Source: an optimization exercise on an open RTL-to-GDS flow (aim: small area and a short achievable clock period). Production flows keep margins and buffers that such runs may drop. In this exercise RTL edits were held to simulation tests only and were not proved equivalent to the original. The series may have gaps, and a smaller design here may also do less where the tests do not look.

--- flow/design.v: outline only ---
// module izhikevich: 5435 lines
module izhikevich (clk, a, b, c, d, v, u, i, v_prime, u_prime, fired);
  // ...
==> flow/flow/run.sh <==
#!/bin/bash
# Standard ORFS layout (standard.sh, unchanged synthesis), with the
# timing-repair steps aiming for a larger setup slack than the default.
set -euo pipefail
bash standard.sh SETUP_SLACK_MARGIN=7.5 finish > standard_flow.log 2>&1
==> flow/standard.sh <==
#!/bin/bash
# synth_recipe.tcl (not shown) runs the flow's synth.tcl, then flattens the netlist and writes it again
# the make line also repeats each setting of config.mk as NAME=value (left out here)
make -C /OpenROAD-flow-scripts/flow DESIGN_CONFIG=/design/flow/config.mk WORK_HOME=/design/flow/orfs CLKGATE_MAP_FILE= SYNTH_SCRIPT=/design/flow/synth_recipe.tcl "${@:-finish}"
==> flow/config.mk <==
export PLATFORM = sky130hd
export DESIGN_NAME = izhikevich
export DESIGN_NICKNAME = izhikevich
export VERILOG_FILES = /design/flow/design.v
export SDC_FILE = /design/flow/constraint.sdc
export NUM_CORES = 4
export LEC_CHECK = 0
export ABC_AREA = 1
export CAP_MARGIN = 20
export CORE_MARGIN = 2
export CORE_UTILIZATION = 40
export SLEW_MARGIN = 20
export TNS_END_PERCENT = 50
==> flow/constraint.sdc <==
create_clock -name core_clock -period 24.0 [get_ports {clk}]
set_input_delay 4.8000 -clock core_clock [delete_from_list [all_inputs] [get_ports {clk}]]
set_output_delay 4.8000 -clock core_clock [all_outputs]
set_load 0.01 [all_outputs]
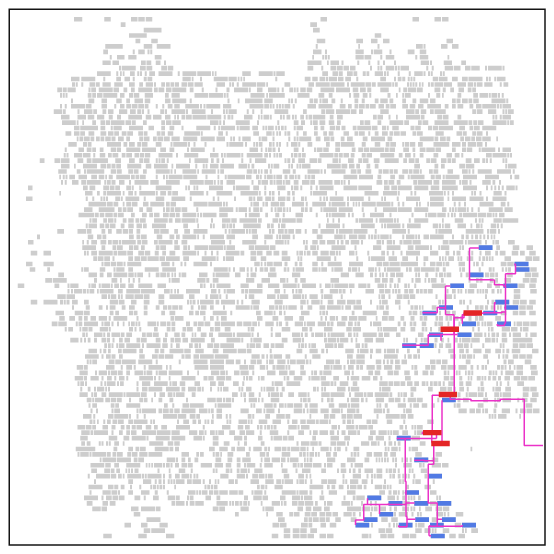
Figure 1: run 1, clock network drawn from the DEF.
Scale: 2 px per um.
legend:
  magenta:
    item: clock wires
    length: 602 um
  red:
    item: cells driving clock nets
    count: 5
  blue:
    item: flip-flops
    count: 35
routed clock nets: 6

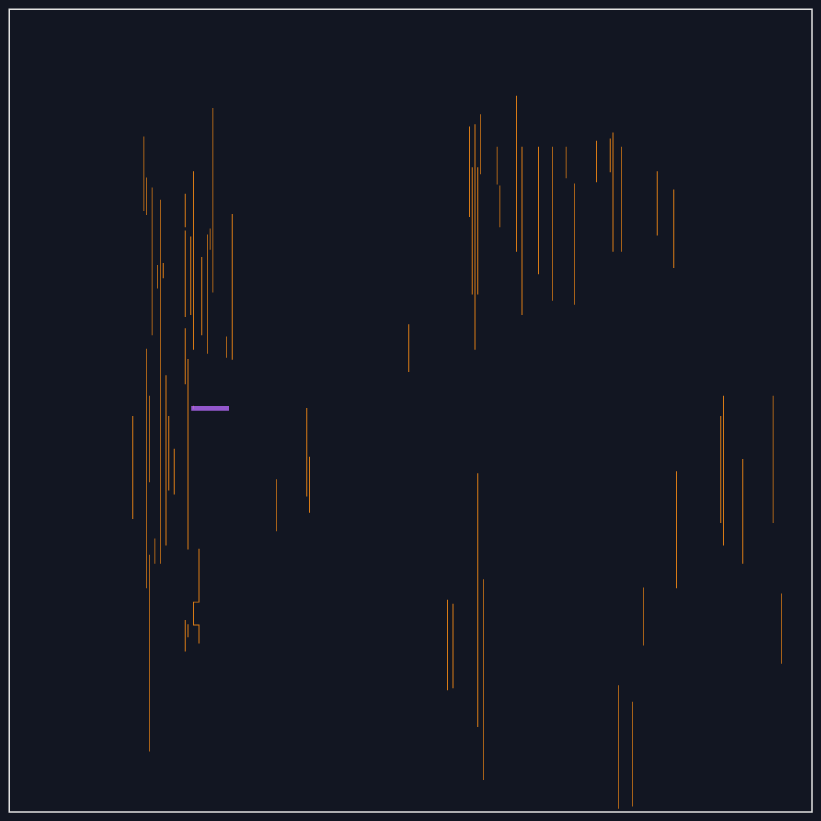
Figure 2: run 1, wiring by layer.
Scale: 3 px per um. Only two layers are drawn.
legend:
  purple:
    layer: met5
    wire_length: 11.0 um
  orange:
    layer: met4
    wire_length: 2,210 um

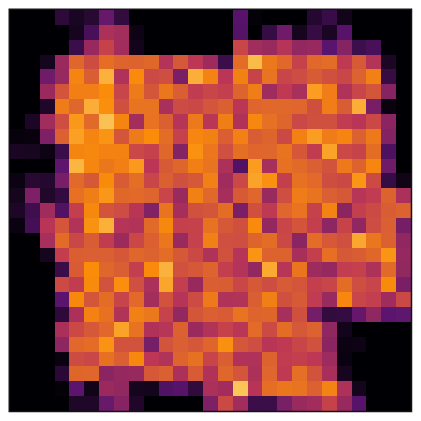
Figure 3: run 1, cell area per tile.
Scale: 1.5 px per um. 27 x 27 tiles, from black (low) to pale yellow (high), 0 to 100% covered.
fullest tile: 87%
mean over tiles: 43%
tiles over 75% full: 4.9%
densest ninth of the die: centre

==> notes.md, run 1 <==
----------------------------------------------------
[Placement]
  HPWL after DPL ... 67,300 um
  # port buffers ... 154
  Placed Cells incl. Taps ... 4,602
  Placed inst area ... about 30,000 um^2

[Clocking]
  # H-tree levels ... 2
  CTS Buf Count ... 5
  TritonCTS clock tree ... built
  Clock root cell ... clkbuf_16
  Number of gates resized after CTS ... 84

[Critical path]
  Buf+Inv Stages, Crit Path ... 20
  Kind of capture point of the worst setup path ... register
  Data required, critical path ... 24.18 ns
  Master of the slowest instance on the critical path ... fa_2
  Setup Crit Path Kind ... in -> reg
  Worst stage delay on the critical path ... roughly 0.55 ns
  Worst EP arrival ... approximately 16 ns
  Worst path most repeated cell ... inv_1

[Floorplanning]
  Die Footprint ... between 70,000 and 80,000 um^2
  Ports placed on the boundary ... 155
  Die height ... 267 um
  Effective utilization at floorplan ... 40.4%
  Standard cell core area ... 68,600 um^2

[Yosys]
  Cells after synthesis ... 3,635
  Post-Syn Nets ... 4,446
  Summed instance area of the synthesized netlist ... 27,700 um^2
  Number of enable-type register cells in the synthesized netlist ... 0
  Yosys top cell by area ... fa_1
  Post-synthesis compound-gate area fraction ... a little over an eighth
  Top cells by instance count after synthesis ... 715 x inv_1, 492 x xor2_1, 425 x nand2_1, 398 x ha_1, 300 x o22ai_1
  Most instantiated library cell after synthesis ... inv_1
  Proportion of synthesized chip area in sequential cells ... 2.53%
  Mean instance size in the synthesized netlist ... 7.62 um^2
  Share of flip-flops with an asynchronous set or reset ... 0%
  Post-synth cell types ... 62
  Area share of fa/ha/maj cells after synthesis ... 39.2%
  Warning count from the yosys run ... 1
  Area share of xor/xnor cells in the synthesized design ... between 10% and 20%
  Synth top area cells ... fa_1 21%, ha_1 18%, xor2_1 16%
  Post-synth top flop ... dfxtp_1

[Outcome]
  Status ... timing/DRC/antenna clean

[Global route]
  Overall track demand over capacity in global routing ... between 20% and 30%
  Largest net degree at the start of global routing ... 43
  Met2 usage in global routing ... 40.7%
  GRT overflow ... 0
  Met3 usage ... ~1.6%
  Most used routing layer ... met2

[Cells and area]
  Seq. cell area ... 701 um^2
  Fin cells ... 4,700
  Layout cell share with drive strength beyond 1 ... 9.37%
  Area growth, synth to finish ... 14.6%
  NumNets Final ... approximately 4,600
  Multi-input logic area ... 24,200 um^2
  Fillers ... 6,945
  Number of antenna repair diodes ... 0
  Commonest non-fill, non-tap cell in the layout ... inv_1
  Most frequent cells in the layout ... 694 x inv_1, 491 x xor2_1, 411 x nand2_1

[STA]
  Period utilisation layout ... 66.6%
  Setup repair after global routing missed its margin ... no
  Number of pins exceeding their max-slew limit in the final report ... 0
  Min Clock Period, post-route ... 15.98 ns
  Final Hold Viols ... 0
  Worst-margin pin slew ... roughly 1.1 ns

[Drt]
  Detailed-route DRC error count ... 0
  Routed vias ... 24,600
  Wirelength per Cell ... 18.3 um

[Worst hold path]
  Min-delay worst type ... in -> reg

[Flow run]
  Count of maximum capacitance violations ... 0

----------------------------------------------------
==> run 1: routing by layer <==
layer / share of wire (%) / vias up
met3: 6.4 / 141
met2: 48 / 943
met5: 0.013 / -
li1: - / 11900
met4: 2.6 / 2
met1: 43 / 11600
==> run 1: per-stage QoR <==
stage	setup slack (ns)	hold slack (ns)
floorplan	7.58	4.91
global placement	5.42	5.33
detailed placement	5.29	5.33
CTS	7.51	5.03
global route	7.38	5.08
finish	8.02	5.04
==> run 1: cell families (layout without fill, tap and decap cells) <==
logic type	after synthesis	in the layout
XOR/XNOR	610	610
multiplexers	15	15
AND/OR/NAND/NOR	772	775
AO/OA/AOI/OAI	602	602
adder cells (fa/ha/maj)	693	693
flip-flops	35	35
buffers and inverters	908	1039
==> run 1: cell type report <==
type	instances	share of cell area, %
repair inverters	2	0.0473
clock inverters	1	0.0158
flip-flops and latches	35	2.21
clock buffers	6	0.438
well taps	931	3.67
multi-input cells	2695	76.2
repair buffers	276	8.17
inverters	754	9.29
## Run 2: what changed since run 1
--- a/flow/config.mk
+++ b/flow/config.mk
@@ -10,4 +10,3 @@
 export CORE_MARGIN = 2
 export CORE_UTILIZATION = 40
 export SLEW_MARGIN = 20
-export TNS_END_PERCENT = 50
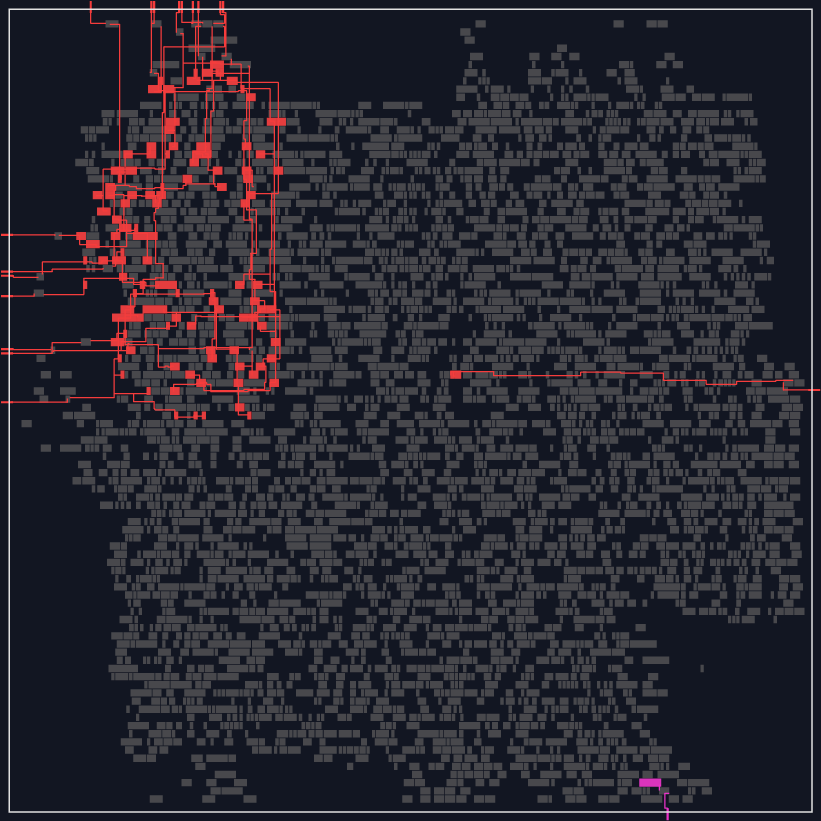
Figure 4: run 2, wires at chosen ports, followed through buffers.
Scale: 3 px per um.
legend:
  magenta:
    port: fired
    bits: 1
    direction: output
    end_cells: 1
    buffers: 1
    wire: 10.1 um
  red:
    port: b
    bits: 17
    direction: input
    end_cells: 111
    buffers: 23
    wire: 2,180 um
ports placed on the boundary: 155
# port buffers: 154

==> notes.md, run 2 <==
----------------------------------------------------
[STA]
  Min Clock Period, post-route ... 15.98 ns (unchanged)
  Final setup slack of the worst path ... 8.02 ns (unchanged)
  Final Hold Viols ... 0 (unchanged)
  Fin Setup TNS ... 0 ns
  Worst slew margin relative to its limit ... 24.9%
  Number of pins exceeding their max-slew limit in the final report ... 0 (unchanged)
  Setup repair after global routing missed its margin ... no
  Setup violators final ... 0
  Worst hold margin ... 5.04 ns (unchanged)
  Peak Freq ... about 63 MHz
  Period utilisation layout ... 66.6% (unchanged)
  Worst-margin pin slew ... 1.12 ns (unchanged)

[Critical path]
  Worst stage delay on the critical path ... 0.55 ns (about the same)
  Worst path most repeated cell ... inv_1
  Crit start category ... input pin
  Buf+Inv Stages, Crit Path ... 20 (unchanged)
  Setup Crit Path Kind ... in -> reg
  Data required, critical path ... 24.18 ns (about the same)
  Kind of capture point of the worst setup path ... register
  Top fanout value on the critical path ... 11
  Worst EP arrival ... 16.16 ns (about the same)
  Master of the slowest instance on the critical path ... fa_2
  Total number of cells along the worst setup path ... 63
  Kind of cell adding the most delay to the critical path ... adder cells

[Placement]
  HPWL after DPL ... 67,300 um (unchanged)
  Placed inst area ... 30,100 um^2 (unchanged)
  Worst setup timing slack at the placement stage ... 5.29 ns (unchanged)
  Routability cong. ... 0.921
  Placed Cells incl. Taps ... 4,602 (unchanged)

[Cells and area]
  Layout cell share with drive strength beyond 1 ... 9.37% (unchanged)
  Seq. cell area ... 701 um^2 (unchanged)
  Number of antenna repair diodes ... 0 (unchanged)
  Commonest non-fill, non-tap cell in the layout ... inv_1
  Finished Core Util ... 46.2%
  Fin cells ... 4,700 (unchanged)
  Area growth, synth to finish ... 14.6% (unchanged)
  Design Area, Final ... 31,700 um^2
  NumNets Final ... 4,580 (unchanged)
  Fillers ... 6,945 (unchanged)
  Multi-input logic area ... 24,200 um^2 (unchanged)
  Most frequent cells in the layout ... 694 x inv_1, 491 x xor2_1, 411 x nand2_1

[Yosys]
  FF+latch count, synth ... 35
  Proportion of synthesized chip area in sequential cells ... 2.53% (unchanged)
  Post-Syn Nets ... 4,446 (unchanged)
  Top cells by instance count after synthesis ... 715 x inv_1, 492 x xor2_1, 425 x nand2_1, 398 x ha_1, 300 x o22ai_1
  Post-synth cell types ... 62 (unchanged)
  Fraction of synthesized cell area taken by the top area cell type ... a little over a fifth
  Number of enable-type register cells in the synthesized netlist ... 0 (unchanged)
  Cells after synthesis ... 3,635 (unchanged)
  Most instantiated library cell after synthesis ... inv_1
  Yosys top cell by area ... fa_1
  Mean instance size in the synthesized netlist ... 7.62 um^2 (unchanged)
  Warning count from the yosys run ... 1 (unchanged)
  Synth top area cells ... fa_1 21%, ha_1 18%, xor2_1 16%
  Summed instance area of the synthesized netlist ... 27,700 um^2 (unchanged)
  Post-synth top flop ... dfxtp_1
  Share of flip-flops with an asynchronous set or reset ... 0% (unchanged)

[Floorplanning]
  Die Footprint ... 71,300 um^2 (unchanged)
  Effective utilization at floorplan ... 40.4% (unchanged)
  Die height ... 267 um (unchanged)
  Standard cell core area ... 68,600 um^2 (unchanged)
  Std-Cell Rows ... 96
  Die X ... 267 um

[Drt]
  Total iterations of the first detailed-routing run ... 6
  Detailed-route DRC error count ... 0 (unchanged)
  Wirelength per Cell ... 18.3 um (unchanged)
  Routed vias ... 24,600 (unchanged)
  Number of violations reported at the end of detailed-routing iteration 0 ... 1,886
  Total wirelength of the detailed-routed design ... between 80,000 and 90,000 um
  Count of nets left with antenna violations after detail routing ... 0
  Vias/cell ... 5.24

[Global route]
  Via count of the first global-routing pass ... 24,100
  First-pass GRT wire length ... 133,000 um
  Overall track demand over capacity in global routing ... 23.5% (unchanged)
  GRT overflow ... 0 (unchanged)
  Largest net degree at the start of global routing ... 43 (unchanged)
  Initial antenna violation count ... 1

[Clocking]
  Total of hold buffers inserted after clock tree synthesis ... 0
  CTS Buf Count ... 5 (unchanged)
  Clock root cell ... clkbuf_16
  Clock Sink Count ... 35
  Largest buffer count on any clock path ... 2
  # H-tree levels ... 2 (unchanged)
  TritonCTS clock tree ... built
  CTS clock-pin slew for the worst setup and hold paths ... 0.06 ns

[Worst hold path]
  Hold depth ... 3
  Min-delay worst type ... in -> reg

[Outcome]
  Status ... timing/DRC/antenna clean

[Flow run]
  Count of maximum capacitance violations ... 0 (unchanged)

----------------------------------------------------
run 2: final cells by class:
cell class	instances	share of cell area, %
timing repair buffer	276	8.17
sequential	35	2.21
timing repair inverter	2	0.0473
tap	931	3.67
clock inverter	1	0.0158
multi-input combinational	2695	76.2
inverter	754	9.29
clock buffer	6	0.438
run 2: timing repair:
| item | CTS | global route |
|---|---|---|
| pin swaps | 3 | 27 |
| cloned | 2 | 3 |
| buffers inserted | 26 | 60 |
| setup endpoints to repair | 16 | 31 |
| resized for setup | 84 | 139 |
run 2: cells by family after synthesis:
group,count (synthesis),synth area share (%)
buffers and inverters,908,12.5
AND/OR/NAND/NOR,772,12.5
AO/OA/AOI/OAI,602,13.3
flip-flops,35,2.53
multiplexers,15,0.551
XOR/XNOR,610,19.4
adder cells (fa/ha/maj),693,39.2
run 2: layer usage:
metal	up-vias	wire, um	track usage (%)
met4	2	2210	5.69
met3	141	5500	1.61
met1	11600	37300	31.9
met2	943	40800	40.7
met5	-	11	0
li1	11900	-	-
## Run 3: what changed since run 2
--- a/flow/config.mk
+++ b/flow/config.mk
@@ -8,5 +8,5 @@
 export ABC_AREA = 1
 export CAP_MARGIN = 20
 export CORE_MARGIN = 2
-export CORE_UTILIZATION = 40
+export CORE_UTILIZATION = 55
 export SLEW_MARGIN = 20
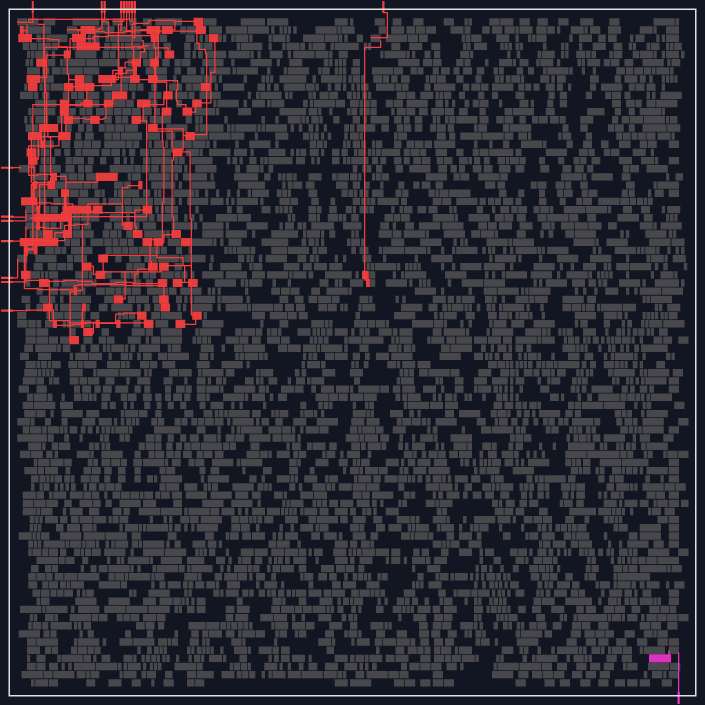
Figure 5: run 3, wires at chosen ports, followed through buffers.
Scale: 3 px per um.

==> notes.md, run 3 <==
----------------------------------------------------
[STA]
  Period utilisation layout ... 67.2% (+0.64 points)
  Worst-margin pin slew ... 1.09 ns (-0.0256 ns)
  Final setup slack of the worst path ... 7.87 ns (-0.154 ns)
  Worst slew margin relative to its limit ... 25.1% (+0.16 points)
  Final Hold Viols ... 0 (unchanged)
  Number of pins exceeding their max-slew limit in the final report ... 0 (unchanged)
  Worst hold margin ... 5.05 ns (+0.0182 ns)
  Setup violators final ... 0 (unchanged)

[Yosys]
  Post-synth top flop ... dfxtp_1
  Summed instance area of the synthesized netlist ... 27,700 um^2 (unchanged)
  Top cells by instance count after synthesis ... 715 x inv_1, 492 x xor2_1, 425 x nand2_1, 398 x ha_1, 300 x o22ai_1
  Mean instance size in the synthesized netlist ... 7.62 um^2 (unchanged)
  Proportion of synthesized chip area in sequential cells ... 2.53% (unchanged)
  Share of flip-flops with an asynchronous set or reset ... 0% (unchanged)
  Fraction of synthesized cell area taken by the top area cell type ... 21.2% (unchanged)
  Post-Syn Nets ... 4,446 (unchanged)
  FF+latch count, synth ... 35 (unchanged)
  Warning count from the yosys run ... 1 (unchanged)
  Basic-gate share of the synthesized area counting and, or, nand and nor cells ... 12.5% (unchanged)
  Cells after synthesis ... 3,635 (unchanged)
  Multiplexer share of the synthesized area ... 0.551% (unchanged)
  Dominant combinational cell family by area after synthesis ... adder cells
  Area share of xor/xnor cells in the synthesized design ... 19.4% (unchanged)
  Post-synth cell types ... 62 (unchanged)
  Area share of fa/ha/maj cells after synthesis ... 39.2% (unchanged)
  Most instantiated library cell after synthesis ... inv_1
  Post-synthesis compound-gate area fraction ... 13.3% (unchanged)
  Yosys top cell by area ... fa_1
  Synth top area cells ... fa_1 21%, ha_1 18%, xor2_1 16%
  Number of enable-type register cells in the synthesized netlist ... 0 (unchanged)

[Placement]
  Worst setup timing slack at the placement stage ... 5.30 ns (+0.00964 ns)
  # port buffers ... 154 (unchanged)
  HPWL after DPL ... 69,700 um (+3.6%)
  Routability cong. ... 0.947 (+2.9%)
  Placed Cells incl. Taps ... 4,351 (-5.5%)
  Placed inst area ... 29,800 um^2 (-0.91%)

[Critical path]
  Crit start category ... input pin
  Kind of capture point of the worst setup path ... register
  Total number of cells along the worst setup path ... 67 (+6.3%)
  Worst EP arrival ... 16.31 ns (+0.15 ns)
  Master of the slowest instance on the critical path ... fa_1
  Top fanout value on the critical path ... 8 (-3)
  Data required, critical path ... 24.18 ns (about the same)
  Worst stage delay on the critical path ... 0.55 ns (about the same)
  Setup Crit Path Kind ... in -> reg
  Worst path most repeated cell ... inv_1
  Kind of cell adding the most delay to the critical path ... adder cells

[Floorplanning]
  Die height ... 228 um (-14%)
  Die Footprint ... 52,100 um^2 (-27%)
  Die X ... 228 um (-14%)
  Std-Cell Rows ... 82 (-15%)
  Ports placed on the boundary ... 155 (unchanged)
  Standard cell core area ... 50,000 um^2 (-27%)

[Flow run]
  Count of maximum capacitance violations ... 0 (unchanged)

[Drt]
  Top routing layer used ... met4
  Vias/cell ... 5.72 (+9.3%)
  Number of violations reported at the end of detailed-routing iteration 0 ... 2,220 (+18%)
  Routed met2 length ... 42,900 um (+5.0%)
  Post-Route M1 WL ... 37,000 um (-0.74%)
  Total wirelength of the detailed-routed design ... 90,000 um (+4.9%)
  Total iterations of the first detailed-routing run ... 6 (unchanged)
  Count of nets left with antenna violations after detail routing ... 0 (unchanged)
  Routed vias ... 25,700 (+4.4%)
  Detailed-route DRC error count ... 0 (unchanged)

[Cells and area]
  Finished Core Util ... 63.9% (+18 points)
  Area growth, synth to finish ... 15.3%
  NumNets Final ... 4,628 (+1.0%)
  Fillers ... 4,627 (-33%)
  Most frequent cells in the layout ... 686 x inv_1, 489 x xor2_1, 408 x nand2_1
  Number of antenna repair diodes ... 0 (unchanged)
  Layout cell share with drive strength beyond 1 ... 11.3% (+1.9 points)
  Design Area, Final ... 31,900 um^2 (+0.67%)

[Global route]
  Via count of the first global-routing pass ... 25,800 (+7.3%)
  Met2 usage in global routing ... 57.2% (+17 points)
  Most used routing layer ... met2
  Met3 usage ... 3.71% (+2.1 points)
  Initial antenna violation count ... 0 (-1)
  Largest net degree at the start of global routing ... 43 (unchanged)
  First-pass GRT wire length ... 139,000 um (+4.4%)

[Clocking]
  CTS clock-pin slew for the worst setup and hold paths ... 0.06 ns (about the same)
  # H-tree levels ... 2 (unchanged)
  Clock root cell ... clkbuf_16
  Clock Sink Count ... 35 (unchanged)
  Total of hold buffers inserted after clock tree synthesis ... 0 (unchanged)
  TritonCTS clock tree ... built
  Largest buffer count on any clock path ... 2 (unchanged)

[Worst hold path]
  Hold depth ... 3 (unchanged)

[Outcome]
  Status ... timing/DRC/antenna clean

----------------------------------------------------
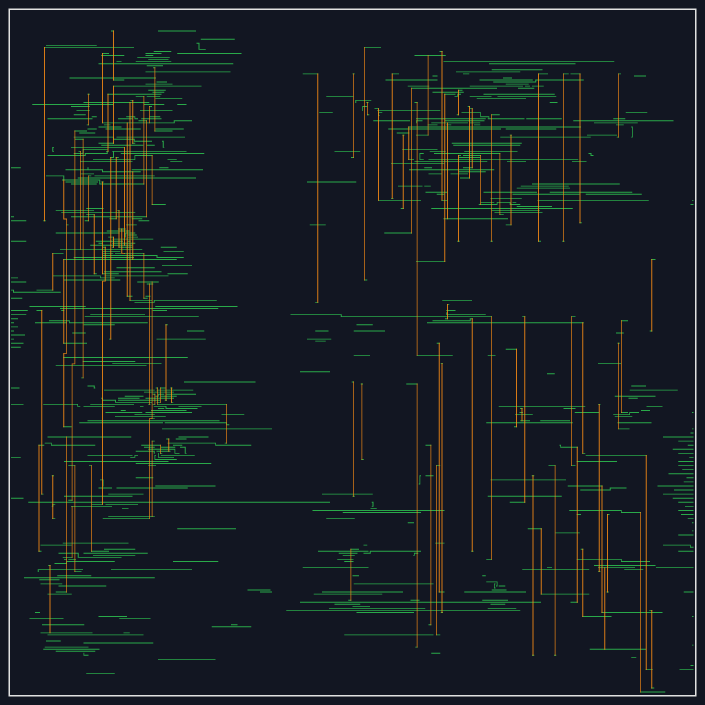
Figure 6: run 3, wiring by layer.
Scale: 3 px per um. Only two layers are drawn.
legend:
  orange:
    layer: met4
    wire_length: 3,930 um
  green:
    layer: met3
    wire_length: 6,260 um

[run 3: cells by family (layout without fill, tap and decap cells)]
family          Yosys count  in the layout
simple gates            772            775
xor+xnor                610            610
mux                      15             15
buf+inv                 908           1088
fa+ha+maj               693            693
compound gates          602            602
flops                    35             35
[run 3: what timing repair did]
item | CTS | global route
pin swaps | 5 | 52
setup buffers | 44 | 80
gates resized for setup | 103 | 163
setup endpoints to repair | 17 | 31
gates cloned | 4 | 3
endpoints found under the hold margin | 0 | 0
[run 3: final cells by class]
class	instances	area [um^2]	area share (%)
inverters	754	2950	9.24
clock buffers	5	125	0.392
multi-input cells	2695	24300	76.0
well taps	672	841	2.63
repair inverters	2	15.0	0.0470
clock inverters	3	67.6	0.212
flip-flops and latches	35	701	2.19
repair buffers	324	2950	9.25
## Run 4: what changed since run 3
==> flow/flow/run.sh (replaced) <==
#!/bin/bash
# Standard ORFS layout (standard.sh), with Yosys's generic ABC pass
# skipped before adder extraction and the timing repair aiming for more slack.
set -euo pipefail
bash standard.sh SETUP_SLACK_MARGIN=7.5 SYNTH_ARGS=-noabc finish > standard_flow.log 2>&1
--- a/flow/config.mk
+++ b/flow/config.mk
@@ -8,5 +8,5 @@
 export ABC_AREA = 1
 export CAP_MARGIN = 20
 export CORE_MARGIN = 2
-export CORE_UTILIZATION = 55
+export CORE_UTILIZATION = 40
 export SLEW_MARGIN = 20
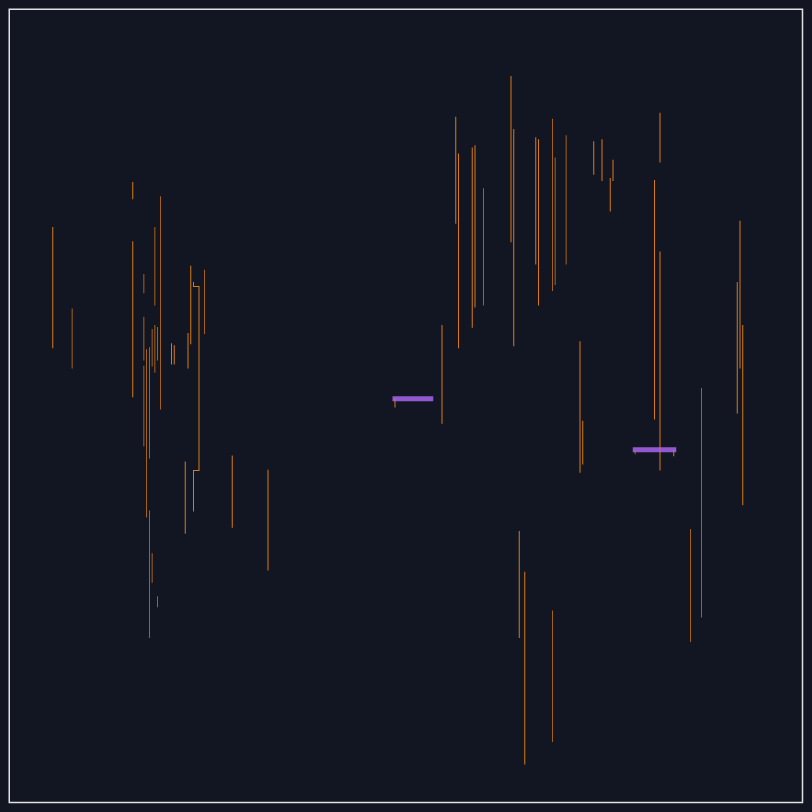
Figure 7: run 4, wiring by layer.
Scale: 3 px per um. Only two layers are drawn.
legend:
  orange:
    layer: met4
    wire_length: 2,010 um
  purple:
    layer: met5
    wire_length: 24.8 um
Wirelength per Cell: 19.5 um
total wirelength of the detailed-routed design: 86,200 um
overall track demand over capacity in global routing: 23.7%
routed vias: 24,200

==> notes.md, run 4 <==
----------------------------------------------------
[Yosys]
  Area share of xor/xnor cells in the synthesized design ... 19.8% (+0.35 points)
  Cells after synthesis ... 3,334 (-8.3%)
  Mean instance size in the synthesized netlist ... 8.10 um^2 (+6.4%)
  Basic-gate share of the synthesized area counting and, or, nand and nor cells ... 12.4% (-0.14 points)
  FF+latch count, synth ... 35 (unchanged)
  Dominant combinational cell family by area after synthesis ... adder cells
  Proportion of synthesized chip area in sequential cells ... 2.59% (+0.063 points)
  Post-Syn Nets ... 4,183 (-5.9%)
  Number of enable-type register cells in the synthesized netlist ... 0 (unchanged)
  Warning count from the yosys run ... 1 (unchanged)
  Synth top area cells ... fa_1 23%, ha_1 20%, xor2_1 17%
  Summed instance area of the synthesized netlist ... 27,000 um^2 (-2.4%)
  Yosys top cell by area ... fa_1
  Most instantiated library cell after synthesis ... xor2_1
  Post-synth cell types ... 61 (-1.6%)
  Multiplexer share of the synthesized area ... 0.445% (-0.11 points)
  Share of flip-flops with an asynchronous set or reset ... 0% (unchanged)
  Post-synthesis compound-gate area fraction ... 13.8% (+0.57 points)
  Area share of fa/ha/maj cells after synthesis ... 42.3% (+3.0 points)
  Post-synth top flop ... dfxtp_1
  Top cells by instance count after synthesis ... 511 x xor2_1, 424 x ha_1, 415 x inv_1, 387 x nand2_1, 305 x fa_1
  Fraction of synthesized cell area taken by the top area cell type ... 22.6% (+1.4 points)

[Drt]
  Vias/cell ... 5.48 (-4.3%)
  Detailed-route DRC error count ... 0 (unchanged)
  Routed met2 length ... 39,200 um (-8.7%)
  Top routing layer used ... met5
  Number of violations reported at the end of detailed-routing iteration 0 ... 2,109 (-5.0%)
  Count of nets left with antenna violations after detail routing ... 0 (unchanged)
  Post-Route M1 WL ... 39,000 um (+5.4%)
  Total iterations of the first detailed-routing run ... 5 (-1)

[STA]
  Setup repair after global routing missed its margin ... yes
  Worst hold margin ... 5.06 ns (+0.00270 ns)
  Fin Setup TNS ... 0 ns
  Worst-margin pin slew ... 1.12 ns (+0.0273 ns)
  Final setup slack of the worst path ... 7.71 ns (-0.152 ns)
  Number of pins exceeding their max-slew limit in the final report ... 0 (unchanged)
  Worst slew margin relative to its limit ... 25.4% (+0.26 points)
  Period utilisation layout ... 67.9% (+0.63 points)
  Peak Freq ... 61.4 MHz
  Final Hold Viols ... 0 (unchanged)
  Min Clock Period, post-route ... about 16 ns
  Setup violators final ... 0 (unchanged)

[Clocking]
  # H-tree levels ... 2 (unchanged)
  Number of gates resized after CTS ... 177 (+72%)
  CTS clock-pin slew for the worst setup and hold paths ... 0.06 ns (about the same)
  Total of hold buffers inserted after clock tree synthesis ... 0 (unchanged)
  Clock Sink Count ... 35 (unchanged)
  TritonCTS clock tree ... built
  Largest buffer count on any clock path ... 2 (unchanged)
  Total setup buffers inserted after CTS ... 82 (+86%)
  Clock root cell ... clkbuf_16

[Floorplanning]
  Effective utilization at floorplan ... 40.3%
  Standard cell core area ... 67,000 um^2 (+34%)
  Std-Cell Rows ... 95 (+16%)
  Die Footprint ... 69,600 um^2 (+34%)
  Ports placed on the boundary ... 155 (unchanged)
  Die height ... 264 um (+16%)
  Die X ... 264 um (+16%)

[Critical path]
  Kind of capture point of the worst setup path ... register
  Setup Crit Path Kind ... in -> reg
  Crit start category ... input pin
  Top fanout value on the critical path ... 16 (+8)
  Worst stage delay on the critical path ... 0.63 ns (+0.08 ns)
  Master of the slowest instance on the critical path ... fa_2
  Data required, critical path ... 24.17 ns (about the same)
  Worst EP arrival ... 16.45 ns (+0.14 ns)
  Worst path most repeated cell ... fa_1

[Cells and area]
  Layout cell share with drive strength beyond 1 ... 15.2% (+3.9 points)
  Most frequent cells in the layout ... 500 x xor2_1, 397 x ha_1, 380 x inv_1
  Area growth, synth to finish ... 20.5%
  Commonest non-fill, non-tap cell in the layout ... xor2_1
  Design Area, Final ... 32,600 um^2 (+2.0%)
  Number of antenna repair diodes ... 0 (unchanged)
  Finished Core Util ... 48.6% (-15 points)
  NumNets Final ... 4,400 (-4.9%)

[Outcome]
  Status ... timing/DRC/antenna clean

[Worst hold path]
  Hold depth ... 3 (unchanged)
  Min-delay worst type ... in -> reg

[Placement]
  Worst setup timing slack at the placement stage ... 4.59 ns (-0.712 ns)
  # port buffers ... 154 (unchanged)
  Routability cong. ... 0.890 (-6.0%)
  HPWL after DPL ... 64,800 um (-7.1%)
  Placed inst area ... 29,400 um^2 (-1.3%)
  Placed Cells incl. Taps ... 4,248 (-2.4%)

[Global route]
  Met1 demand-to-capacity share in global routing ... 33.8%
  Met3 usage ... 2.12% (-1.6 points)
  Initial antenna violation count ... 2 (+2)
  First-pass GRT wire length ... 132,000 um (-4.7%)
  GRT overflow ... 0
  Largest net degree at the start of global routing ... 46 (+7.0%)
  Most used routing layer ... met2
  Met2 usage in global routing ... 38.5% (-19 points)
  Via count of the first global-routing pass ... 23,300 (-9.6%)

[Flow run]
  Count of maximum capacitance violations ... 0 (unchanged)

----------------------------------------------------
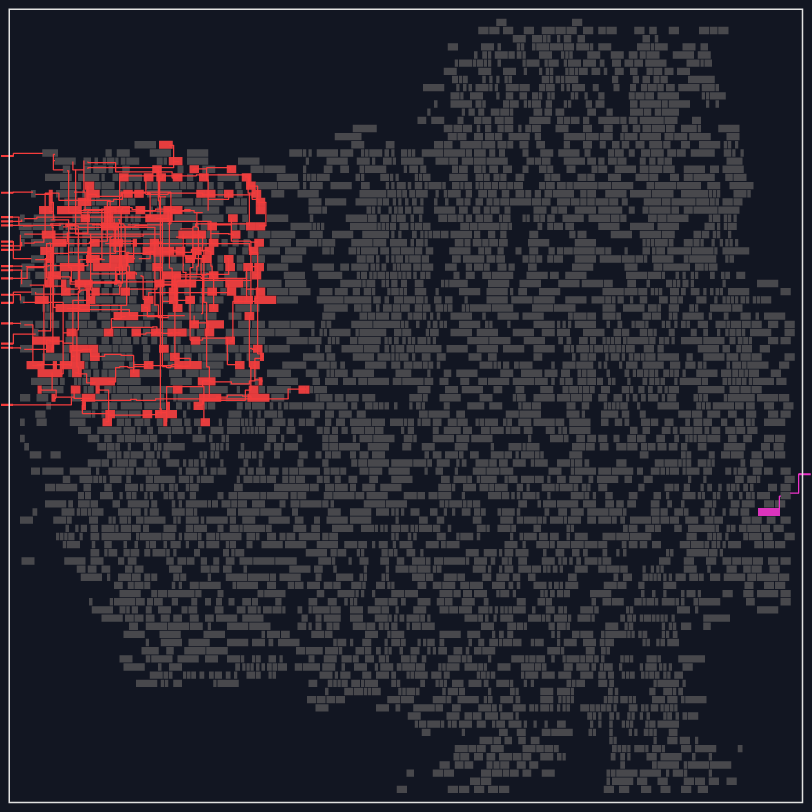
Figure 8: run 4, wires at chosen ports, followed through buffers.
Scale: 3 px per um.

-- run 4: final cells by class --
| class | instances | area (um^2) |
|---|---|---|
| flip-flops and latches | 35 | 701 |
| well taps | 873 | 1090 |
| inverters | 444 | 1810 |
| repair inverters | 4 | 27.5 |
| multi-input cells | 2693 | 25100 |
| repair buffers | 368 | 3660 |
| clock buffers | 6 | 129 |
| fillers | 6422 | 34500 |
| clock inverters | 2 | 12.5 |
-- run 4: worst max-delay path: cells and delay by family --
| family | cells | cell delay, ns |
|---|---|---|
| adder cells (fa/ha/maj) | 11 | 5.10 |
| AND/OR/NAND/NOR | 21 | 2.41 |
| buffers and inverters | 15 | 2.05 |
| AO/OA/AOI/OAI | 11 | 1.66 |
| XOR/XNOR | 2 | 0.39 |
## Run 5: what changed since run 4
==> flow/flow/run.sh (replaced) <==
#!/bin/bash
# Standard ORFS layout through standard.sh, with two changes:
# no full/half-adder cell extraction in synthesis (ABC maps the adder logic
# to ordinary gates), and timing repair aiming for a larger setup slack.
set -euo pipefail
bash standard.sh ADDER_MAP_FILE= SETUP_SLACK_MARGIN=10 finish > standard_flow.log 2>&1
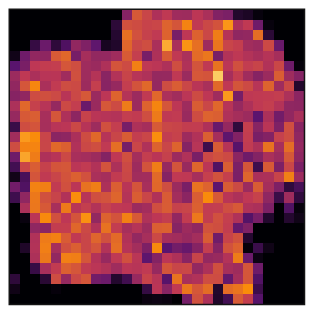
Figure 9: run 5, cell area per tile.
Scale: 1 px per um. 29 x 29 tiles, from black (low) to pale yellow (high), 0 to 100% covered.
nearly empty tiles: 15%
emptiest ninth of the die: lower right
tiles over 75% full: 1.3%

==> notes.md, run 5 <==
----------------------------------------------------
[STA]
  Worst hold margin ... 5.05 ns (-0.00704 ns)
  Fin Setup TNS ... 0 ns (unchanged)
  Worst-margin pin slew ... 1.15 ns (+0.0350 ns)
  Final Hold Viols ... 0 (unchanged)
  Min Clock Period, post-route ... 13.25 ns (-3.04 ns)
  Worst slew margin relative to its limit ... 22.5% (-2.8 points)
  Setup violators final ... 0 (unchanged)
  Number of pins exceeding their max-slew limit in the final report ... 0 (unchanged)
  Period utilisation layout ... 55.2% (-13 points)
  Setup repair after global routing missed its margin ... yes

[Critical path]
  Kind of capture point of the worst setup path ... register
  Worst EP arrival ... 13.46 ns (-2.99 ns)
  Worst stage delay on the critical path ... 0.47 ns (-0.16 ns)
  Kind of cell adding the most delay to the critical path ... simple AND/OR/NAND/NOR gates
  Master of the slowest instance on the critical path ... clkdlybuf4s50_1
  Crit start category ... input pin
  Total number of cells along the worst setup path ... 66 (+10%)
  Buf+Inv Stages, Crit Path ... 7 (-8)
  Worst path most repeated cell ... nand2_1
  Setup Crit Path Kind ... in -> reg
  Data required, critical path ... 24.21 ns (+0.04 ns)

[Drt]
  Post-Route M1 WL ... 55,400 um (+42%)
  Total iterations of the first detailed-routing run ... 7 (+2)
  Count of nets left with antenna violations after detail routing ... 0 (unchanged)
  Number of violations reported at the end of detailed-routing iteration 0 ... 3,770 (+79%)
  Routed met2 length ... 53,900 um (+38%)
  Vias/cell ... 5.29 (-3.3%)
  Top routing layer used ... met4

[Yosys]
  Area share of fa/ha/maj cells after synthesis ... 0.0596% (-42 points)
  FF+latch count, synth ... 35 (unchanged)
  Post-synthesis compound-gate area fraction ... 10.9% (-2.9 points)
  Warning count from the yosys run ... 1 (unchanged)
  Post-synth cell types ... 70 (+15%)
  Mean instance size in the synthesized netlist ... 4.81 um^2 (-41%)
  Basic-gate share of the synthesized area counting and, or, nand and nor cells ... 62.4% (+50 points)
  Share of flip-flops with an asynchronous set or reset ... 0% (unchanged)
  Most instantiated library cell after synthesis ... nand2_1
  Multiplexer share of the synthesized area ... 0% (-0.44 points)
  Proportion of synthesized chip area in sequential cells ... 2.09% (-0.51 points)
  Summed instance area of the synthesized netlist ... 33,600 um^2 (+24%)
  Fraction of synthesized cell area taken by the top area cell type ... 33.8% (+11 points)
  Dominant combinational cell family by area after synthesis ... simple AND/OR/NAND/NOR gates
  Cells after synthesis ... 6,978 (+110%)
  Post-synth top flop ... dfxtp_1
  Yosys top cell by area ... nand2_1
  Number of enable-type register cells in the synthesized netlist ... 0 (unchanged)
  Area share of xor/xnor cells in the synthesized design ... 11.6% (-8.1 points)
  Top cells by instance count after synthesis ... 3,022 x nand2_1, 923 x nand3_1, 818 x inv_1, 402 x nor2_1, 302 x xor2_1
  Synth top area cells ... nand2_1 34%, nand3_1 14%, inv_1 9.1%
  Post-Syn Nets ... 7,098 (+70%)

[Floorplanning]
  Die X ... 294 um (+11%)
  Ports placed on the boundary ... 155 (unchanged)
  Effective utilization at floorplan ... 40.2% (-0.067 points)
  Standard cell core area ... 83,400 um^2 (+24%)
  Std-Cell Rows ... 106 (+12%)
  Die height ... 294 um (+11%)
  Die Footprint ... 86,200 um^2 (+24%)

[Global route]
  GRT overflow ... 0 (unchanged)
  Largest net degree at the start of global routing ... 33 (-28%)
  Via count of the first global-routing pass ... 37,600 (+61%)
  First-pass GRT wire length ... 196,000 um (+48%)
  Initial antenna violation count ... 1 (-1)

[Clocking]
  TritonCTS clock tree ... built
  Total of hold buffers inserted after clock tree synthesis ... 0 (unchanged)
  Clock root cell ... clkbuf_16
  CTS clock-pin slew for the worst setup and hold paths ... 0.07 ns (about the same)
  Largest buffer count on any clock path ... 2 (unchanged)
  # H-tree levels ... 2 (unchanged)
  Total setup buffers inserted after CTS ... 4 (-95%)
  Number of gates resized after CTS ... 3 (-98%)
  Clock Sink Count ... 35 (unchanged)

[Cells and area]
  Commonest non-fill, non-tap cell in the layout ... nand2_1
  Layout cell share with drive strength beyond 1 ... 6.25% (-9.0 points)
  Most frequent cells in the layout ... 3,017 x nand2_1, 921 x nand3_1, 811 x inv_1
  Finished Core Util ... 43.6% (-5.0 points)
  Area growth, synth to finish ... 8.41%
  Seq. cell area ... 701 um^2 (unchanged)
  Fillers ... 9,394 (+46%)
  NumNets Final ... 7,147 (+62%)
  Multi-input logic area ... 28,700 um^2 (+14%)

[Worst hold path]
  Min-delay worst type ... in -> reg
  Hold depth ... 3 (unchanged)

[Outcome]
  Status ... timing/DRC/antenna clean

[Placement]
  # port buffers ... 154 (unchanged)
  HPWL after DPL ... 99,100 um (+53%)
  Routability cong. ... 0.967 (+8.6%)
  Placed Cells incl. Taps ... 8,061 (+90%)

[Flow run]
  Count of maximum capacitance violations ... 0 (unchanged)

----------------------------------------------------
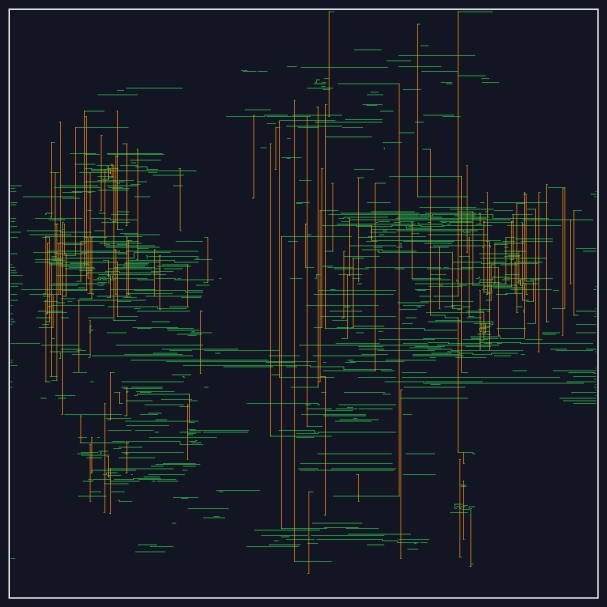
Figure 10: run 5, wiring by layer.
Scale: 2 px per um. Only two layers are drawn.
routed vias: 42,900
Wirelength per Cell: 15.4 um
overall track demand over capacity in global routing: 28.1%
total wirelength of the detailed-routed design: 125,000 um

run 5: cell count changes in the layout (fill, tap and decap cells not counted), moves of 63 or more:
cell and delta:
inv_1 +431, nand3_1 +833, ha_1 -397, nor2_1 +299, o22ai_1 -171, o21ai_1 +63, xor2_1 -199, fa_1 -273
buf_4 -96, nand4_1 +98, nand2_1 +2640
run 5: metrics by stage:
step,worst slack [ns],cell area (um^2)
floorplan,13.13,33600
global placement,9.45,35700
detailed placement,9.39,35700
CTS,10.19,35900
global route,9.95,36400
finish,10.75,36400
run 5: kinds of logic after synthesis:
kind of cell / count (synthesis)
simple gates: 4833
buf+inv: 1067
compound gates: 601
xor+xnor: 440
flops: 35
fa+ha+maj: 2
run 5: layout make-up:
type	count	area share [%]
Clock buffer	6	0.354
Multi-Input combinational cell	5876	78.8
Tap cell	1080	3.71
Antenna cell	1	0.00688
Timing Repair Buffer	233	5.99
Sequential cell	35	1.93
Timing Repair inverter	1	0.0138
Clock inverter	2	0.0344
Inverter	875	9.18
run 5: per-layer routing:
layer  vias to the layer above  track usage [%]
met2                      1581             45.2
met5                         -                0
met1                     18800             37.5
met3                       272             3.29
met4                         0             12.5
li1                      22300                -
## Run 6: what changed since run 5
--- a/flow/config.mk
+++ b/flow/config.mk
@@ -8,5 +8,5 @@
 export ABC_AREA = 1
 export CAP_MARGIN = 20
 export CORE_MARGIN = 2
-export CORE_UTILIZATION = 40
+export CORE_UTILIZATION = 60
 export SLEW_MARGIN = 20
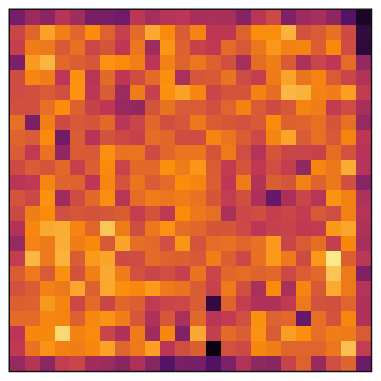
Figure 11: run 6, cell area per tile.
Scale: 1.5 px per um. 24 x 24 tiles, from black (low) to pale yellow (high), 0 to 100% covered.
mean over tiles: 60%
fullest tile: 95%
tiles over 75% full: 11%
effective utilization at floorplan: 60.8%
standard cell core area: 55,200 um^2

==> notes.md, run 6 <==
----------------------------------------------------
[Worst hold path]
  Hold depth ... 3 (unchanged)
  Min-delay worst type ... in -> reg

[Floorplanning]
  Ports placed on the boundary ... 155 (unchanged)
  Std-Cell Rows ... 86 (-19%)
  Die X ... 241 um (-18%)

[Placement]
  Worst setup timing slack at the placement stage ... 9.50 ns (+0.109 ns)
  # port buffers ... 154 (unchanged)
  Placed inst area ... 35,300 um^2 (-1.1%)
  Routability cong. ... 1.03 (+6.4%)

[Drt]
  Number of violations reported at the end of detailed-routing iteration 0 ... 4,461 (+18%)
  Wirelength per Cell ... 15.4 um (-0.33%)
  Routed vias ... 43,600 (+1.5%)
  Total iterations of the first detailed-routing run ... 10 (+3)
  Vias/cell ... 5.61 (+5.9%)
  Count of nets left with antenna violations after detail routing ... 0 (unchanged)

[Cells and area]
  Fillers ... 5,792 (-38%)
  Number of antenna repair diodes ... 0 (-1)
  Layout cell share with drive strength beyond 1 ... 6.03% (-0.22 points)
  NumNets Final ... 7,139 (-0.11%)
  Finished Core Util ... 64.9% (+21 points)
  Commonest non-fill, non-tap cell in the layout ... nand2_1

[Yosys]
  Synth top area cells ... nand2_1 34%, nand3_1 14%, inv_1 9.1%
  Basic-gate share of the synthesized area counting and, or, nand and nor cells ... 62.4% (unchanged)
  FF+latch count, synth ... 35 (unchanged)
  Yosys top cell by area ... nand2_1
  Proportion of synthesized chip area in sequential cells ... 2.09% (unchanged)
  Summed instance area of the synthesized netlist ... 33,600 um^2 (unchanged)
  Fraction of synthesized cell area taken by the top area cell type ... 33.8% (unchanged)
  Number of enable-type register cells in the synthesized netlist ... 0 (unchanged)
  Post-Syn Nets ... 7,098 (unchanged)
  Mean instance size in the synthesized netlist ... 4.81 um^2 (unchanged)
  Area share of fa/ha/maj cells after synthesis ... 0.0596% (unchanged)
  Multiplexer share of the synthesized area ... 0% (unchanged)
  Post-synthesis compound-gate area fraction ... 10.9% (unchanged)
  Post-synth cell types ... 70 (unchanged)
  Area share of xor/xnor cells in the synthesized design ... 11.6% (unchanged)
  Dominant combinational cell family by area after synthesis ... simple AND/OR/NAND/NOR gates

[Outcome]
  Status ... timing/DRC/antenna clean

[STA]
  Number of pins exceeding their max-slew limit in the final report ... 0 (unchanged)
  Final Hold Viols ... 0 (unchanged)
  Min Clock Period, post-route ... 13.21 ns (-0.0355 ns)
  Worst hold margin ... 5.04 ns (-0.00749 ns)
  Period utilisation layout ... 55.1% (-0.15 points)
  Worst-margin pin slew ... 1.24 ns (+0.0865 ns)
  Fin Setup TNS ... 0 ns (unchanged)
  Setup violators final ... 0 (unchanged)
  Setup repair after global routing missed its margin ... yes
  Final setup slack of the worst path ... 10.79 ns (+0.0355 ns)

[Clocking]
  Clock Sink Count ... 35 (unchanged)
  Clock root cell ... clkbuf_16
  # H-tree levels ... 2 (unchanged)
  TritonCTS clock tree ... built
  Largest buffer count on any clock path ... 2 (unchanged)

[Critical path]
  Worst path most repeated cell ... nand2_1
  Master of the slowest instance on the critical path ... clkdlybuf4s50_1
  Crit start category ... input pin
  Data required, critical path ... 24.18 ns (-0.03 ns)
  Total number of cells along the worst setup path ... 50 (-24%)
  Kind of cell adding the most delay to the critical path ... simple AND/OR/NAND/NOR gates
  Worst EP arrival ... 13.39 ns (-0.07 ns)
  Worst stage delay on the critical path ... 0.47 ns (about the same)

[Global route]
  First-pass GRT wire length ... 189,000 um (-3.8%)

----------------------------------------------------
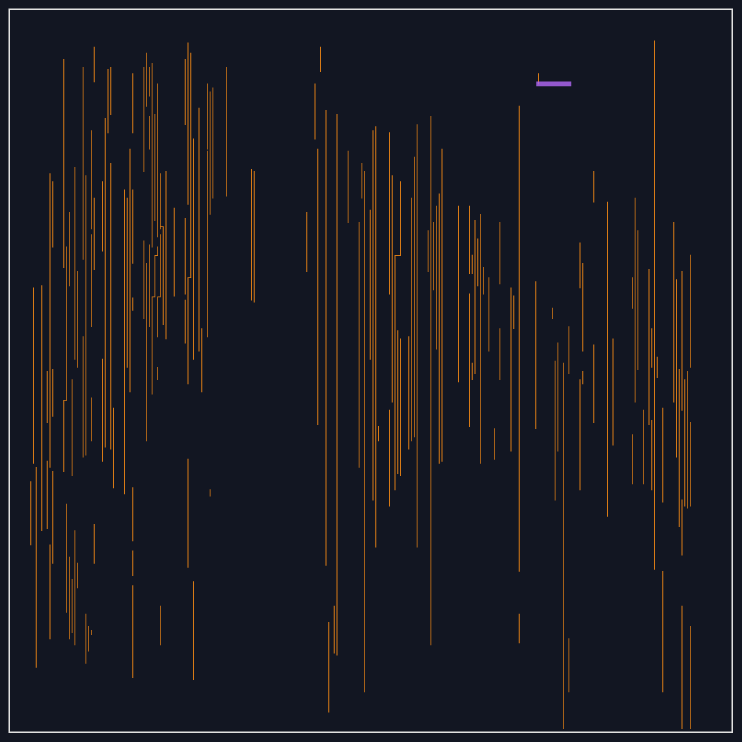
Figure 12: run 6, wiring by layer.
Scale: 3 px per um. Only two layers are drawn.
legend:
  orange:
    layer: met4
    wire_length: 7,650 um
  purple:
    layer: met5
    wire_length: 10.1 um

==> run 6: metal layers <==
layer / vias to the layer above / track usage, % / part of all wire, % / wire length (um)
li1: 22200 / - / - / -
met1: 18900 / 51.9 / 41 / 49200
met2: 2072 / 62.4 / 41 / 49300
met3: 392 / 7.41 / 11 / 13100
met4: 2 / 22.8 / 6.4 / 7650
met5: - / 0 / 0.0084 / 10
==> run 6: area by class of cell <==
| type | count | area (um^2) | area share [%] |
|---|---|---|---|
| clock inverter | 2 | 12.5 | 0.0349 |
| timing repair inverter | 1 | 5.00 | 0.0140 |
| inverter | 875 | 3340 | 9.31 |
| timing repair buffer | 225 | 2100 | 5.85 |
| sequential | 35 | 701 | 1.96 |
| multi-input combinational | 5876 | 28600 | 79.9 |
| clock buffer | 6 | 129 | 0.360 |
| tap | 748 | 936 | 2.61 |
==> run 6: repair_timing <==
item / CTS / global route
hold endpoints to repair: 0 / 0
buffers inserted: 0 / 28
resized for setup: 2 / 47
pin swaps: 0 / 2
gates cloned: 1 / 0
endpoints found under the setup margin: 15 / 34
## Run 7: what changed since run 6
--- a/flow/config.mk
+++ b/flow/config.mk
@@ -8,5 +8,5 @@
 export ABC_AREA = 1
 export CAP_MARGIN = 20
 export CORE_MARGIN = 2
-export CORE_UTILIZATION = 60
+export CORE_UTILIZATION = 50
 export SLEW_MARGIN = 20
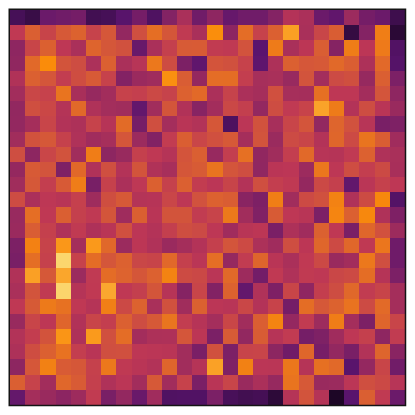
Figure 13: run 7, cell area per tile.
Scale: 1.5 px per um. 26 x 26 tiles, from black (low) to pale yellow (high), 0 to 100% covered.
mean over tiles: 50%
tiles over 75% full: 2.1%
fullest tile: 91%

==> notes.md, run 7 <==
----------------------------------------------------
[Yosys]
  Synth top area cells ... nand2_1 34%, nand3_1 14%, inv_1 9.1%
  Proportion of synthesized chip area in sequential cells ... 2.09% (unchanged)
  Summed instance area of the synthesized netlist ... 33,600 um^2 (unchanged)
  Fraction of synthesized cell area taken by the top area cell type ... 33.8% (unchanged)
  Mean instance size in the synthesized netlist ... 4.81 um^2 (unchanged)
  Number of enable-type register cells in the synthesized netlist ... 0 (unchanged)
  Post-synth cell types ... 70 (unchanged)
  Post-Syn Nets ... 7,098 (unchanged)
  Yosys top cell by area ... nand2_1
  FF+latch count, synth ... 35 (unchanged)

[STA]
  Number of pins exceeding their max-slew limit in the final report ... 0 (unchanged)
  Setup violators final ... 0 (unchanged)
  Final Hold Viols ... 0 (unchanged)
  Fin Setup TNS ... 0 ns (unchanged)
  Period utilisation layout ... 54.6% (-0.49 points)
  Worst-margin pin slew ... 1.24 ns (+0.00126 ns)
  Min Clock Period, post-route ... 13.10 ns (-0.118 ns)
  Setup repair after global routing missed its margin ... no

[Drt]
  Vias/cell ... 5.41 (-3.5%)
  Count of nets left with antenna violations after detail routing ... 0 (unchanged)
  Total iterations of the first detailed-routing run ... 8 (-2)
  Routed vias ... 42,600 (-2.1%)
  Top routing layer used ... met4
  Number of violations reported at the end of detailed-routing iteration 0 ... 4,227 (-5.2%)
  Detail Route met3 WL ... 9470 um (-28%)

[Cells and area]
  Design Area, Final ... between 30,000 and 40,000 um^2
  Seq. cell area ... 701 um^2 (unchanged)
  Layout cell share with drive strength beyond 1 ... 5.99% (-0.036 points)
  NumNets Final ... 7,131 (-0.11%)
  Multi-input logic area ... 28,600 um^2 (about the same)
  Commonest non-fill, non-tap cell in the layout ... nand2_1
  Fillers ... 7,295 (+26%)
  Number of antenna repair diodes ... 0 (unchanged)

[Global route]
  Met3 usage ... 2.86% (-4.5 points)
  Met1 demand-to-capacity share in global routing ... 47.7% (-4.3 points)
  First-pass GRT wire length ... 196,000 um (+3.9%)
  Most used routing layer ... met2
  Met2 usage in global routing ... 53.9% (-8.5 points)

[Placement]
  Placed inst area ... 35,400 um^2 (+0.27%)
  Routability cong. ... 0.983 (-4.5%)
  # port buffers ... 154 (unchanged)

[Critical path]
  Worst path most repeated cell ... nand2_1
  Kind of cell adding the most delay to the critical path ... simple AND/OR/NAND/NOR gates
  Crit start category ... input pin
  Worst EP arrival ... 13.34 ns (-0.05 ns)
  Worst stage delay on the critical path ... 0.47 ns (about the same)
  Total number of cells along the worst setup path ... 54 (+8.0%)
  Master of the slowest instance on the critical path ... clkdlybuf4s50_1
  Data required, critical path ... 24.25 ns (+0.07 ns)

[Outcome]
  Status ... timing/DRC/antenna clean

[Floorplanning]
  Std-Cell Rows ... 94 (+9.3%)
  Standard cell core area ... 66,100 um^2 (+20%)
  Die X ... 263 um (+9.4%)
  Effective utilization at floorplan ... 50.8% (-10 points)
  Ports placed on the boundary ... 155 (unchanged)

[Clocking]
  Clock root cell ... clkbuf_16
  TritonCTS clock tree ... built
  Clock Sink Count ... 35 (unchanged)
  Total setup buffers inserted after CTS ... 0 (unchanged)
  Largest buffer count on any clock path ... 2 (unchanged)
  # H-tree levels ... 2 (unchanged)
  Number of gates resized after CTS ... 4 (+2)

[Worst hold path]
  Hold depth ... 3 (unchanged)

----------------------------------------------------
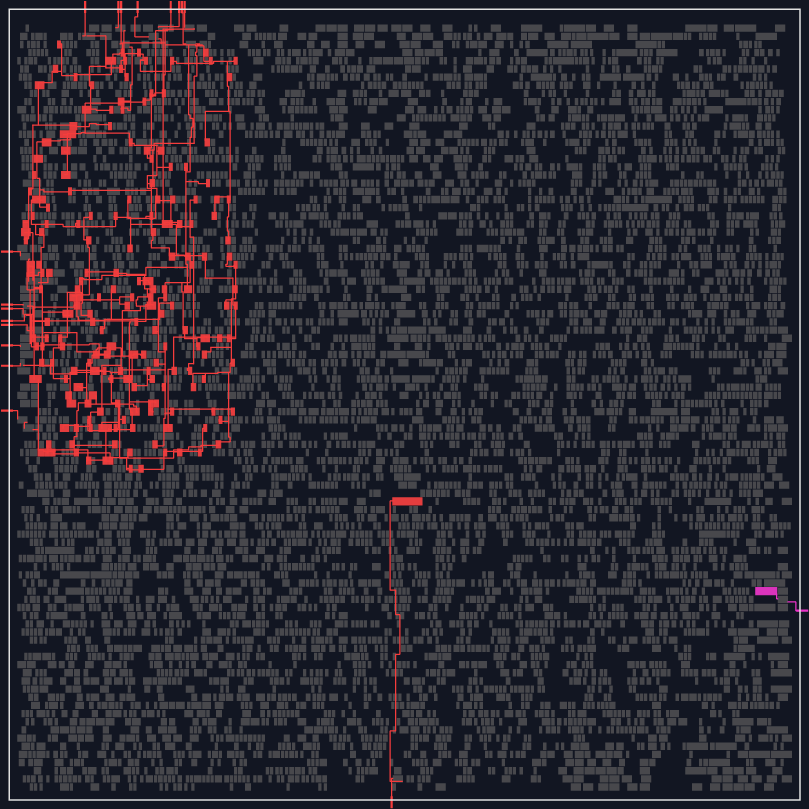
Figure 14: run 7, wires at chosen ports, followed through buffers.
Scale: 3 px per um.
legend:
  magenta:
    port: fired
    bits: 1
    direction: output
    end_cells: 1
    buffers: 1
    wire: 8.50 um
  red:
    port: b
    bits: 17
    direction: input
    end_cells: 207
    buffers: 21
    wire: 2,970 um

run 7: through the flow:
| step | std cells | hold WS (ns) | setup slack, ns | util [%] |
|---|---|---|---|---|
| after floorplan | 6978 | 4.90 | 13.13 | - |
| after global placement | 7839 | 5.36 | 9.47 | 53.6 |
| after detailed placement | 7839 | 5.36 | 9.45 | 53.6 |
| after CTS | 7848 | 5.04 | 9.98 | 53.8 |
| after global routing | 7876 | 5.08 | 9.98 | 54.4 |
| final | 7876 | 5.04 | 10.90 | 54.4 |
run 7: kinds of logic after synthesis:
family / synth area share, %
simple gates: 62.4
flops: 2.09
compound gates: 10.9
xor+xnor: 11.6
fa+ha+maj: 0.0596
buf+inv: 13.0
run 7: area by class of cell:
| cell class | instances | share of cell area (%) |
|---|---|---|
| Inverter | 875 | 9.29 |
| Timing Repair Buffer | 217 | 5.75 |
| Timing Repair inverter | 1 | 0.0139 |
| Tap cell | 864 | 3.01 |
| Clock buffer | 6 | 0.358 |
| Clock inverter | 2 | 0.0348 |
| Multi-Input combinational cell | 5876 | 79.6 |
| Sequential cell | 35 | 1.95 |
## Run 8: what changed since run 7
==> flow/flow/run.sh (replaced) <==
#!/bin/bash
# Standard ORFS layout through standard.sh, with two changes:
# no full/half-adder cell extraction in synthesis (ABC maps the adder logic
# to ordinary gates), and timing repair aiming for a larger setup slack.
set -euo pipefail
bash standard.sh ADDER_MAP_FILE= SETUP_SLACK_MARGIN=9.5 finish > standard_flow.log 2>&1
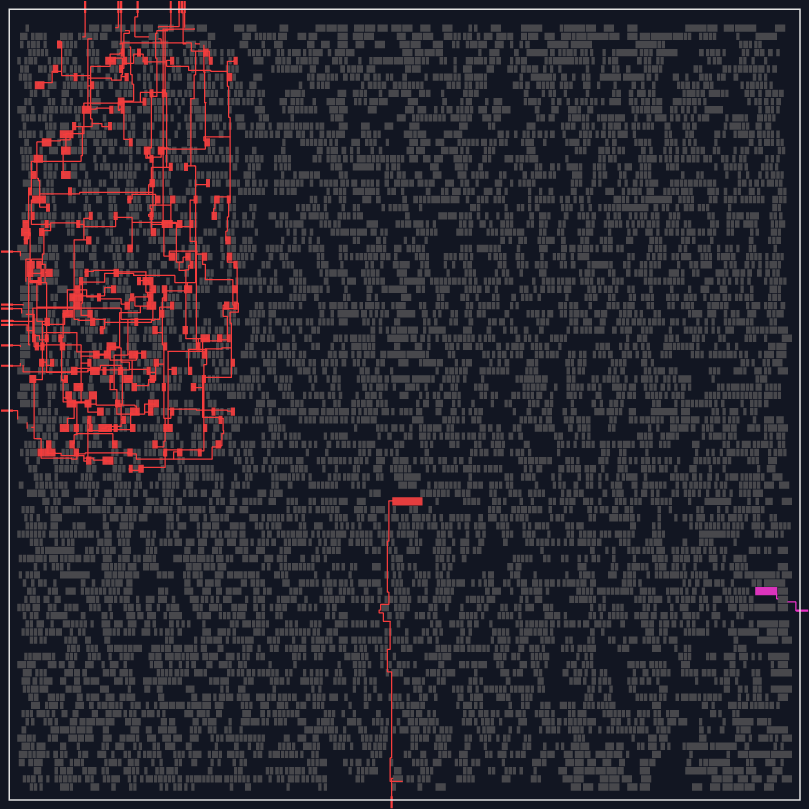
Figure 15: run 8, wires at chosen ports, followed through buffers.
Scale: 3 px per um.

==> notes.md, run 8 <==
----------------------------------------------------
[STA]
  Worst-margin pin slew ... 1.21 ns (-0.0366 ns)
  Number of pins exceeding their max-slew limit in the final report ... 0 (unchanged)
  Period utilisation layout ... 56.6% (+2.0 points)
  Worst hold margin ... 5.05 ns (+0.00287 ns)
  Setup violators final ... 0 (unchanged)
  Setup repair after global routing missed its margin ... yes
  Peak Freq ... 73.6 MHz
  Final Hold Viols ... 0 (unchanged)
  Fin Setup TNS ... 0 ns (unchanged)
  Final setup slack of the worst path ... 10.41 ns (-0.492 ns)

[Yosys]
  Basic-gate share of the synthesized area counting and, or, nand and nor cells ... 62.4% (unchanged)
  Area share of xor/xnor cells in the synthesized design ... 11.6% (unchanged)
  Post-Syn Nets ... 7,098 (unchanged)
  Post-synthesis compound-gate area fraction ... 10.9% (unchanged)
  Proportion of synthesized chip area in sequential cells ... 2.09% (unchanged)
  Multiplexer share of the synthesized area ... 0% (unchanged)
  Number of enable-type register cells in the synthesized netlist ... 0 (unchanged)
  Area share of fa/ha/maj cells after synthesis ... 0.0596% (unchanged)
  Mean instance size in the synthesized netlist ... 4.81 um^2 (unchanged)
  Post-synth cell types ... 70 (unchanged)
  Fraction of synthesized cell area taken by the top area cell type ... 33.8% (unchanged)
  FF+latch count, synth ... 35 (unchanged)
  Yosys top cell by area ... nand2_1
  Synth top area cells ... nand2_1 34%, nand3_1 14%, inv_1 9.1%
  Summed instance area of the synthesized netlist ... 33,600 um^2 (unchanged)
  Dominant combinational cell family by area after synthesis ... simple AND/OR/NAND/NOR gates

[Placement]
  # port buffers ... 154 (unchanged)
  Routability cong. ... 0.983 (unchanged)
  Placed inst area ... 35,400 um^2 (unchanged)
  Placed Cells incl. Taps ... 7,839 (unchanged)
  Worst setup timing slack at the placement stage ... 9.45 ns (unchanged)

[Global route]
  First-pass GRT wire length ... 196,000 um (about the same)

[Cells and area]
  Buffer count excluding the clock tree in the final layout ... 202 (-6.9%)
  Clock-cell share of area ... 0.396% (+0.0029 points)
  Fillers ... 7,336 (+0.56%)
  Finished Core Util ... 54.0% (-0.40 points)
  Commonest non-fill, non-tap cell in the layout ... nand2_1
  Sequential share of cell area ... 1.96% (+0.014 points)
  Fin cells ... 7,861 (-0.19%)
  Biggest Area Class ... multi-input combinational cells
  NumNets Final ... 7,116 (-0.21%)
  Count of inverters not on the clock network in the layout ... 876 (unchanged)
  Count of multi-input gates ... 5,876 (unchanged)
  Number of sequential cells ... 35 (unchanged)
  Design Area, Final ... 35,700 um^2 (-0.73%)
  Number of clock buffers in the layout ... 6 (unchanged)
  Layout cell share with drive strength beyond 1 ... 5.60% (-0.39 points)
  Seq. cell area ... 701 um^2 (unchanged)
  Non-clock buffering overhead in the final layout ... 5.32% (-0.43 points)
  Number of antenna repair diodes ... 0 (unchanged)
  Fraction of area in multi-input gates ... 80.0% (+0.41 points)
  Multi-input logic area ... 28,600 um^2 (-0.22%)

[Drt]
  Number of violations reported at the end of detailed-routing iteration 0 ... 4,040 (-4.4%)
  Vias/cell ... 5.43 (+0.24%)
  Routed vias ... 42,700 (+0.049%)
  Count of nets left with antenna violations after detail routing ... 0 (unchanged)
  Total iterations of the first detailed-routing run ... 6 (-2)

[Clocking]
  TritonCTS clock tree ... built
  # H-tree levels ... 2 (unchanged)
  Clock root cell ... clkbuf_16
  Clock Sink Count ... 35 (unchanged)
  CTS Buf Count ... 5
  Largest buffer count on any clock path ... 2 (unchanged)

[Critical path]
  Worst stage delay on the critical path ... 1.23 ns (+0.76 ns)
  Worst EP arrival ... 13.75 ns (+0.41 ns)
  Crit start category ... input pin
  Data required, critical path ... 24.16 ns (-0.09 ns)
  Worst path most repeated cell ... nand2_1

[Floorplanning]
  Ports placed on the boundary ... 155 (unchanged)
  Number of well taps ... 864 (unchanged)
  Die X ... 263 um (unchanged)
  Std-Cell Rows ... 94 (unchanged)

[Worst hold path]
  Hold depth ... 3 (unchanged)

[Outcome]
  Status ... timing/DRC/antenna clean

----------------------------------------------------
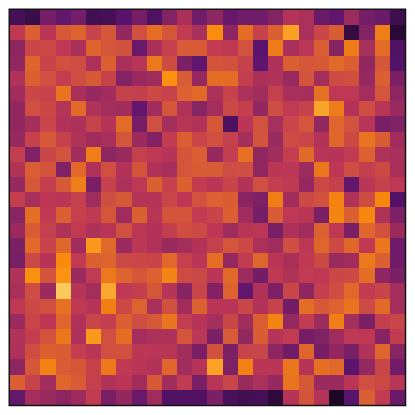
Figure 16: run 8, cell area per tile.
Scale: 1.5 px per um. 26 x 26 tiles, from black (low) to pale yellow (high), 0 to 100% covered.
standard cell core area: 66,100 um^2
effective utilization at floorplan: 50.8%

==> run 8: cell types whose count changed in the layout (fill, tap and decap cells not counted), sizes merged <==
cell / change
dlymetal6s2s: -2
clkinvlp: -4
clkdlybuf4s50: +3
inv: +5
buf: -15
clkbuf: -1
clkinv: -1
==> run 8: kinds of logic (layout without fill, tap and decap cells) <==
kind of cell / after synthesis / count (layout)
and+or+nand+nor: 4833 / 4833
buffers and inverters: 1067 / 1086
AOI/OAI and AO/OA: 601 / 601
xor gates and xnor gates: 440 / 440
DFF: 35 / 35
adders and majority gates: 2 / 2
==> run 8: what timing repair did <==
action                     in CTS  in global routing
resized for setup               0                 16
setup endpoints to repair       0                 34
buffers inserted                0                 13
==> run 8: critical path, delay by kind of cell <==
family                    cells  cell delay, ns
buffers and inverters         7            1.97
AOI/OAI and AO/OA             6            1.50
xor gates and xnor gates      1            0.22
and+or+nand+nor              41            5.24
==> run 8: layer usage <==
metal  track usage (%)  share of wire, %
met1              47.7                45
met2              53.9                41
met3              2.91               7.8
met4              17.3               5.5
met5                 0                 0
## Run 9: what changed since run 8
==> flow/flow/run.sh (replaced) <==
#!/bin/bash
# Standard ORFS layout through standard.sh, with two changes:
# no full/half-adder cell extraction in synthesis (ABC maps the adder logic
# to ordinary gates), and timing repair aiming for a larger setup slack.
set -euo pipefail
bash standard.sh ADDER_MAP_FILE= SETUP_SLACK_MARGIN=10.5 finish > standard_flow.log 2>&1
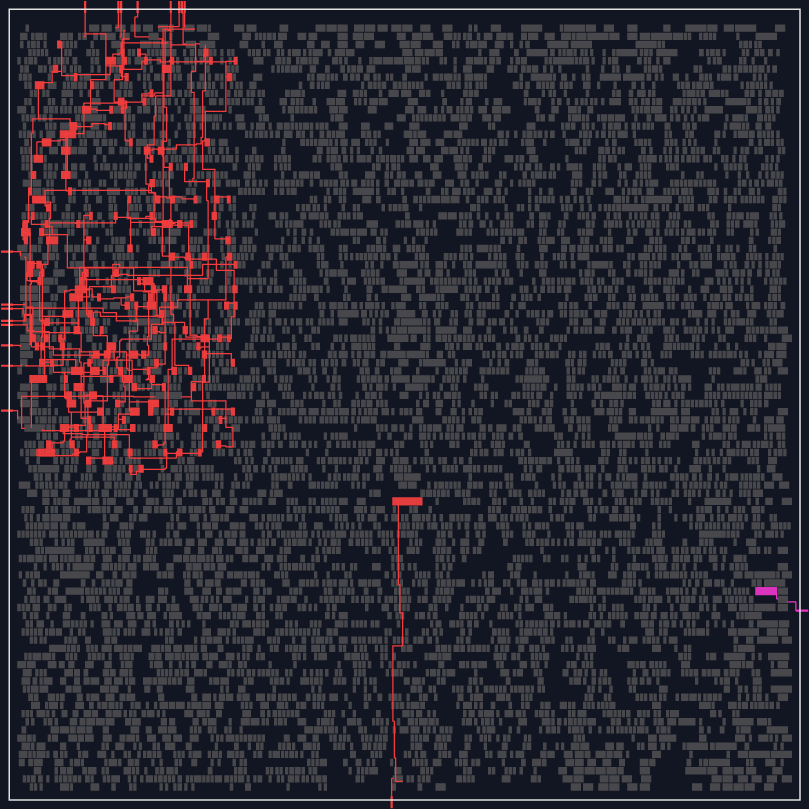
Figure 17: run 9, wires at chosen ports, followed through buffers.
Scale: 3 px per um.
legend:
  magenta:
    port: fired
    bits: 1
    direction: output
    end_cells: 1
    buffers: 1
    wire: 8.50 um
  red:
    port: b
    bits: 17
    direction: input
    end_cells: 207
    buffers: 23
    wire: 3,330 um

==> notes.md, run 9 <==
----------------------------------------------------
[Global route]
  Most used routing layer ... met2
  Met2 usage in global routing ... 54.2% (+0.34 points)
  Met1 demand-to-capacity share in global routing ... 47.7% (+0.057 points)
  First-pass GRT wire length ... 196,000 um (+0.26%)

[Yosys]
  Post-Syn Nets ... 7,098 (unchanged)
  Yosys top cell by area ... nand2_1
  Proportion of synthesized chip area in sequential cells ... 2.09% (unchanged)
  Mean instance size in the synthesized netlist ... 4.81 um^2 (unchanged)
  Post-synth cell types ... 70 (unchanged)
  Summed instance area of the synthesized netlist ... 33,600 um^2 (unchanged)
  Number of enable-type register cells in the synthesized netlist ... 0 (unchanged)

[Cells and area]
  Finished Core Util ... 55.4% (+1.4 points)
  NumNets Final ... 7,166 (+0.70%)
  Commonest non-fill, non-tap cell in the layout ... nand2_1
  Fillers ... 7,263 (-1.0%)
  Design Area, Final ... 36,600 um^2 (+2.6%)

[STA]
  Peak Freq ... 77.2 MHz (+4.9%)
  Worst-margin pin slew ... 1.19 ns (-0.0119 ns)
  Number of pins exceeding their max-slew limit in the final report ... 0 (unchanged)
  Period utilisation layout ... 54.0% (-2.7 points)
  Setup violators final ... 0 (unchanged)
  Final Hold Viols ... 0 (unchanged)
  Final setup slack of the worst path ... 11.05 ns (+0.637 ns)
  Fin Setup TNS ... 0 ns (unchanged)

[Drt]
  Vias/cell ... 5.44 (+0.27%)
  Top routing layer used ... met4
  Detail Route met3 WL ... 10,100 um (+4.9%)
  Routed met2 length ... 53,000 um (+3.3%)
  Count of nets left with antenna violations after detail routing ... 0 (unchanged)
  Routed vias ... 43,000 (+0.91%)
  Number of violations reported at the end of detailed-routing iteration 0 ... 4,276 (+5.8%)
  Total iterations of the first detailed-routing run ... 9 (+3)

[Floorplanning]
  Std-Cell Rows ... 94 (unchanged)
  Standard cell core area ... 66,100 um^2 (unchanged)
  Die X ... 263 um (unchanged)

[Clocking]
  Largest buffer count on any clock path ... 2 (unchanged)
  Clock root cell ... clkbuf_16
  CTS Buf Count ... 5 (unchanged)
  # H-tree levels ... 2 (unchanged)
  TritonCTS clock tree ... built

[Placement]
  Worst setup timing slack at the placement stage ... 9.45 ns (unchanged)
  Routability cong. ... 0.983 (unchanged)
  Placed Cells incl. Taps ... 7,839 (unchanged)
  Placed inst area ... 35,400 um^2 (unchanged)

[Critical path]
  Crit start category ... input pin
  Worst stage delay on the critical path ... 0.45 ns (-0.78 ns)
  Worst EP arrival ... 13.19 ns (-0.56 ns)
  Worst path most repeated cell ... nand2_1

[Worst hold path]
  Hold depth ... 3 (unchanged)

[Outcome]
  Status ... timing/DRC/antenna clean

----------------------------------------------------
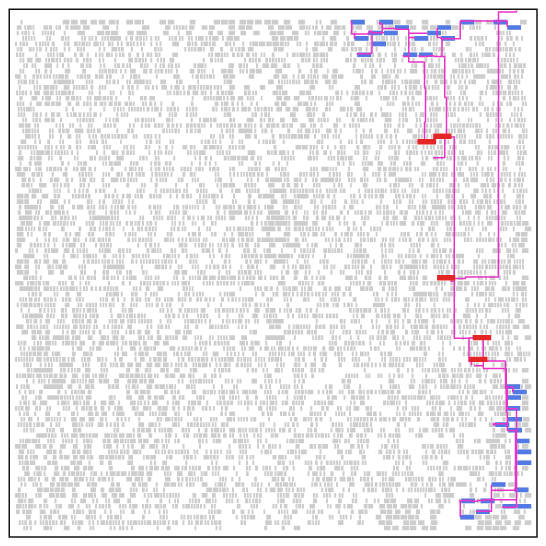
Figure 18: run 9, clock network drawn from the DEF.
Scale: 2 px per um.
legend:
  magenta:
    item: clock wires
    length: 897 um
  red:
    item: cells driving clock nets
    count: 5
  blue:
    item: flip-flops
    count: 35
routed clock nets: 6

run 9: cell counts after synthesis:
No cell type changed its count.
run 9: critical path: cells and delay by family:
kind | cells | cell delay, ns
and+or+nand+nor | 48 | 5.90
buffers and inverters | 7 | 1.54
AOI/OAI and AO/OA | 3 | 0.60
xor gates and xnor gates | 1 | 0.32
run 9: logic make-up after synthesis:
family	share of synthesized area, %
and+or+nand+nor	62.4
buffers and inverters	13.0
adders and majority gates	0.0596
xor gates and xnor gates	11.6
DFF	2.09
AOI/OAI and AO/OA	10.9
run 9: area by class of cell:
| type | instances | area (um^2) | share of cell area [%] |
|---|---|---|---|
| clock buffers | 6 | 129 | 0.352 |
| clock inverters | 2 | 12.5 | 0.0341 |
| inverters | 875 | 3370 | 9.19 |
| multi-input cells | 5879 | 28900 | 78.8 |
| flip-flops and latches | 35 | 701 | 1.91 |
| well taps | 864 | 1080 | 2.95 |
| repair buffers | 249 | 2460 | 6.71 |
| repair inverters | 1 | 5.00 | 0.0137 |
## Run 10: what changed since run 9
==> flow/flow/run.sh (replaced) <==
#!/bin/bash
# Standard ORFS layout through standard.sh, with two changes:
# no full/half-adder cell extraction in synthesis (ABC maps the adder logic
# to ordinary gates), and timing repair aiming for a larger setup slack.
set -euo pipefail
bash standard.sh ADDER_MAP_FILE= SETUP_SLACK_MARGIN=11 finish > standard_flow.log 2>&1
--- a/flow/config.mk
+++ b/flow/config.mk
@@ -8,5 +8,5 @@
 export ABC_AREA = 1
 export CAP_MARGIN = 20
 export CORE_MARGIN = 2
-export CORE_UTILIZATION = 50
+export CORE_UTILIZATION = 40
 export SLEW_MARGIN = 20
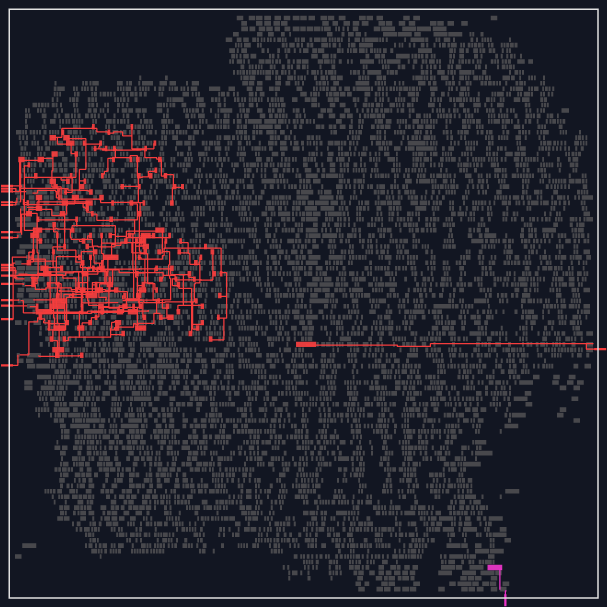
Figure 19: run 10, wires at chosen ports, followed through buffers.
Scale: 2 px per um.
legend:
  red:
    port: b
    bits: 17
    direction: input
    end_cells: 207
    buffers: 23
    wire: 3,280 um
  magenta:
    port: fired
    bits: 1
    direction: output
    end_cells: 1
    buffers: 1
    wire: 14.5 um

==> notes.md, run 10 <==
----------------------------------------------------
[Outcome]
  Status ... timing/DRC/antenna clean

[Yosys]
  Summed instance area of the synthesized netlist ... 33,600 um^2 (unchanged)
  Number of enable-type register cells in the synthesized netlist ... 0 (unchanged)
  Post-Syn Nets ... 7,098 (unchanged)
  Post-synth cell types ... 70 (unchanged)
  Proportion of synthesized chip area in sequential cells ... 2.09% (unchanged)
  Post-synthesis compound-gate area fraction ... 10.9% (unchanged)
  Dominant combinational cell family by area after synthesis ... simple AND/OR/NAND/NOR gates
  Area share of xor/xnor cells in the synthesized design ... 11.6% (unchanged)
  Multiplexer share of the synthesized area ... 0% (unchanged)
  Yosys top cell by area ... nand2_1

[Cells and area]
  Commonest non-fill, non-tap cell in the layout ... nand2_1
  Design Area, Final ... 38,600 um^2 (+5.2%)
  Sequential share of cell area ... 1.82% (-0.095 points)
  Count of inverters not on the clock network in the layout ... 877 (+0.11%)
  Multi-input logic area ... 29,800 um^2 (+3.2%)
  Biggest Area Class ... multi-input combinational cells
  Seq. cell area ... 701 um^2 (unchanged)
  Count of multi-input gates ... 5,884 (+0.085%)
  Finished Core Util ... 46.2% (-9.2 points)
  Non-clock buffering overhead in the final layout ... 8.14% (+1.4 points)
  Buffer count excluding the clock tree in the final layout ... 309 (+24%)
  Fraction of area in multi-input gates ... 77.3% (-1.5 points)
  Number of clock buffers in the layout ... 6 (unchanged)
  Clock-cell share of area ... 0.367% (-0.019 points)
  NumNets Final ... 7,232 (+0.92%)

[STA]
  Fin Setup TNS ... 0 ns (unchanged)
  Period utilisation layout ... 52.0% (-2.0 points)
  Worst-margin pin slew ... 1.18 ns (-0.0124 ns)
  Final setup slack of the worst path ... 11.52 ns (+0.469 ns)
  Number of pins exceeding their max-slew limit in the final report ... 0 (unchanged)

[Placement]
  Worst setup timing slack at the placement stage ... 9.39 ns (-0.0565 ns)
  Placed Cells incl. Taps ... 8,061 (+2.8%)
  Routability cong. ... 0.967 (-1.6%)

[Clocking]
  CTS Buf Count ... 5 (unchanged)
  Largest buffer count on any clock path ... 2 (unchanged)
  Clock root cell ... clkbuf_16
  # H-tree levels ... 2 (unchanged)
  TritonCTS clock tree ... built

[Critical path]
  Worst path most repeated cell ... nand2_1
  Worst stage delay on the critical path ... 0.47 ns (+0.02 ns)

[Drt]
  Count of nets left with antenna violations after detail routing ... 0 (unchanged)
  Vias/cell ... 5.35 (-1.6%)
  Total iterations of the first detailed-routing run ... 8 (-1)
  Routed vias ... 43,900 (+1.9%)

[Floorplanning]
  Effective utilization at floorplan ... 40.2%
  Std-Cell Rows ... 106 (+13%)
  Number of well taps ... 1,080 (+25%)
  Die X ... 294 um (+12%)

----------------------------------------------------
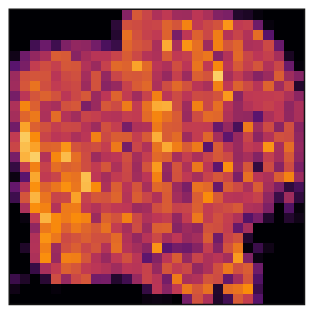
Figure 20: run 10, cell area per tile.
Scale: 1 px per um. 29 x 29 tiles, from black (low) to pale yellow (high), 0 to 100% covered.
nearly empty tiles: 14%
mean over tiles: 43%
tiles over 75% full: 4.2%
emptiest ninth of the die: lower right
fullest tile: 90%

-- run 10: cell count changes in the layout (fill, tap and decap cells not counted), sizes merged, moves of 2 or more --
| cell | delta |
|---|---|
| nand2 | +3 |
| clkbuf | +12 |
| buf | +53 |
| clkinv | +2 |
| dlymetal6s2s | +6 |
| clkdlybuf4s50 | -10 |
-- run 10: metal layers --
layer | track usage, % | up-vias | wire, um
met5 | 0 | - | 0
met4 | 12.6 | 0 | 6850
met3 | 3.01 | 328 | 11200
met2 | 45.5 | 1773 | 56100
met1 | 37.7 | 19300 | 56600
li1 | - | 22400 | -
-- run 10: cells by family after synthesis --
family	count (synthesis)
xor gates and xnor gates	440
DFF	35
AOI/OAI and AO/OA	601
buffers and inverters	1067
adders and majority gates	2
and+or+nand+nor	4833
-- run 10: critical path: cells and delay by family --
kind / cells / cell delay [ns]
buf+inv: 12 / 1.71
simple gates: 45 / 5.18
compound gates: 3 / 0.57
xor+xnor: 2 / 0.46
--- run 11: outline of the changes from run 10 ---
flow/design.v: 5435 -> 5222 lines; modules unchanged: 0
  izhikevich: edited, 5435 -> 5222 lines
==> flow/flow/run.sh (replaced) <==
#!/bin/bash
# Standard ORFS layout (standard.sh, unchanged synthesis), with the
# timing-repair steps aiming for a larger setup slack than the default.
set -euo pipefail
bash standard.sh SETUP_SLACK_MARGIN=8 finish > standard_flow.log 2>&1
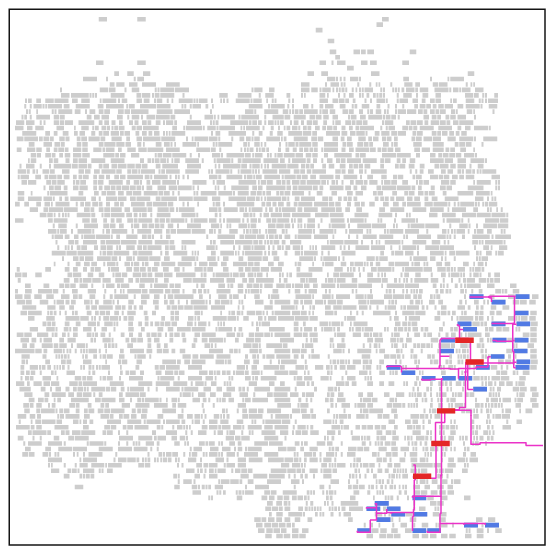
Figure 21: run 11, clock network drawn from the DEF.
Scale: 2 px per um.
legend:
  magenta:
    item: clock wires
    length: 648 um
  red:
    item: cells driving clock nets
    count: 5
  blue:
    item: flip-flops
    count: 35
routed clock nets: 6

==> notes.md, run 11 <==
----------------------------------------------------
[Global route]
  Met1 demand-to-capacity share in global routing ... 31.8% (-5.9 points)
  Met2 usage in global routing ... 39.8% (-5.7 points)
  Overall track demand over capacity in global routing ... 23.4%
  Largest net degree at the start of global routing ... 40
  First-pass GRT wire length ... around 130,000 um
  GRT overflow ... 0
  Via count of the first global-routing pass ... about 24,000
  Met3 usage ... 1.93% (-1.1 points)
  Most used routing layer ... met2

[STA]
  Worst hold margin ... 5.03 ns
  Peak Freq ... 63.6 MHz
  Final setup slack of the worst path ... 8.28 ns (-3.24 ns)
  Fin Setup TNS ... 0 ns (unchanged)
  Number of pins exceeding their max-slew limit in the final report ... 0 (unchanged)
  Period utilisation layout ... 65.5% (+14 points)
  Worst-margin pin slew ... 1.16 ns (-0.0202 ns)

[Clocking]
  Total setup buffers inserted after CTS ... 70
  TritonCTS clock tree ... built
  Clock root cell ... clkbuf_16
  # H-tree levels ... 2 (unchanged)
  Clock Sink Count ... 35
  CTS Buf Count ... 5 (unchanged)
  Number of gates resized after CTS ... 119
  Largest buffer count on any clock path ... 2 (unchanged)
  CTS clock-pin slew for the worst setup and hold paths ... about 0.070 ns

[Floorplanning]
  Ports placed on the boundary ... 155
  Die Footprint ... 71,300 um^2
  Std-Cell Rows ... 96 (-9.4%)
  Die height ... 267 um
  Effective utilization at floorplan ... 40.4% (+0.13 points)
  Die X ... 267 um (-9.1%)

[Yosys]
  FF+latch count, synth ... 35
  Summed instance area of the synthesized netlist ... 27,700 um^2 (-18%)
  Post-synthesis compound-gate area fraction ... 13.0% (+2.1 points)
  Post-synth cell types ... 67 (-4.3%)
  Basic-gate share of the synthesized area counting and, or, nand and nor cells ... between 10% and 20%
  Post-synth top flop ... dfxtp_1
  Area share of xor/xnor cells in the synthesized design ... 17.9% (+6.3 points)
  Mean instance size in the synthesized netlist ... just under 8 um^2
  Dominant combinational cell family by area after synthesis ... adder cells
  Warning count from the yosys run ... 1
  Multiplexer share of the synthesized area ... 0.511% (+0.51 points)
  Most instantiated library cell after synthesis ... inv_1
  Post-Syn Nets ... 4,404 (-38%)
  Number of enable-type register cells in the synthesized netlist ... 0 (unchanged)
  Proportion of synthesized chip area in sequential cells ... 2.53% (+0.44 points)
  Synth top area cells ... fa_1 24%, ha_1 16%, xor2_1 14%
  Yosys top cell by area ... fa_1

[Cells and area]
  Multi-input logic area ... 25,000 um^2 (-16%)
  NumNets Final ... 4,632 (-36%)
  Finished Core Util ... 48.8% (+2.6 points)
  Area growth, synth to finish ... 21.0%
  Design Area, Final ... 33,500 um^2 (-13%)
  Seq. cell area ... 701 um^2 (unchanged)
  Commonest non-fill, non-tap cell in the layout ... inv_1
  Layout cell share with drive strength beyond 1 ... between 10% and 20%

[Placement]
  Worst setup timing slack at the placement stage ... 6.04 ns (-3.35 ns)
  Routability cong. ... 0.907 (-6.2%)
  HPWL after DPL ... roughly 67,000 um
  Placed Cells incl. Taps ... 4,573 (-43%)

[Drt]
  Routed met2 length ... 42,100 um (-25%)
  Top routing layer used ... met5
  Routed vias ... 25,000 (-43%)
  Detail Route met3 WL ... 5470 um (-51%)
  Post-Route M1 WL ... 37,900 um (-33%)
  Total iterations of the first detailed-routing run ... 8 (unchanged)
  Vias/cell ... 5.26 (-1.8%)
  Number of violations reported at the end of detailed-routing iteration 0 ... 1,995
  Count of nets left with antenna violations after detail routing ... 0 (unchanged)

[Critical path]
  Worst path most repeated cell ... inv_1
  Crit start category ... input pin
  Setup Crit Path Kind ... in -> reg
  Kind of cell adding the most delay to the critical path ... adder cells
  Buf+Inv Stages, Crit Path ... 17 (+5)
  Worst stage delay on the critical path ... 0.59 ns (+0.12 ns)
  Total number of cells along the worst setup path ... 54 (-13%)

[Worst hold path]
  Min-delay worst type ... in -> reg

[Outcome]
  Status ... timing/DRC/antenna clean

----------------------------------------------------
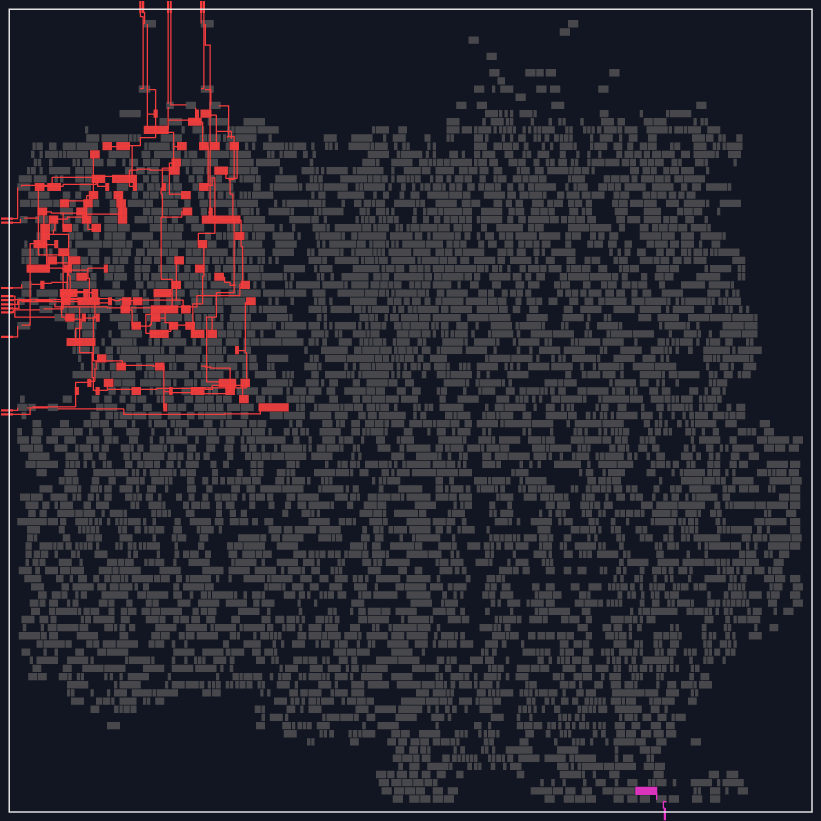
Figure 22: run 11, wires at chosen ports, followed through buffers.
Scale: 3 px per um.

==> run 11: cell count changes after synthesis, moves of 110 or more <==
| cell | previous run | this run |
|---|---|---|
| o22ai_1 | 104 | 305 |
| inv_1 | 818 | 708 |
| fa_1 | 0 | 327 |
| ha_1 | 0 | 359 |
| nor2_1 | 402 | 123 |
| xor2_1 | 302 | 435 |
| nand3_1 | 923 | 102 |
| nand2_1 | 3022 | 431 |
==> run 11: area by class of cell <==
type / count / area share [%]
inverter: 747 / 8.82
antenna: 1 / 0.00747
timing repair inverter: 3 / 0.0635
sequential: 35 / 2.09
multi-input combinational: 2665 / 74.7
clock buffer: 5 / 0.374
tap: 931 / 3.48
clock inverter: 3 / 0.131
timing repair buffer: 369 / 10.4
==> run 11: logic make-up (layout without fill, tap and decap cells) <==
logic type / Yosys count / in the layout
xor gates and xnor gates: 560 / 560
and+or+nand+nor: 831 / 836
AOI/OAI and AO/OA: 569 / 569
DFF: 35 / 35
buffers and inverters: 903 / 1127
adders and majority gates: 686 / 686
muxes: 14 / 14
other: 0 / 1
## Run 12: what changed since run 11
==> flow/flow/run.sh (replaced) <==
#!/bin/bash
# Standard ORFS layout through standard.sh, with two changes:
# no full/half-adder cell extraction in synthesis (ABC maps the adder logic
# to ordinary gates), and timing repair aiming for a larger setup slack.
set -euo pipefail
bash standard.sh ADDER_MAP_FILE= SETUP_SLACK_MARGIN=10 finish > standard_flow.log 2>&1
--- a/flow/config.mk
+++ b/flow/config.mk
@@ -8,5 +8,5 @@
 export ABC_AREA = 1
 export CAP_MARGIN = 20
 export CORE_MARGIN = 2
-export CORE_UTILIZATION = 40
+export CORE_UTILIZATION = 55
 export SLEW_MARGIN = 20
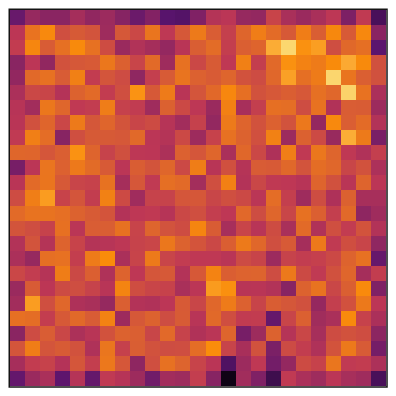
Figure 23: run 12, cell area per tile.
Scale: 1.5 px per um. 25 x 25 tiles, from black (low) to pale yellow (high), 0 to 100% covered.
mean over tiles: 56%
fullest tile: 91%
tiles over 75% full: 2.7%
effective utilization at floorplan: 55.5%
Finished Core Util: 59.5%
standard cell core area: 60,400 um^2

==> notes.md, run 12 <==
----------------------------------------------------
[Clocking]
  TritonCTS clock tree ... built
  Clock Sink Count ... 35 (unchanged)
  Largest buffer count on any clock path ... 2 (unchanged)
  CTS Buf Count ... 5 (unchanged)
  Clock root cell ... clkbuf_16
  # H-tree levels ... 2 (unchanged)
  CTS clock-pin slew for the worst setup and hold paths ... 0.06 ns (about the same)

[STA]
  Worst hold margin ... 5.06 ns (+0.0313 ns)
  Fin Setup TNS ... 0 ns (unchanged)
  Peak Freq ... 75.8 MHz (+19%)
  Period utilisation layout ... 55.0% (-11 points)
  Final setup slack of the worst path ... 10.80 ns (+2.52 ns)
  Number of pins exceeding their max-slew limit in the final report ... 0 (unchanged)
  Worst-margin pin slew ... 1.15 ns (-0.0142 ns)

[Yosys]
  Number of enable-type register cells in the synthesized netlist ... 0 (unchanged)
  Most instantiated library cell after synthesis ... nand2_1
  Dominant combinational cell family by area after synthesis ... simple AND/OR/NAND/NOR gates
  Proportion of synthesized chip area in sequential cells ... 2.09% (-0.44 points)
  Mean instance size in the synthesized netlist ... 4.80 um^2 (-38%)
  Synth top area cells ... nand2_1 35%, nand3_1 13%, xor2_1 10%
  Post-synth top flop ... dfxtp_1
  Summed instance area of the synthesized netlist ... 33,500 um^2 (+21%)
  Basic-gate share of the synthesized area counting and, or, nand and nor cells ... 60.3% (+47 points)
  Post-synth cell types ... 66 (-1.5%)
  Area share of xor/xnor cells in the synthesized design ... 14.2% (-3.8 points)
  FF+latch count, synth ... 35 (unchanged)
  Warning count from the yosys run ... 1 (unchanged)
  Yosys top cell by area ... nand2_1
  Multiplexer share of the synthesized area ... 0.0634% (-0.45 points)

[Global route]
  Overall track demand over capacity in global routing ... 35.5% (+12 points)
  Met1 demand-to-capacity share in global routing ... 44.4% (+13 points)
  GRT overflow ... 0 (unchanged)
  Met2 usage in global routing ... 61.0% (+21 points)
  First-pass GRT wire length ... 185,000 um (+40%)
  Met3 usage ... 3.69% (+1.8 points)
  Largest net degree at the start of global routing ... 36 (-10%)
  Via count of the first global-routing pass ... 37,100 (+54%)

[Cells and area]
  Design Area, Final ... 35,900 um^2 (+7.2%)
  NumNets Final ... 7,148 (+54%)
  Fin cells ... between 7,000 and 8,000
  Layout cell share with drive strength beyond 1 ... 5.41% (-11 points)
  Number of antenna repair diodes ... 0 (-1)
  Commonest non-fill, non-tap cell in the layout ... nand2_1
  Area growth, synth to finish ... 7.10%

[Floorplanning]
  Die X ... 251 um (-6.1%)
  Ports placed on the boundary ... 155 (unchanged)
  Die height ... 251 um (-6.1%)
  Std-Cell Rows ... 90 (-6.3%)

[Critical path]
  Top fanout value on the critical path ... 25
  Total number of cells along the worst setup path ... 59 (+9.3%)
  Setup Crit Path Kind ... in -> reg
  Worst path most repeated cell ... nand2_1
  Worst stage delay on the critical path ... 0.45 ns (-0.14 ns)
  Kind of cell adding the most delay to the critical path ... simple AND/OR/NAND/NOR gates
  Buf+Inv Stages, Crit Path ... 9 (-8)

[Drt]
  Post-Route M1 WL ... 48,500 um (+28%)
  Top routing layer used ... met5
  Wirelength per Cell ... between 10 and 15 um
  Count of nets left with antenna violations after detail routing ... 0 (unchanged)
  Routed vias ... 42,700 (+70%)
  Detail Route met3 WL ... 9190 um (+68%)
  Routed met2 length ... 52,200 um (+24%)
  Vias/cell ... 5.46 (+3.9%)
  Number of violations reported at the end of detailed-routing iteration 0 ... 3,144 (+58%)

[Outcome]
  Status ... timing/DRC/antenna clean

[Placement]
  Routability cong. ... 1.00 (+11%)
  HPWL after DPL ... 92,000 um (+37%)
  Worst setup timing slack at the placement stage ... 9.97 ns (+3.92 ns)
  Placed Cells incl. Taps ... 7,792 (+70%)

[Worst hold path]
  Min-delay worst type ... in -> reg

----------------------------------------------------
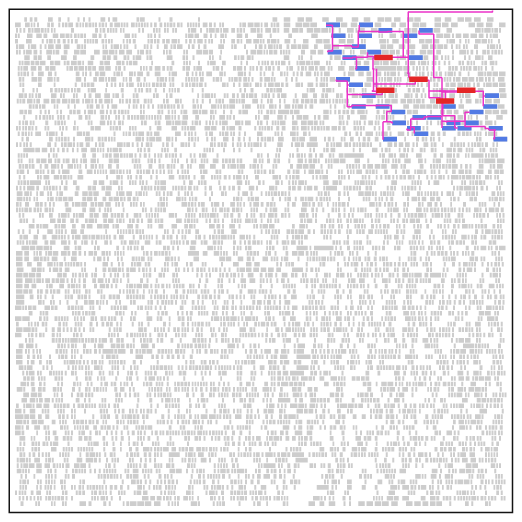
Figure 24: run 12, clock network drawn from the DEF.
Scale: 2 px per um.
legend:
  red:
    item: cells driving clock nets
    count: 5
  magenta:
    item: clock wires
    length: 580 um
  blue:
    item: flip-flops
    count: 35
flops lie: upper right
routed clock nets: 6

run 12: cell types whose count changed in the layout (fill, tap and decap cells not counted), moves of 77 or more:
cell / previous run / this run
nand2_1: 415 / 3080
nand3_1: 97 / 881
ha_1: 329 / 0
fa_1: 284 / 0
nor2_1: 113 / 369
o22ai_1: 265 / 98
inv_1: 678 / 811
buf_4: 174 / 57
o21ai_0: 56 / 160
nand4_1: 34 / 111
run 12: final cells by class:
class                           count  area (um^2)
Multi-Input combinational cell   5883        28700
Fill cell                        6622        24400
Inverter                          887         3360
Timing Repair Buffer              216         2010
Tap cell                          782          978
Sequential cell                    35          701
Clock buffer                        6          139
Clock inverter                      2         38.8
run 12: repair_timing:
action,4_1_cts,5_1_grt
setup endpoints to repair,0,34
endpoints found under the hold margin,0,0
buffers inserted,0,11
hold buffers,0,0
gates resized for setup,0,51
run 12: kinds of logic after synthesis:
group                     after synthesis
and+or+nand+nor                      4750
buffers and inverters                1069
AOI/OAI and AO/OA                     598
xor gates and xnor gates              533
DFF                                    35
muxes                                   2
run 12: tightest hold or removal path, stage by stage:
cell	delay [ns]
clkdlybuf4s50_1	0.39
nand2_1	0.06
nand2_1	0.04
## Run 13: what changed since run 12
--- a/flow/config.mk
+++ b/flow/config.mk
@@ -8,5 +8,5 @@
 export ABC_AREA = 1
 export CAP_MARGIN = 20
 export CORE_MARGIN = 2
-export CORE_UTILIZATION = 55
+export CORE_UTILIZATION = 50
 export SLEW_MARGIN = 20
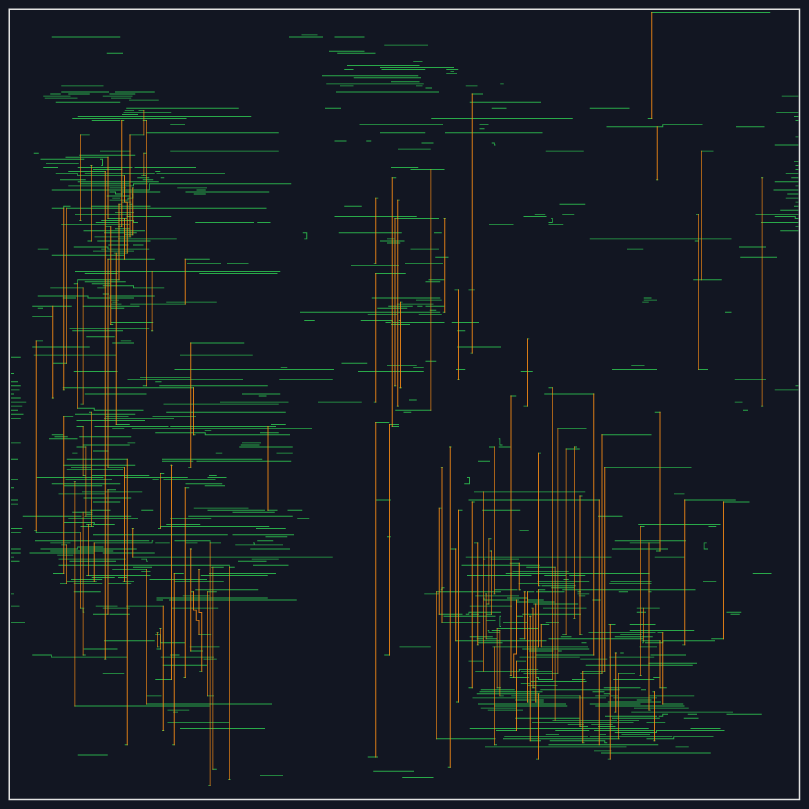
Figure 25: run 13, wiring by layer.
Scale: 3 px per um. Only two layers are drawn.
legend:
  green:
    layer: met3
    wire_length: 8,320 um
  orange:
    layer: met4
    wire_length: 5,390 um
overall track demand over capacity in global routing: 33.2%
total wirelength of the detailed-routed design: 120,000 um
Wirelength per Cell: 15.1 um
routed vias: 42,400

==> notes.md, run 13 <==
----------------------------------------------------
[Outcome]
  Status ... timing/DRC/antenna clean

[STA]
  Peak Freq ... 76.0 MHz (+0.30%)
  Setup repair after global routing missed its margin ... no
  Number of pins exceeding their max-slew limit in the final report ... 0 (unchanged)
  Fin Setup TNS ... 0 ns (unchanged)
  Worst hold margin ... 5.07 ns (+0.0118 ns)
  Worst-margin pin slew ... 1.13 ns (-0.0211 ns)
  Setup violators final ... 0
  Period utilisation layout ... 54.8% (-0.16 points)
  Final Hold Viols ... 0
  Worst slew margin relative to its limit ... between 20% and 30%

[Critical path]
  Setup Crit Path Kind ... in -> reg
  Top fanout value on the critical path ... 17 (-32%)
  Kind of capture point of the worst setup path ... register
  Worst stage delay on the critical path ... 0.67 ns (+0.22 ns)
  Data required, critical path ... 24.20 ns
  Worst EP arrival ... 13.36 ns
  Master of the slowest instance on the critical path ... dlymetal6s2s_1
  Worst path most repeated cell ... nand2_1
  Crit start category ... input pin

[Yosys]
  Most instantiated library cell after synthesis ... nand2_1
  Share of flip-flops with an asynchronous set or reset ... 0%
  Post-Syn Nets ... 7,107
  Number of enable-type register cells in the synthesized netlist ... 0 (unchanged)
  Fraction of synthesized cell area taken by the top area cell type ... about a third
  Proportion of synthesized chip area in sequential cells ... 2.09% (unchanged)
  Post-synth cell types ... 66 (unchanged)
  Synth top area cells ... nand2_1 35%, nand3_1 13%, xor2_1 10%
  Yosys top cell by area ... nand2_1
  Mean instance size in the synthesized netlist ... 4.80 um^2 (unchanged)
  Warning count from the yosys run ... 1 (unchanged)
  Cells after synthesis ... between 6,000 and 7,000
  FF+latch count, synth ... 35 (unchanged)
  Post-synth top flop ... dfxtp_1
  Summed instance area of the synthesized netlist ... 33,500 um^2 (unchanged)

[Drt]
  Post-Route M1 WL ... 52,700 um (+8.8%)
  Top routing layer used ... met4
  Count of nets left with antenna violations after detail routing ... 0 (unchanged)
  Routed met2 length ... 53,400 um (+2.3%)
  Total iterations of the first detailed-routing run ... 7
  Vias/cell ... 5.36 (-1.9%)
  Number of violations reported at the end of detailed-routing iteration 0 ... 3,248 (+3.3%)
  Detailed-route DRC error count ... 0
  Detail Route met3 WL ... 8320 um (-9.5%)

[Global route]
  Met1 demand-to-capacity share in global routing ... 43.4% (-0.96 points)
  Via count of the first global-routing pass ... 37,300 (+0.64%)
  Initial antenna violation count ... 0
  GRT overflow ... 0 (unchanged)
  First-pass GRT wire length ... 190,000 um (+2.9%)
  Met2 usage in global routing ... 56.3% (-4.7 points)
  Met3 usage ... 2.52% (-1.2 points)
  Most used routing layer ... met2
  Largest net degree at the start of global routing ... 34 (-5.6%)

[Cells and area]
  Commonest non-fill, non-tap cell in the layout ... nand2_1
  Seq. cell area ... 701 um^2 (unchanged)
  Most frequent cells in the layout ... 3,080 x nand2_1, 881 x nand3_1, 811 x inv_1
  Number of antenna repair diodes ... 0 (unchanged)
  Multi-input logic area ... 28,800 um^2 (+0.30%)
  Finished Core Util ... 54.9% (-4.6 points)
  NumNets Final ... 7,168 (+0.28%)
  Area growth, synth to finish ... 8.21%
  Layout cell share with drive strength beyond 1 ... 5.69% (+0.28 points)
  Fillers ... 7,350 (+11%)

[Clocking]
  CTS Buf Count ... 5 (unchanged)
  CTS clock-pin slew for the worst setup and hold paths ... 0.06 ns (about the same)
  Total of hold buffers inserted after clock tree synthesis ... 0 (unchanged)
  TritonCTS clock tree ... built
  Number of gates resized after CTS ... 2 (+2)
  Clock Sink Count ... 35 (unchanged)
  Total setup buffers inserted after CTS ... 0 (unchanged)
  Largest buffer count on any clock path ... 2 (unchanged)
  Clock root cell ... clkbuf_16
  # H-tree levels ... 2 (unchanged)

[Floorplanning]
  Die X ... 263 um (+4.8%)
  Die Footprint ... a little under 70,000 um^2
  Effective utilization at floorplan ... 50.7% (-4.8 points)
  Ports placed on the boundary ... 155 (unchanged)
  Std-Cell Rows ... 94 (+4.4%)
  Standard cell core area ... 66,100 um^2 (+9.5%)
  Die height ... 263 um (+4.8%)

[Worst hold path]
  Min-delay worst type ... in -> reg
  Hold depth ... 3

[Flow run]
  Count of maximum capacitance violations ... 0

[Placement]
  # port buffers ... 154
  Routability cong. ... 0.967 (-3.5%)
  HPWL after DPL ... 94,400 um (+2.6%)

----------------------------------------------------
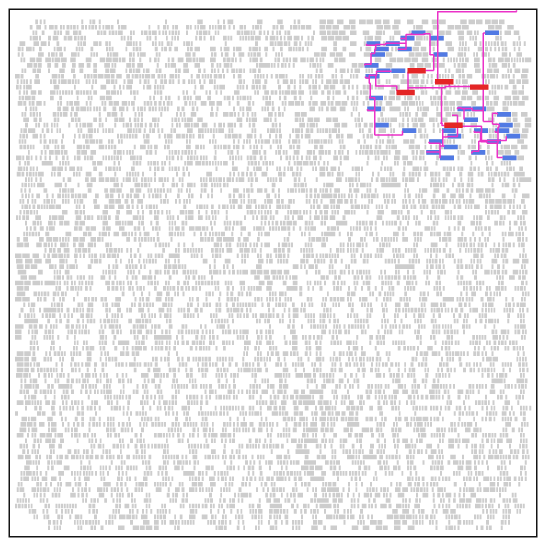
Figure 26: run 13, clock network drawn from the DEF.
Scale: 2 px per um.

-- run 13: cell counts after synthesis --
Identical to the previous run, type by type.
-- run 13: final cells by class --
cell class                 instances  area share, %
multi-input combinational       5883           79.3
inverter                         887           9.30
timing repair buffer             236           6.10
tap                              864           2.98
sequential                        35           1.93
clock buffer                       6          0.383
clock inverter                     1         0.0138
-- run 13: critical path, delay by kind of cell --
family	cells	cell delay, ns
xor+xnor	1	0.18
compound gates	5	1.02
simple gates	48	5.46
buf+inv	7	1.88
-- run 13: through the flow --
step / std cells / area [um^2] / setup WS, ns
3_5_place_dp: 7878 / 35600 / 9.60
4_1_cts: 7885 / 35800 / 10.01
6_report: 7912 / 36300 / 10.84
2_1_floorplan: 6987 / 33500 / 12.98
3_3_place_gp: 7878 / 35600 / 9.77
5_1_grt: 7912 / 36300 / 10.0
-- run 13: cell families (layout without fill, tap and decap cells) --
kind of cell / Yosys count / after routing / synth area share (%)
simple gates: 4750 / 4750 / 60.3
buf+inv: 1069 / 1130 / 12.7
compound gates: 598 / 598 / 10.7
xor+xnor: 533 / 533 / 14.2
flops: 35 / 35 / 2.09
mux: 2 / 2 / 0.0634
## Run 14: what changed since run 13
--- a/flow/config.mk
+++ b/flow/config.mk
@@ -8,5 +8,5 @@
 export ABC_AREA = 1
 export CAP_MARGIN = 20
 export CORE_MARGIN = 2
-export CORE_UTILIZATION = 50
+export CORE_UTILIZATION = 40
 export SLEW_MARGIN = 20
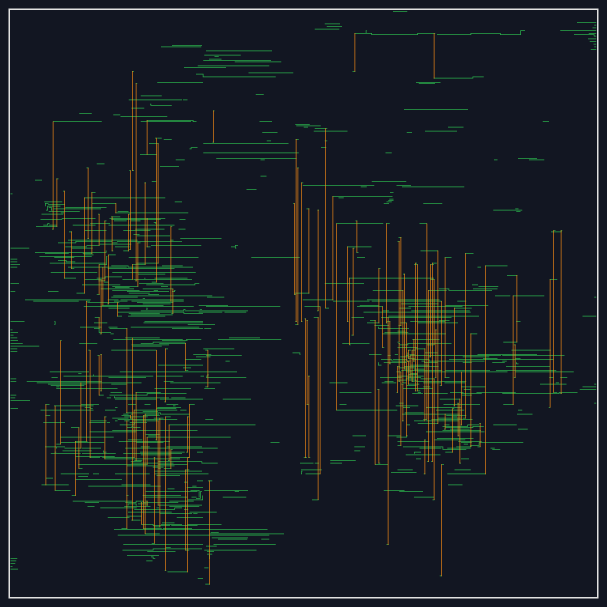
Figure 27: run 14, wiring by layer.
Scale: 2 px per um. Only two layers are drawn.
legend:
  orange:
    layer: met4
    wire_length: 5,690 um
  green:
    layer: met3
    wire_length: 8,830 um

==> notes.md, run 14 <==
----------------------------------------------------
[Yosys]
  Most instantiated library cell after synthesis ... nand2_1
  FF+latch count, synth ... 35 (unchanged)
  Number of enable-type register cells in the synthesized netlist ... 0 (unchanged)
  Yosys top cell by area ... nand2_1
  Synth top area cells ... nand2_1 35%, nand3_1 13%, xor2_1 10%
  Share of flip-flops with an asynchronous set or reset ... 0% (unchanged)
  Post-Syn Nets ... 7,107 (unchanged)
  Proportion of synthesized chip area in sequential cells ... 2.09% (unchanged)
  Cells after synthesis ... 6,987 (unchanged)
  Summed instance area of the synthesized netlist ... 33,500 um^2 (unchanged)
  Fraction of synthesized cell area taken by the top area cell type ... 34.5% (unchanged)

[Critical path]
  Crit start category ... input pin
  Worst path most repeated cell ... nand2_1
  Master of the slowest instance on the critical path ... clkdlybuf4s50_1
  Setup Crit Path Kind ... in -> reg
  Kind of capture point of the worst setup path ... register
  Top fanout value on the critical path ... 28 (+11)

[STA]
  Setup repair after global routing missed its margin ... no
  Fin Setup TNS ... 0 ns (unchanged)
  Worst slew margin relative to its limit ... 25.5% (+1.1 points)
  Worst-margin pin slew ... 1.11 ns (-0.0121 ns)
  Setup violators final ... 0 (unchanged)
  Period utilisation layout ... 54.7% (-0.13 points)
  Worst hold margin ... 5.06 ns (-0.0101 ns)
  Final Hold Viols ... 0 (unchanged)
  Final setup slack of the worst path ... 10.87 ns (+0.0303 ns)

[Global route]
  Initial antenna violation count ... 0 (unchanged)
  Largest net degree at the start of global routing ... 36 (+5.9%)
  First-pass GRT wire length ... 199,000 um (+4.9%)
  Via count of the first global-routing pass ... 38,600 (+3.6%)

[Cells and area]
  Finished Core Util ... 43.9% (-11 points)
  Fin cells ... 8,130 (+2.8%)
  Commonest non-fill, non-tap cell in the layout ... nand2_1
  Most frequent cells in the layout ... 3,073 x nand2_1, 880 x nand3_1, 810 x inv_1
  Number of antenna repair diodes ... 0 (unchanged)
  Layout cell share with drive strength beyond 1 ... 5.93% (+0.24 points)
  Area growth, synth to finish ... 9.12%

[Placement]
  # port buffers ... 154 (unchanged)
  Worst setup timing slack at the placement stage ... 9.85 ns (+0.246 ns)
  Routability cong. ... 0.988 (+2.2%)
  Placed Cells incl. Taps ... 8,094 (+2.7%)

[Clocking]
  Clock Sink Count ... 35 (unchanged)
  # H-tree levels ... 2 (unchanged)
  Total of hold buffers inserted after clock tree synthesis ... 0 (unchanged)
  Largest buffer count on any clock path ... 2 (unchanged)
  Number of gates resized after CTS ... 0 (-2)
  Total setup buffers inserted after CTS ... 0 (unchanged)
  TritonCTS clock tree ... built

[Drt]
  Routed vias ... 42,800 (+0.97%)
  Wirelength per Cell ... 15.5 um (+2.0%)
  Vias/cell ... 5.26 (-1.7%)
  Detailed-route DRC error count ... 0 (unchanged)
  Number of violations reported at the end of detailed-routing iteration 0 ... 3,563 (+9.7%)

[Floorplanning]
  Die X ... 294 um (+12%)
  Ports placed on the boundary ... 155 (unchanged)
  Std-Cell Rows ... 106 (+13%)
  Effective utilization at floorplan ... 40.3% (-10 points)
  Standard cell core area ... 83,300 um^2 (+26%)

[Worst hold path]
  Min-delay worst type ... in -> reg

[Outcome]
  Status ... timing/DRC/antenna clean

----------------------------------------------------
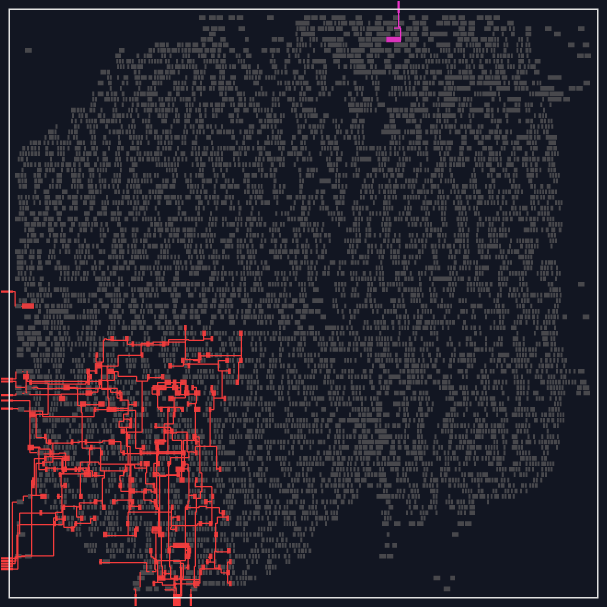
Figure 28: run 14, wires at chosen ports, followed through buffers.
Scale: 2 px per um.

-- run 14: cell type report --
cell class | instances | area (um^2)
Sequential cell | 35 | 701
Inverter | 887 | 3380
Clock inverter | 1 | 5.00
Fill cell | 9517 | 46700
Multi-Input combinational cell | 5883 | 28800
Timing Repair inverter | 1 | 5.00
Clock buffer | 6 | 139
Timing Repair Buffer | 237 | 2220
Tap cell | 1080 | 1350
-- run 14: per-layer routing --
layer / routed length (um) / up-vias / track usage, % / share of wire, %
li1: - / 22200 / - / -
met1: 53700 / 18800 / 36.4 / 43
met2: 57500 / 1492 / 48.8 / 46
met3: 8830 / 305 / 2.28 / 7.0
met4: 5690 / 0 / 11.6 / 4.5
met5: 0 / - / 0 / 0
-- run 14: kinds of logic after synthesis --
family | synth area share, %
buffers and inverters | 12.7
AO/OA/AOI/OAI | 10.7
multiplexers | 0.0634
flip-flops | 2.09
XOR/XNOR | 14.2
AND/OR/NAND/NOR | 60.3
-- run 14: worst max-delay path: cells and delay by family --
| family | cells | cell delay [ns] |
|---|---|---|
| buf+inv | 9 | 1.92 |
| xor+xnor | 3 | 0.81 |
| simple gates | 37 | 4.80 |
| compound gates | 5 | 0.94 |
## Run 15: what changed since run 14
==> flow/flow/run.sh (replaced) <==
#!/bin/bash
# Standard ORFS layout through standard.sh, with two changes:
# no full/half-adder cell extraction in synthesis (ABC maps the adder logic
# to ordinary gates), and timing repair aiming for a larger setup slack.
set -euo pipefail
bash standard.sh ADDER_MAP_FILE= SETUP_SLACK_MARGIN=10.5 finish > standard_flow.log 2>&1
--- a/flow/config.mk
+++ b/flow/config.mk
@@ -8,5 +8,5 @@
 export ABC_AREA = 1
 export CAP_MARGIN = 20
 export CORE_MARGIN = 2
-export CORE_UTILIZATION = 40
+export CORE_UTILIZATION = 50
 export SLEW_MARGIN = 20
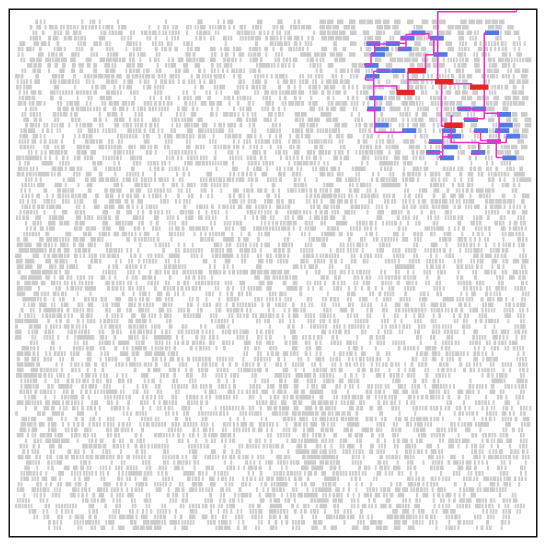
Figure 29: run 15, clock network drawn from the DEF.
Scale: 2 px per um.
legend:
  red:
    item: cells driving clock nets
    count: 5
  magenta:
    item: clock wires
    length: 548 um
  blue:
    item: flip-flops
    count: 35
flops lie: upper right
routed clock nets: 6

==> notes.md, run 15 <==
----------------------------------------------------
[Outcome]
  Status ... timing/DRC/antenna clean

[Yosys]
  Post-synthesis compound-gate area fraction ... 10.7% (unchanged)
  Cells after synthesis ... 6,987 (unchanged)
  Number of enable-type register cells in the synthesized netlist ... 0 (unchanged)
  Fraction of synthesized cell area taken by the top area cell type ... 34.5% (unchanged)
  Basic-gate share of the synthesized area counting and, or, nand and nor cells ... 60.3% (unchanged)
  Most instantiated library cell after synthesis ... nand2_1
  Summed instance area of the synthesized netlist ... 33,500 um^2 (unchanged)
  FF+latch count, synth ... 35 (unchanged)
  Post-Syn Nets ... 7,107 (unchanged)

[Cells and area]
  Fin cells ... 7,953 (-2.2%)
  Most frequent cells in the layout ... 3,057 x nand2_1, 867 x nand3_1, 806 x inv_1
  Commonest non-fill, non-tap cell in the layout ... nand2_1
  Finished Core Util ... 56.2% (+12 points)
  Fillers ... 7,273 (-24%)
  Area growth, synth to finish ... 10.8%

[Global route]
  Initial antenna violation count ... 0 (unchanged)
  First-pass GRT wire length ... 190,000 um (-4.6%)
  Via count of the first global-routing pass ... 37,400 (-3.3%)
  Largest net degree at the start of global routing ... 34 (-5.6%)

[STA]
  Fin Setup TNS ... 0 ns (unchanged)
  Final Hold Viols ... 0 (unchanged)
  Setup repair after global routing missed its margin ... no
  Setup violators final ... 0 (unchanged)
  Period utilisation layout ... 53.1% (-1.6 points)
  Worst-margin pin slew ... 1.16 ns (+0.0461 ns)
  Worst slew margin relative to its limit ... 22.4% (-3.1 points)

[Worst hold path]
  Min-delay worst type ... in -> reg

[Critical path]
  Worst path most repeated cell ... nand2_1
  Master of the slowest instance on the critical path ... clkdlybuf4s50_1
  Kind of capture point of the worst setup path ... register
  Kind of cell adding the most delay to the critical path ... simple AND/OR/NAND/NOR gates
  Total number of cells along the worst setup path ... 64 (+19%)
  Buf+Inv Stages, Crit Path ... 9 (unchanged)

[Placement]
  Routability cong. ... 0.967 (-2.1%)
  Placed Cells incl. Taps ... 7,878 (-2.7%)

[Drt]
  Vias/cell ... 5.36 (+1.8%)
  Detailed-route DRC error count ... 0 (unchanged)

[Floorplanning]
  Standard cell core area ... 66,100 um^2 (-21%)
  Std-Cell Rows ... 94 (-11%)
  Ports placed on the boundary ... 155 (unchanged)
  Die X ... 263 um (-10%)
  Effective utilization at floorplan ... 50.7% (+10 points)

[Clocking]
  TritonCTS clock tree ... built
  # H-tree levels ... 2 (unchanged)
  Largest buffer count on any clock path ... 2 (unchanged)
  Total of hold buffers inserted after clock tree synthesis ... 0 (unchanged)
  Clock root cell ... clkbuf_16

----------------------------------------------------
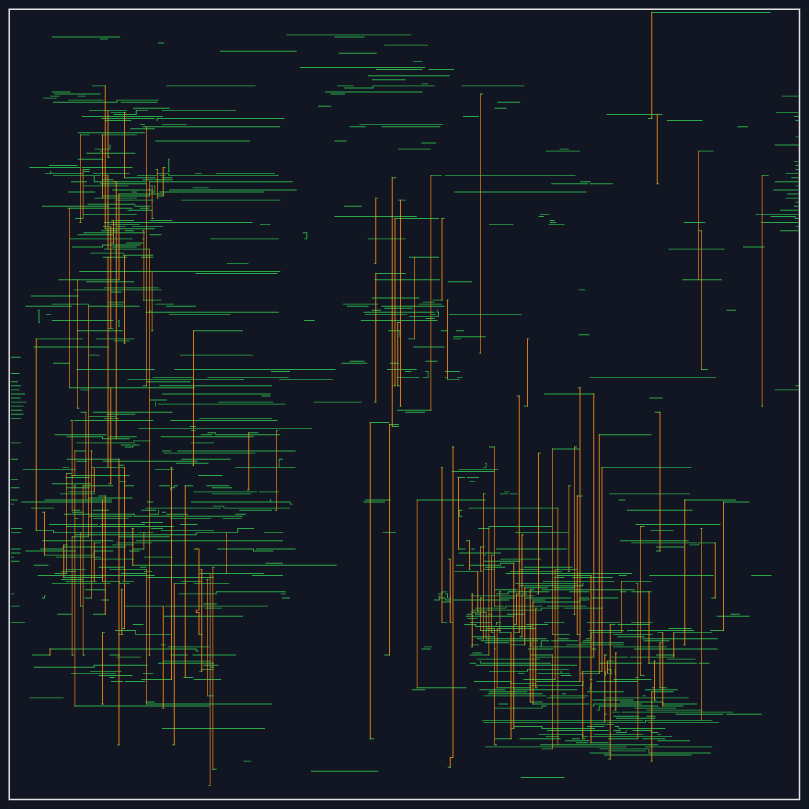
Figure 30: run 15, wiring by layer.
Scale: 3 px per um. Only two layers are drawn.
overall track demand over capacity in global routing: 33.2%
total wirelength of the detailed-routed design: 121,000 um
routed vias: 42,600
Wirelength per Cell: 15.2 um

run 15: cell counts after synthesis:
No cell type changed its count.
run 15: routing by layer:
metal	vias up	share of wire (%)	GRT usage [%]
li1	22200	-	-
met1	18500	43	43.3
met2	1542	45	56.4
met3	311	7.3	2.52
met4	0	4.5	13.7
met5	-	0	0
run 15: timing repair:
action	CTS	global route
buffers inserted	3	61
resized for setup	11	226
gates cloned	0	4
pin swaps	2	23
endpoints found under the setup margin	16	35
hold endpoints to repair	0	0
run 15: area by class of cell:
type | count | area (um^2) | share of cell area (%)
multi-input combinational | 5884 | 29200 | 78.5
inverter | 887 | 3430 | 9.23
timing repair buffer | 275 | 2620 | 7.04
tap | 864 | 1080 | 2.91
sequential | 35 | 701 | 1.89
clock buffer | 6 | 139 | 0.374
timing repair inverter | 1 | 7.51 | 0.0202
clock inverter | 1 | 5.00 | 0.0135
run 15: metrics by stage:
stage	worst slack, ns	hold slack [ns]
after floorplan	12.98	4.90
after global placement	9.77	5.36
after detailed placement	9.60	5.36
after CTS	10.59	5.07
after global routing	10.44	5.09
final	11.25	5.07

## separate check: timing with driven ports
The results above use ideal ports. As a check the final layouts listed here were re-extracted and re-timed, cells and wires unchanged.
Step 1 assumes that a clkbuf_16 drives the clock port and a buf_2 every other input.
Step 2 also shifts input and output timing later by t, the mid clock arrival at the registers, as if the neighbouring blocks saw the same clock.
Slacks: ideal / step 1 / step 2; pairs: ideal / step 1.
run | shift t [ns] | slack for setup (ns) | worst data-port slew with drivers (ns)
run 1 | 0.312 | 8.020 / 8.022 / 7.709 | 0.08
run 2 | 0.312 | 8.020 / 8.022 / 7.709 | 0.08
run 3 | 0.325 | 7.866 / 7.879 / 7.554 | 0.09
run 4 | 0.315 | 7.714 / 7.706 / 7.392 | 0.09
run 5 | 0.362 | 10.750 / 10.780 / 10.418 | 0.08
run 6 | 0.350 | 10.786 / 10.814 / 10.464 | 0.22
run 7 | 0.351 | 10.904 / 10.932 / 10.581 | 0.07
run 8 | 0.350 | 10.412 / 10.441 / 10.091 | 0.07
run 9 | 0.351 | 11.049 / 11.077 / 10.726 | 0.07
run 10 | 0.363 | 11.519 / 11.552 / 11.189 | 0.08
run 11 | 0.320 | 8.276 / 8.281 / 7.962 | 0.08
run 12 | 0.315 | 10.800 / 10.812 / 10.497 | 0.07
run 13 | 0.310 | 10.839 / 10.854 / 10.544 | 0.07
run 14 | 0.311 | 10.869 / 10.876 / 10.565 | 0.06
run 15 | 0.311 | 11.248 / 11.259 / 10.948 | 0.07
After both steps setup and hold are still met in every run listed. The setup slack of run 5, which loses most, moves by +0.030 ns with the drivers and by -0.332 ns with both steps.
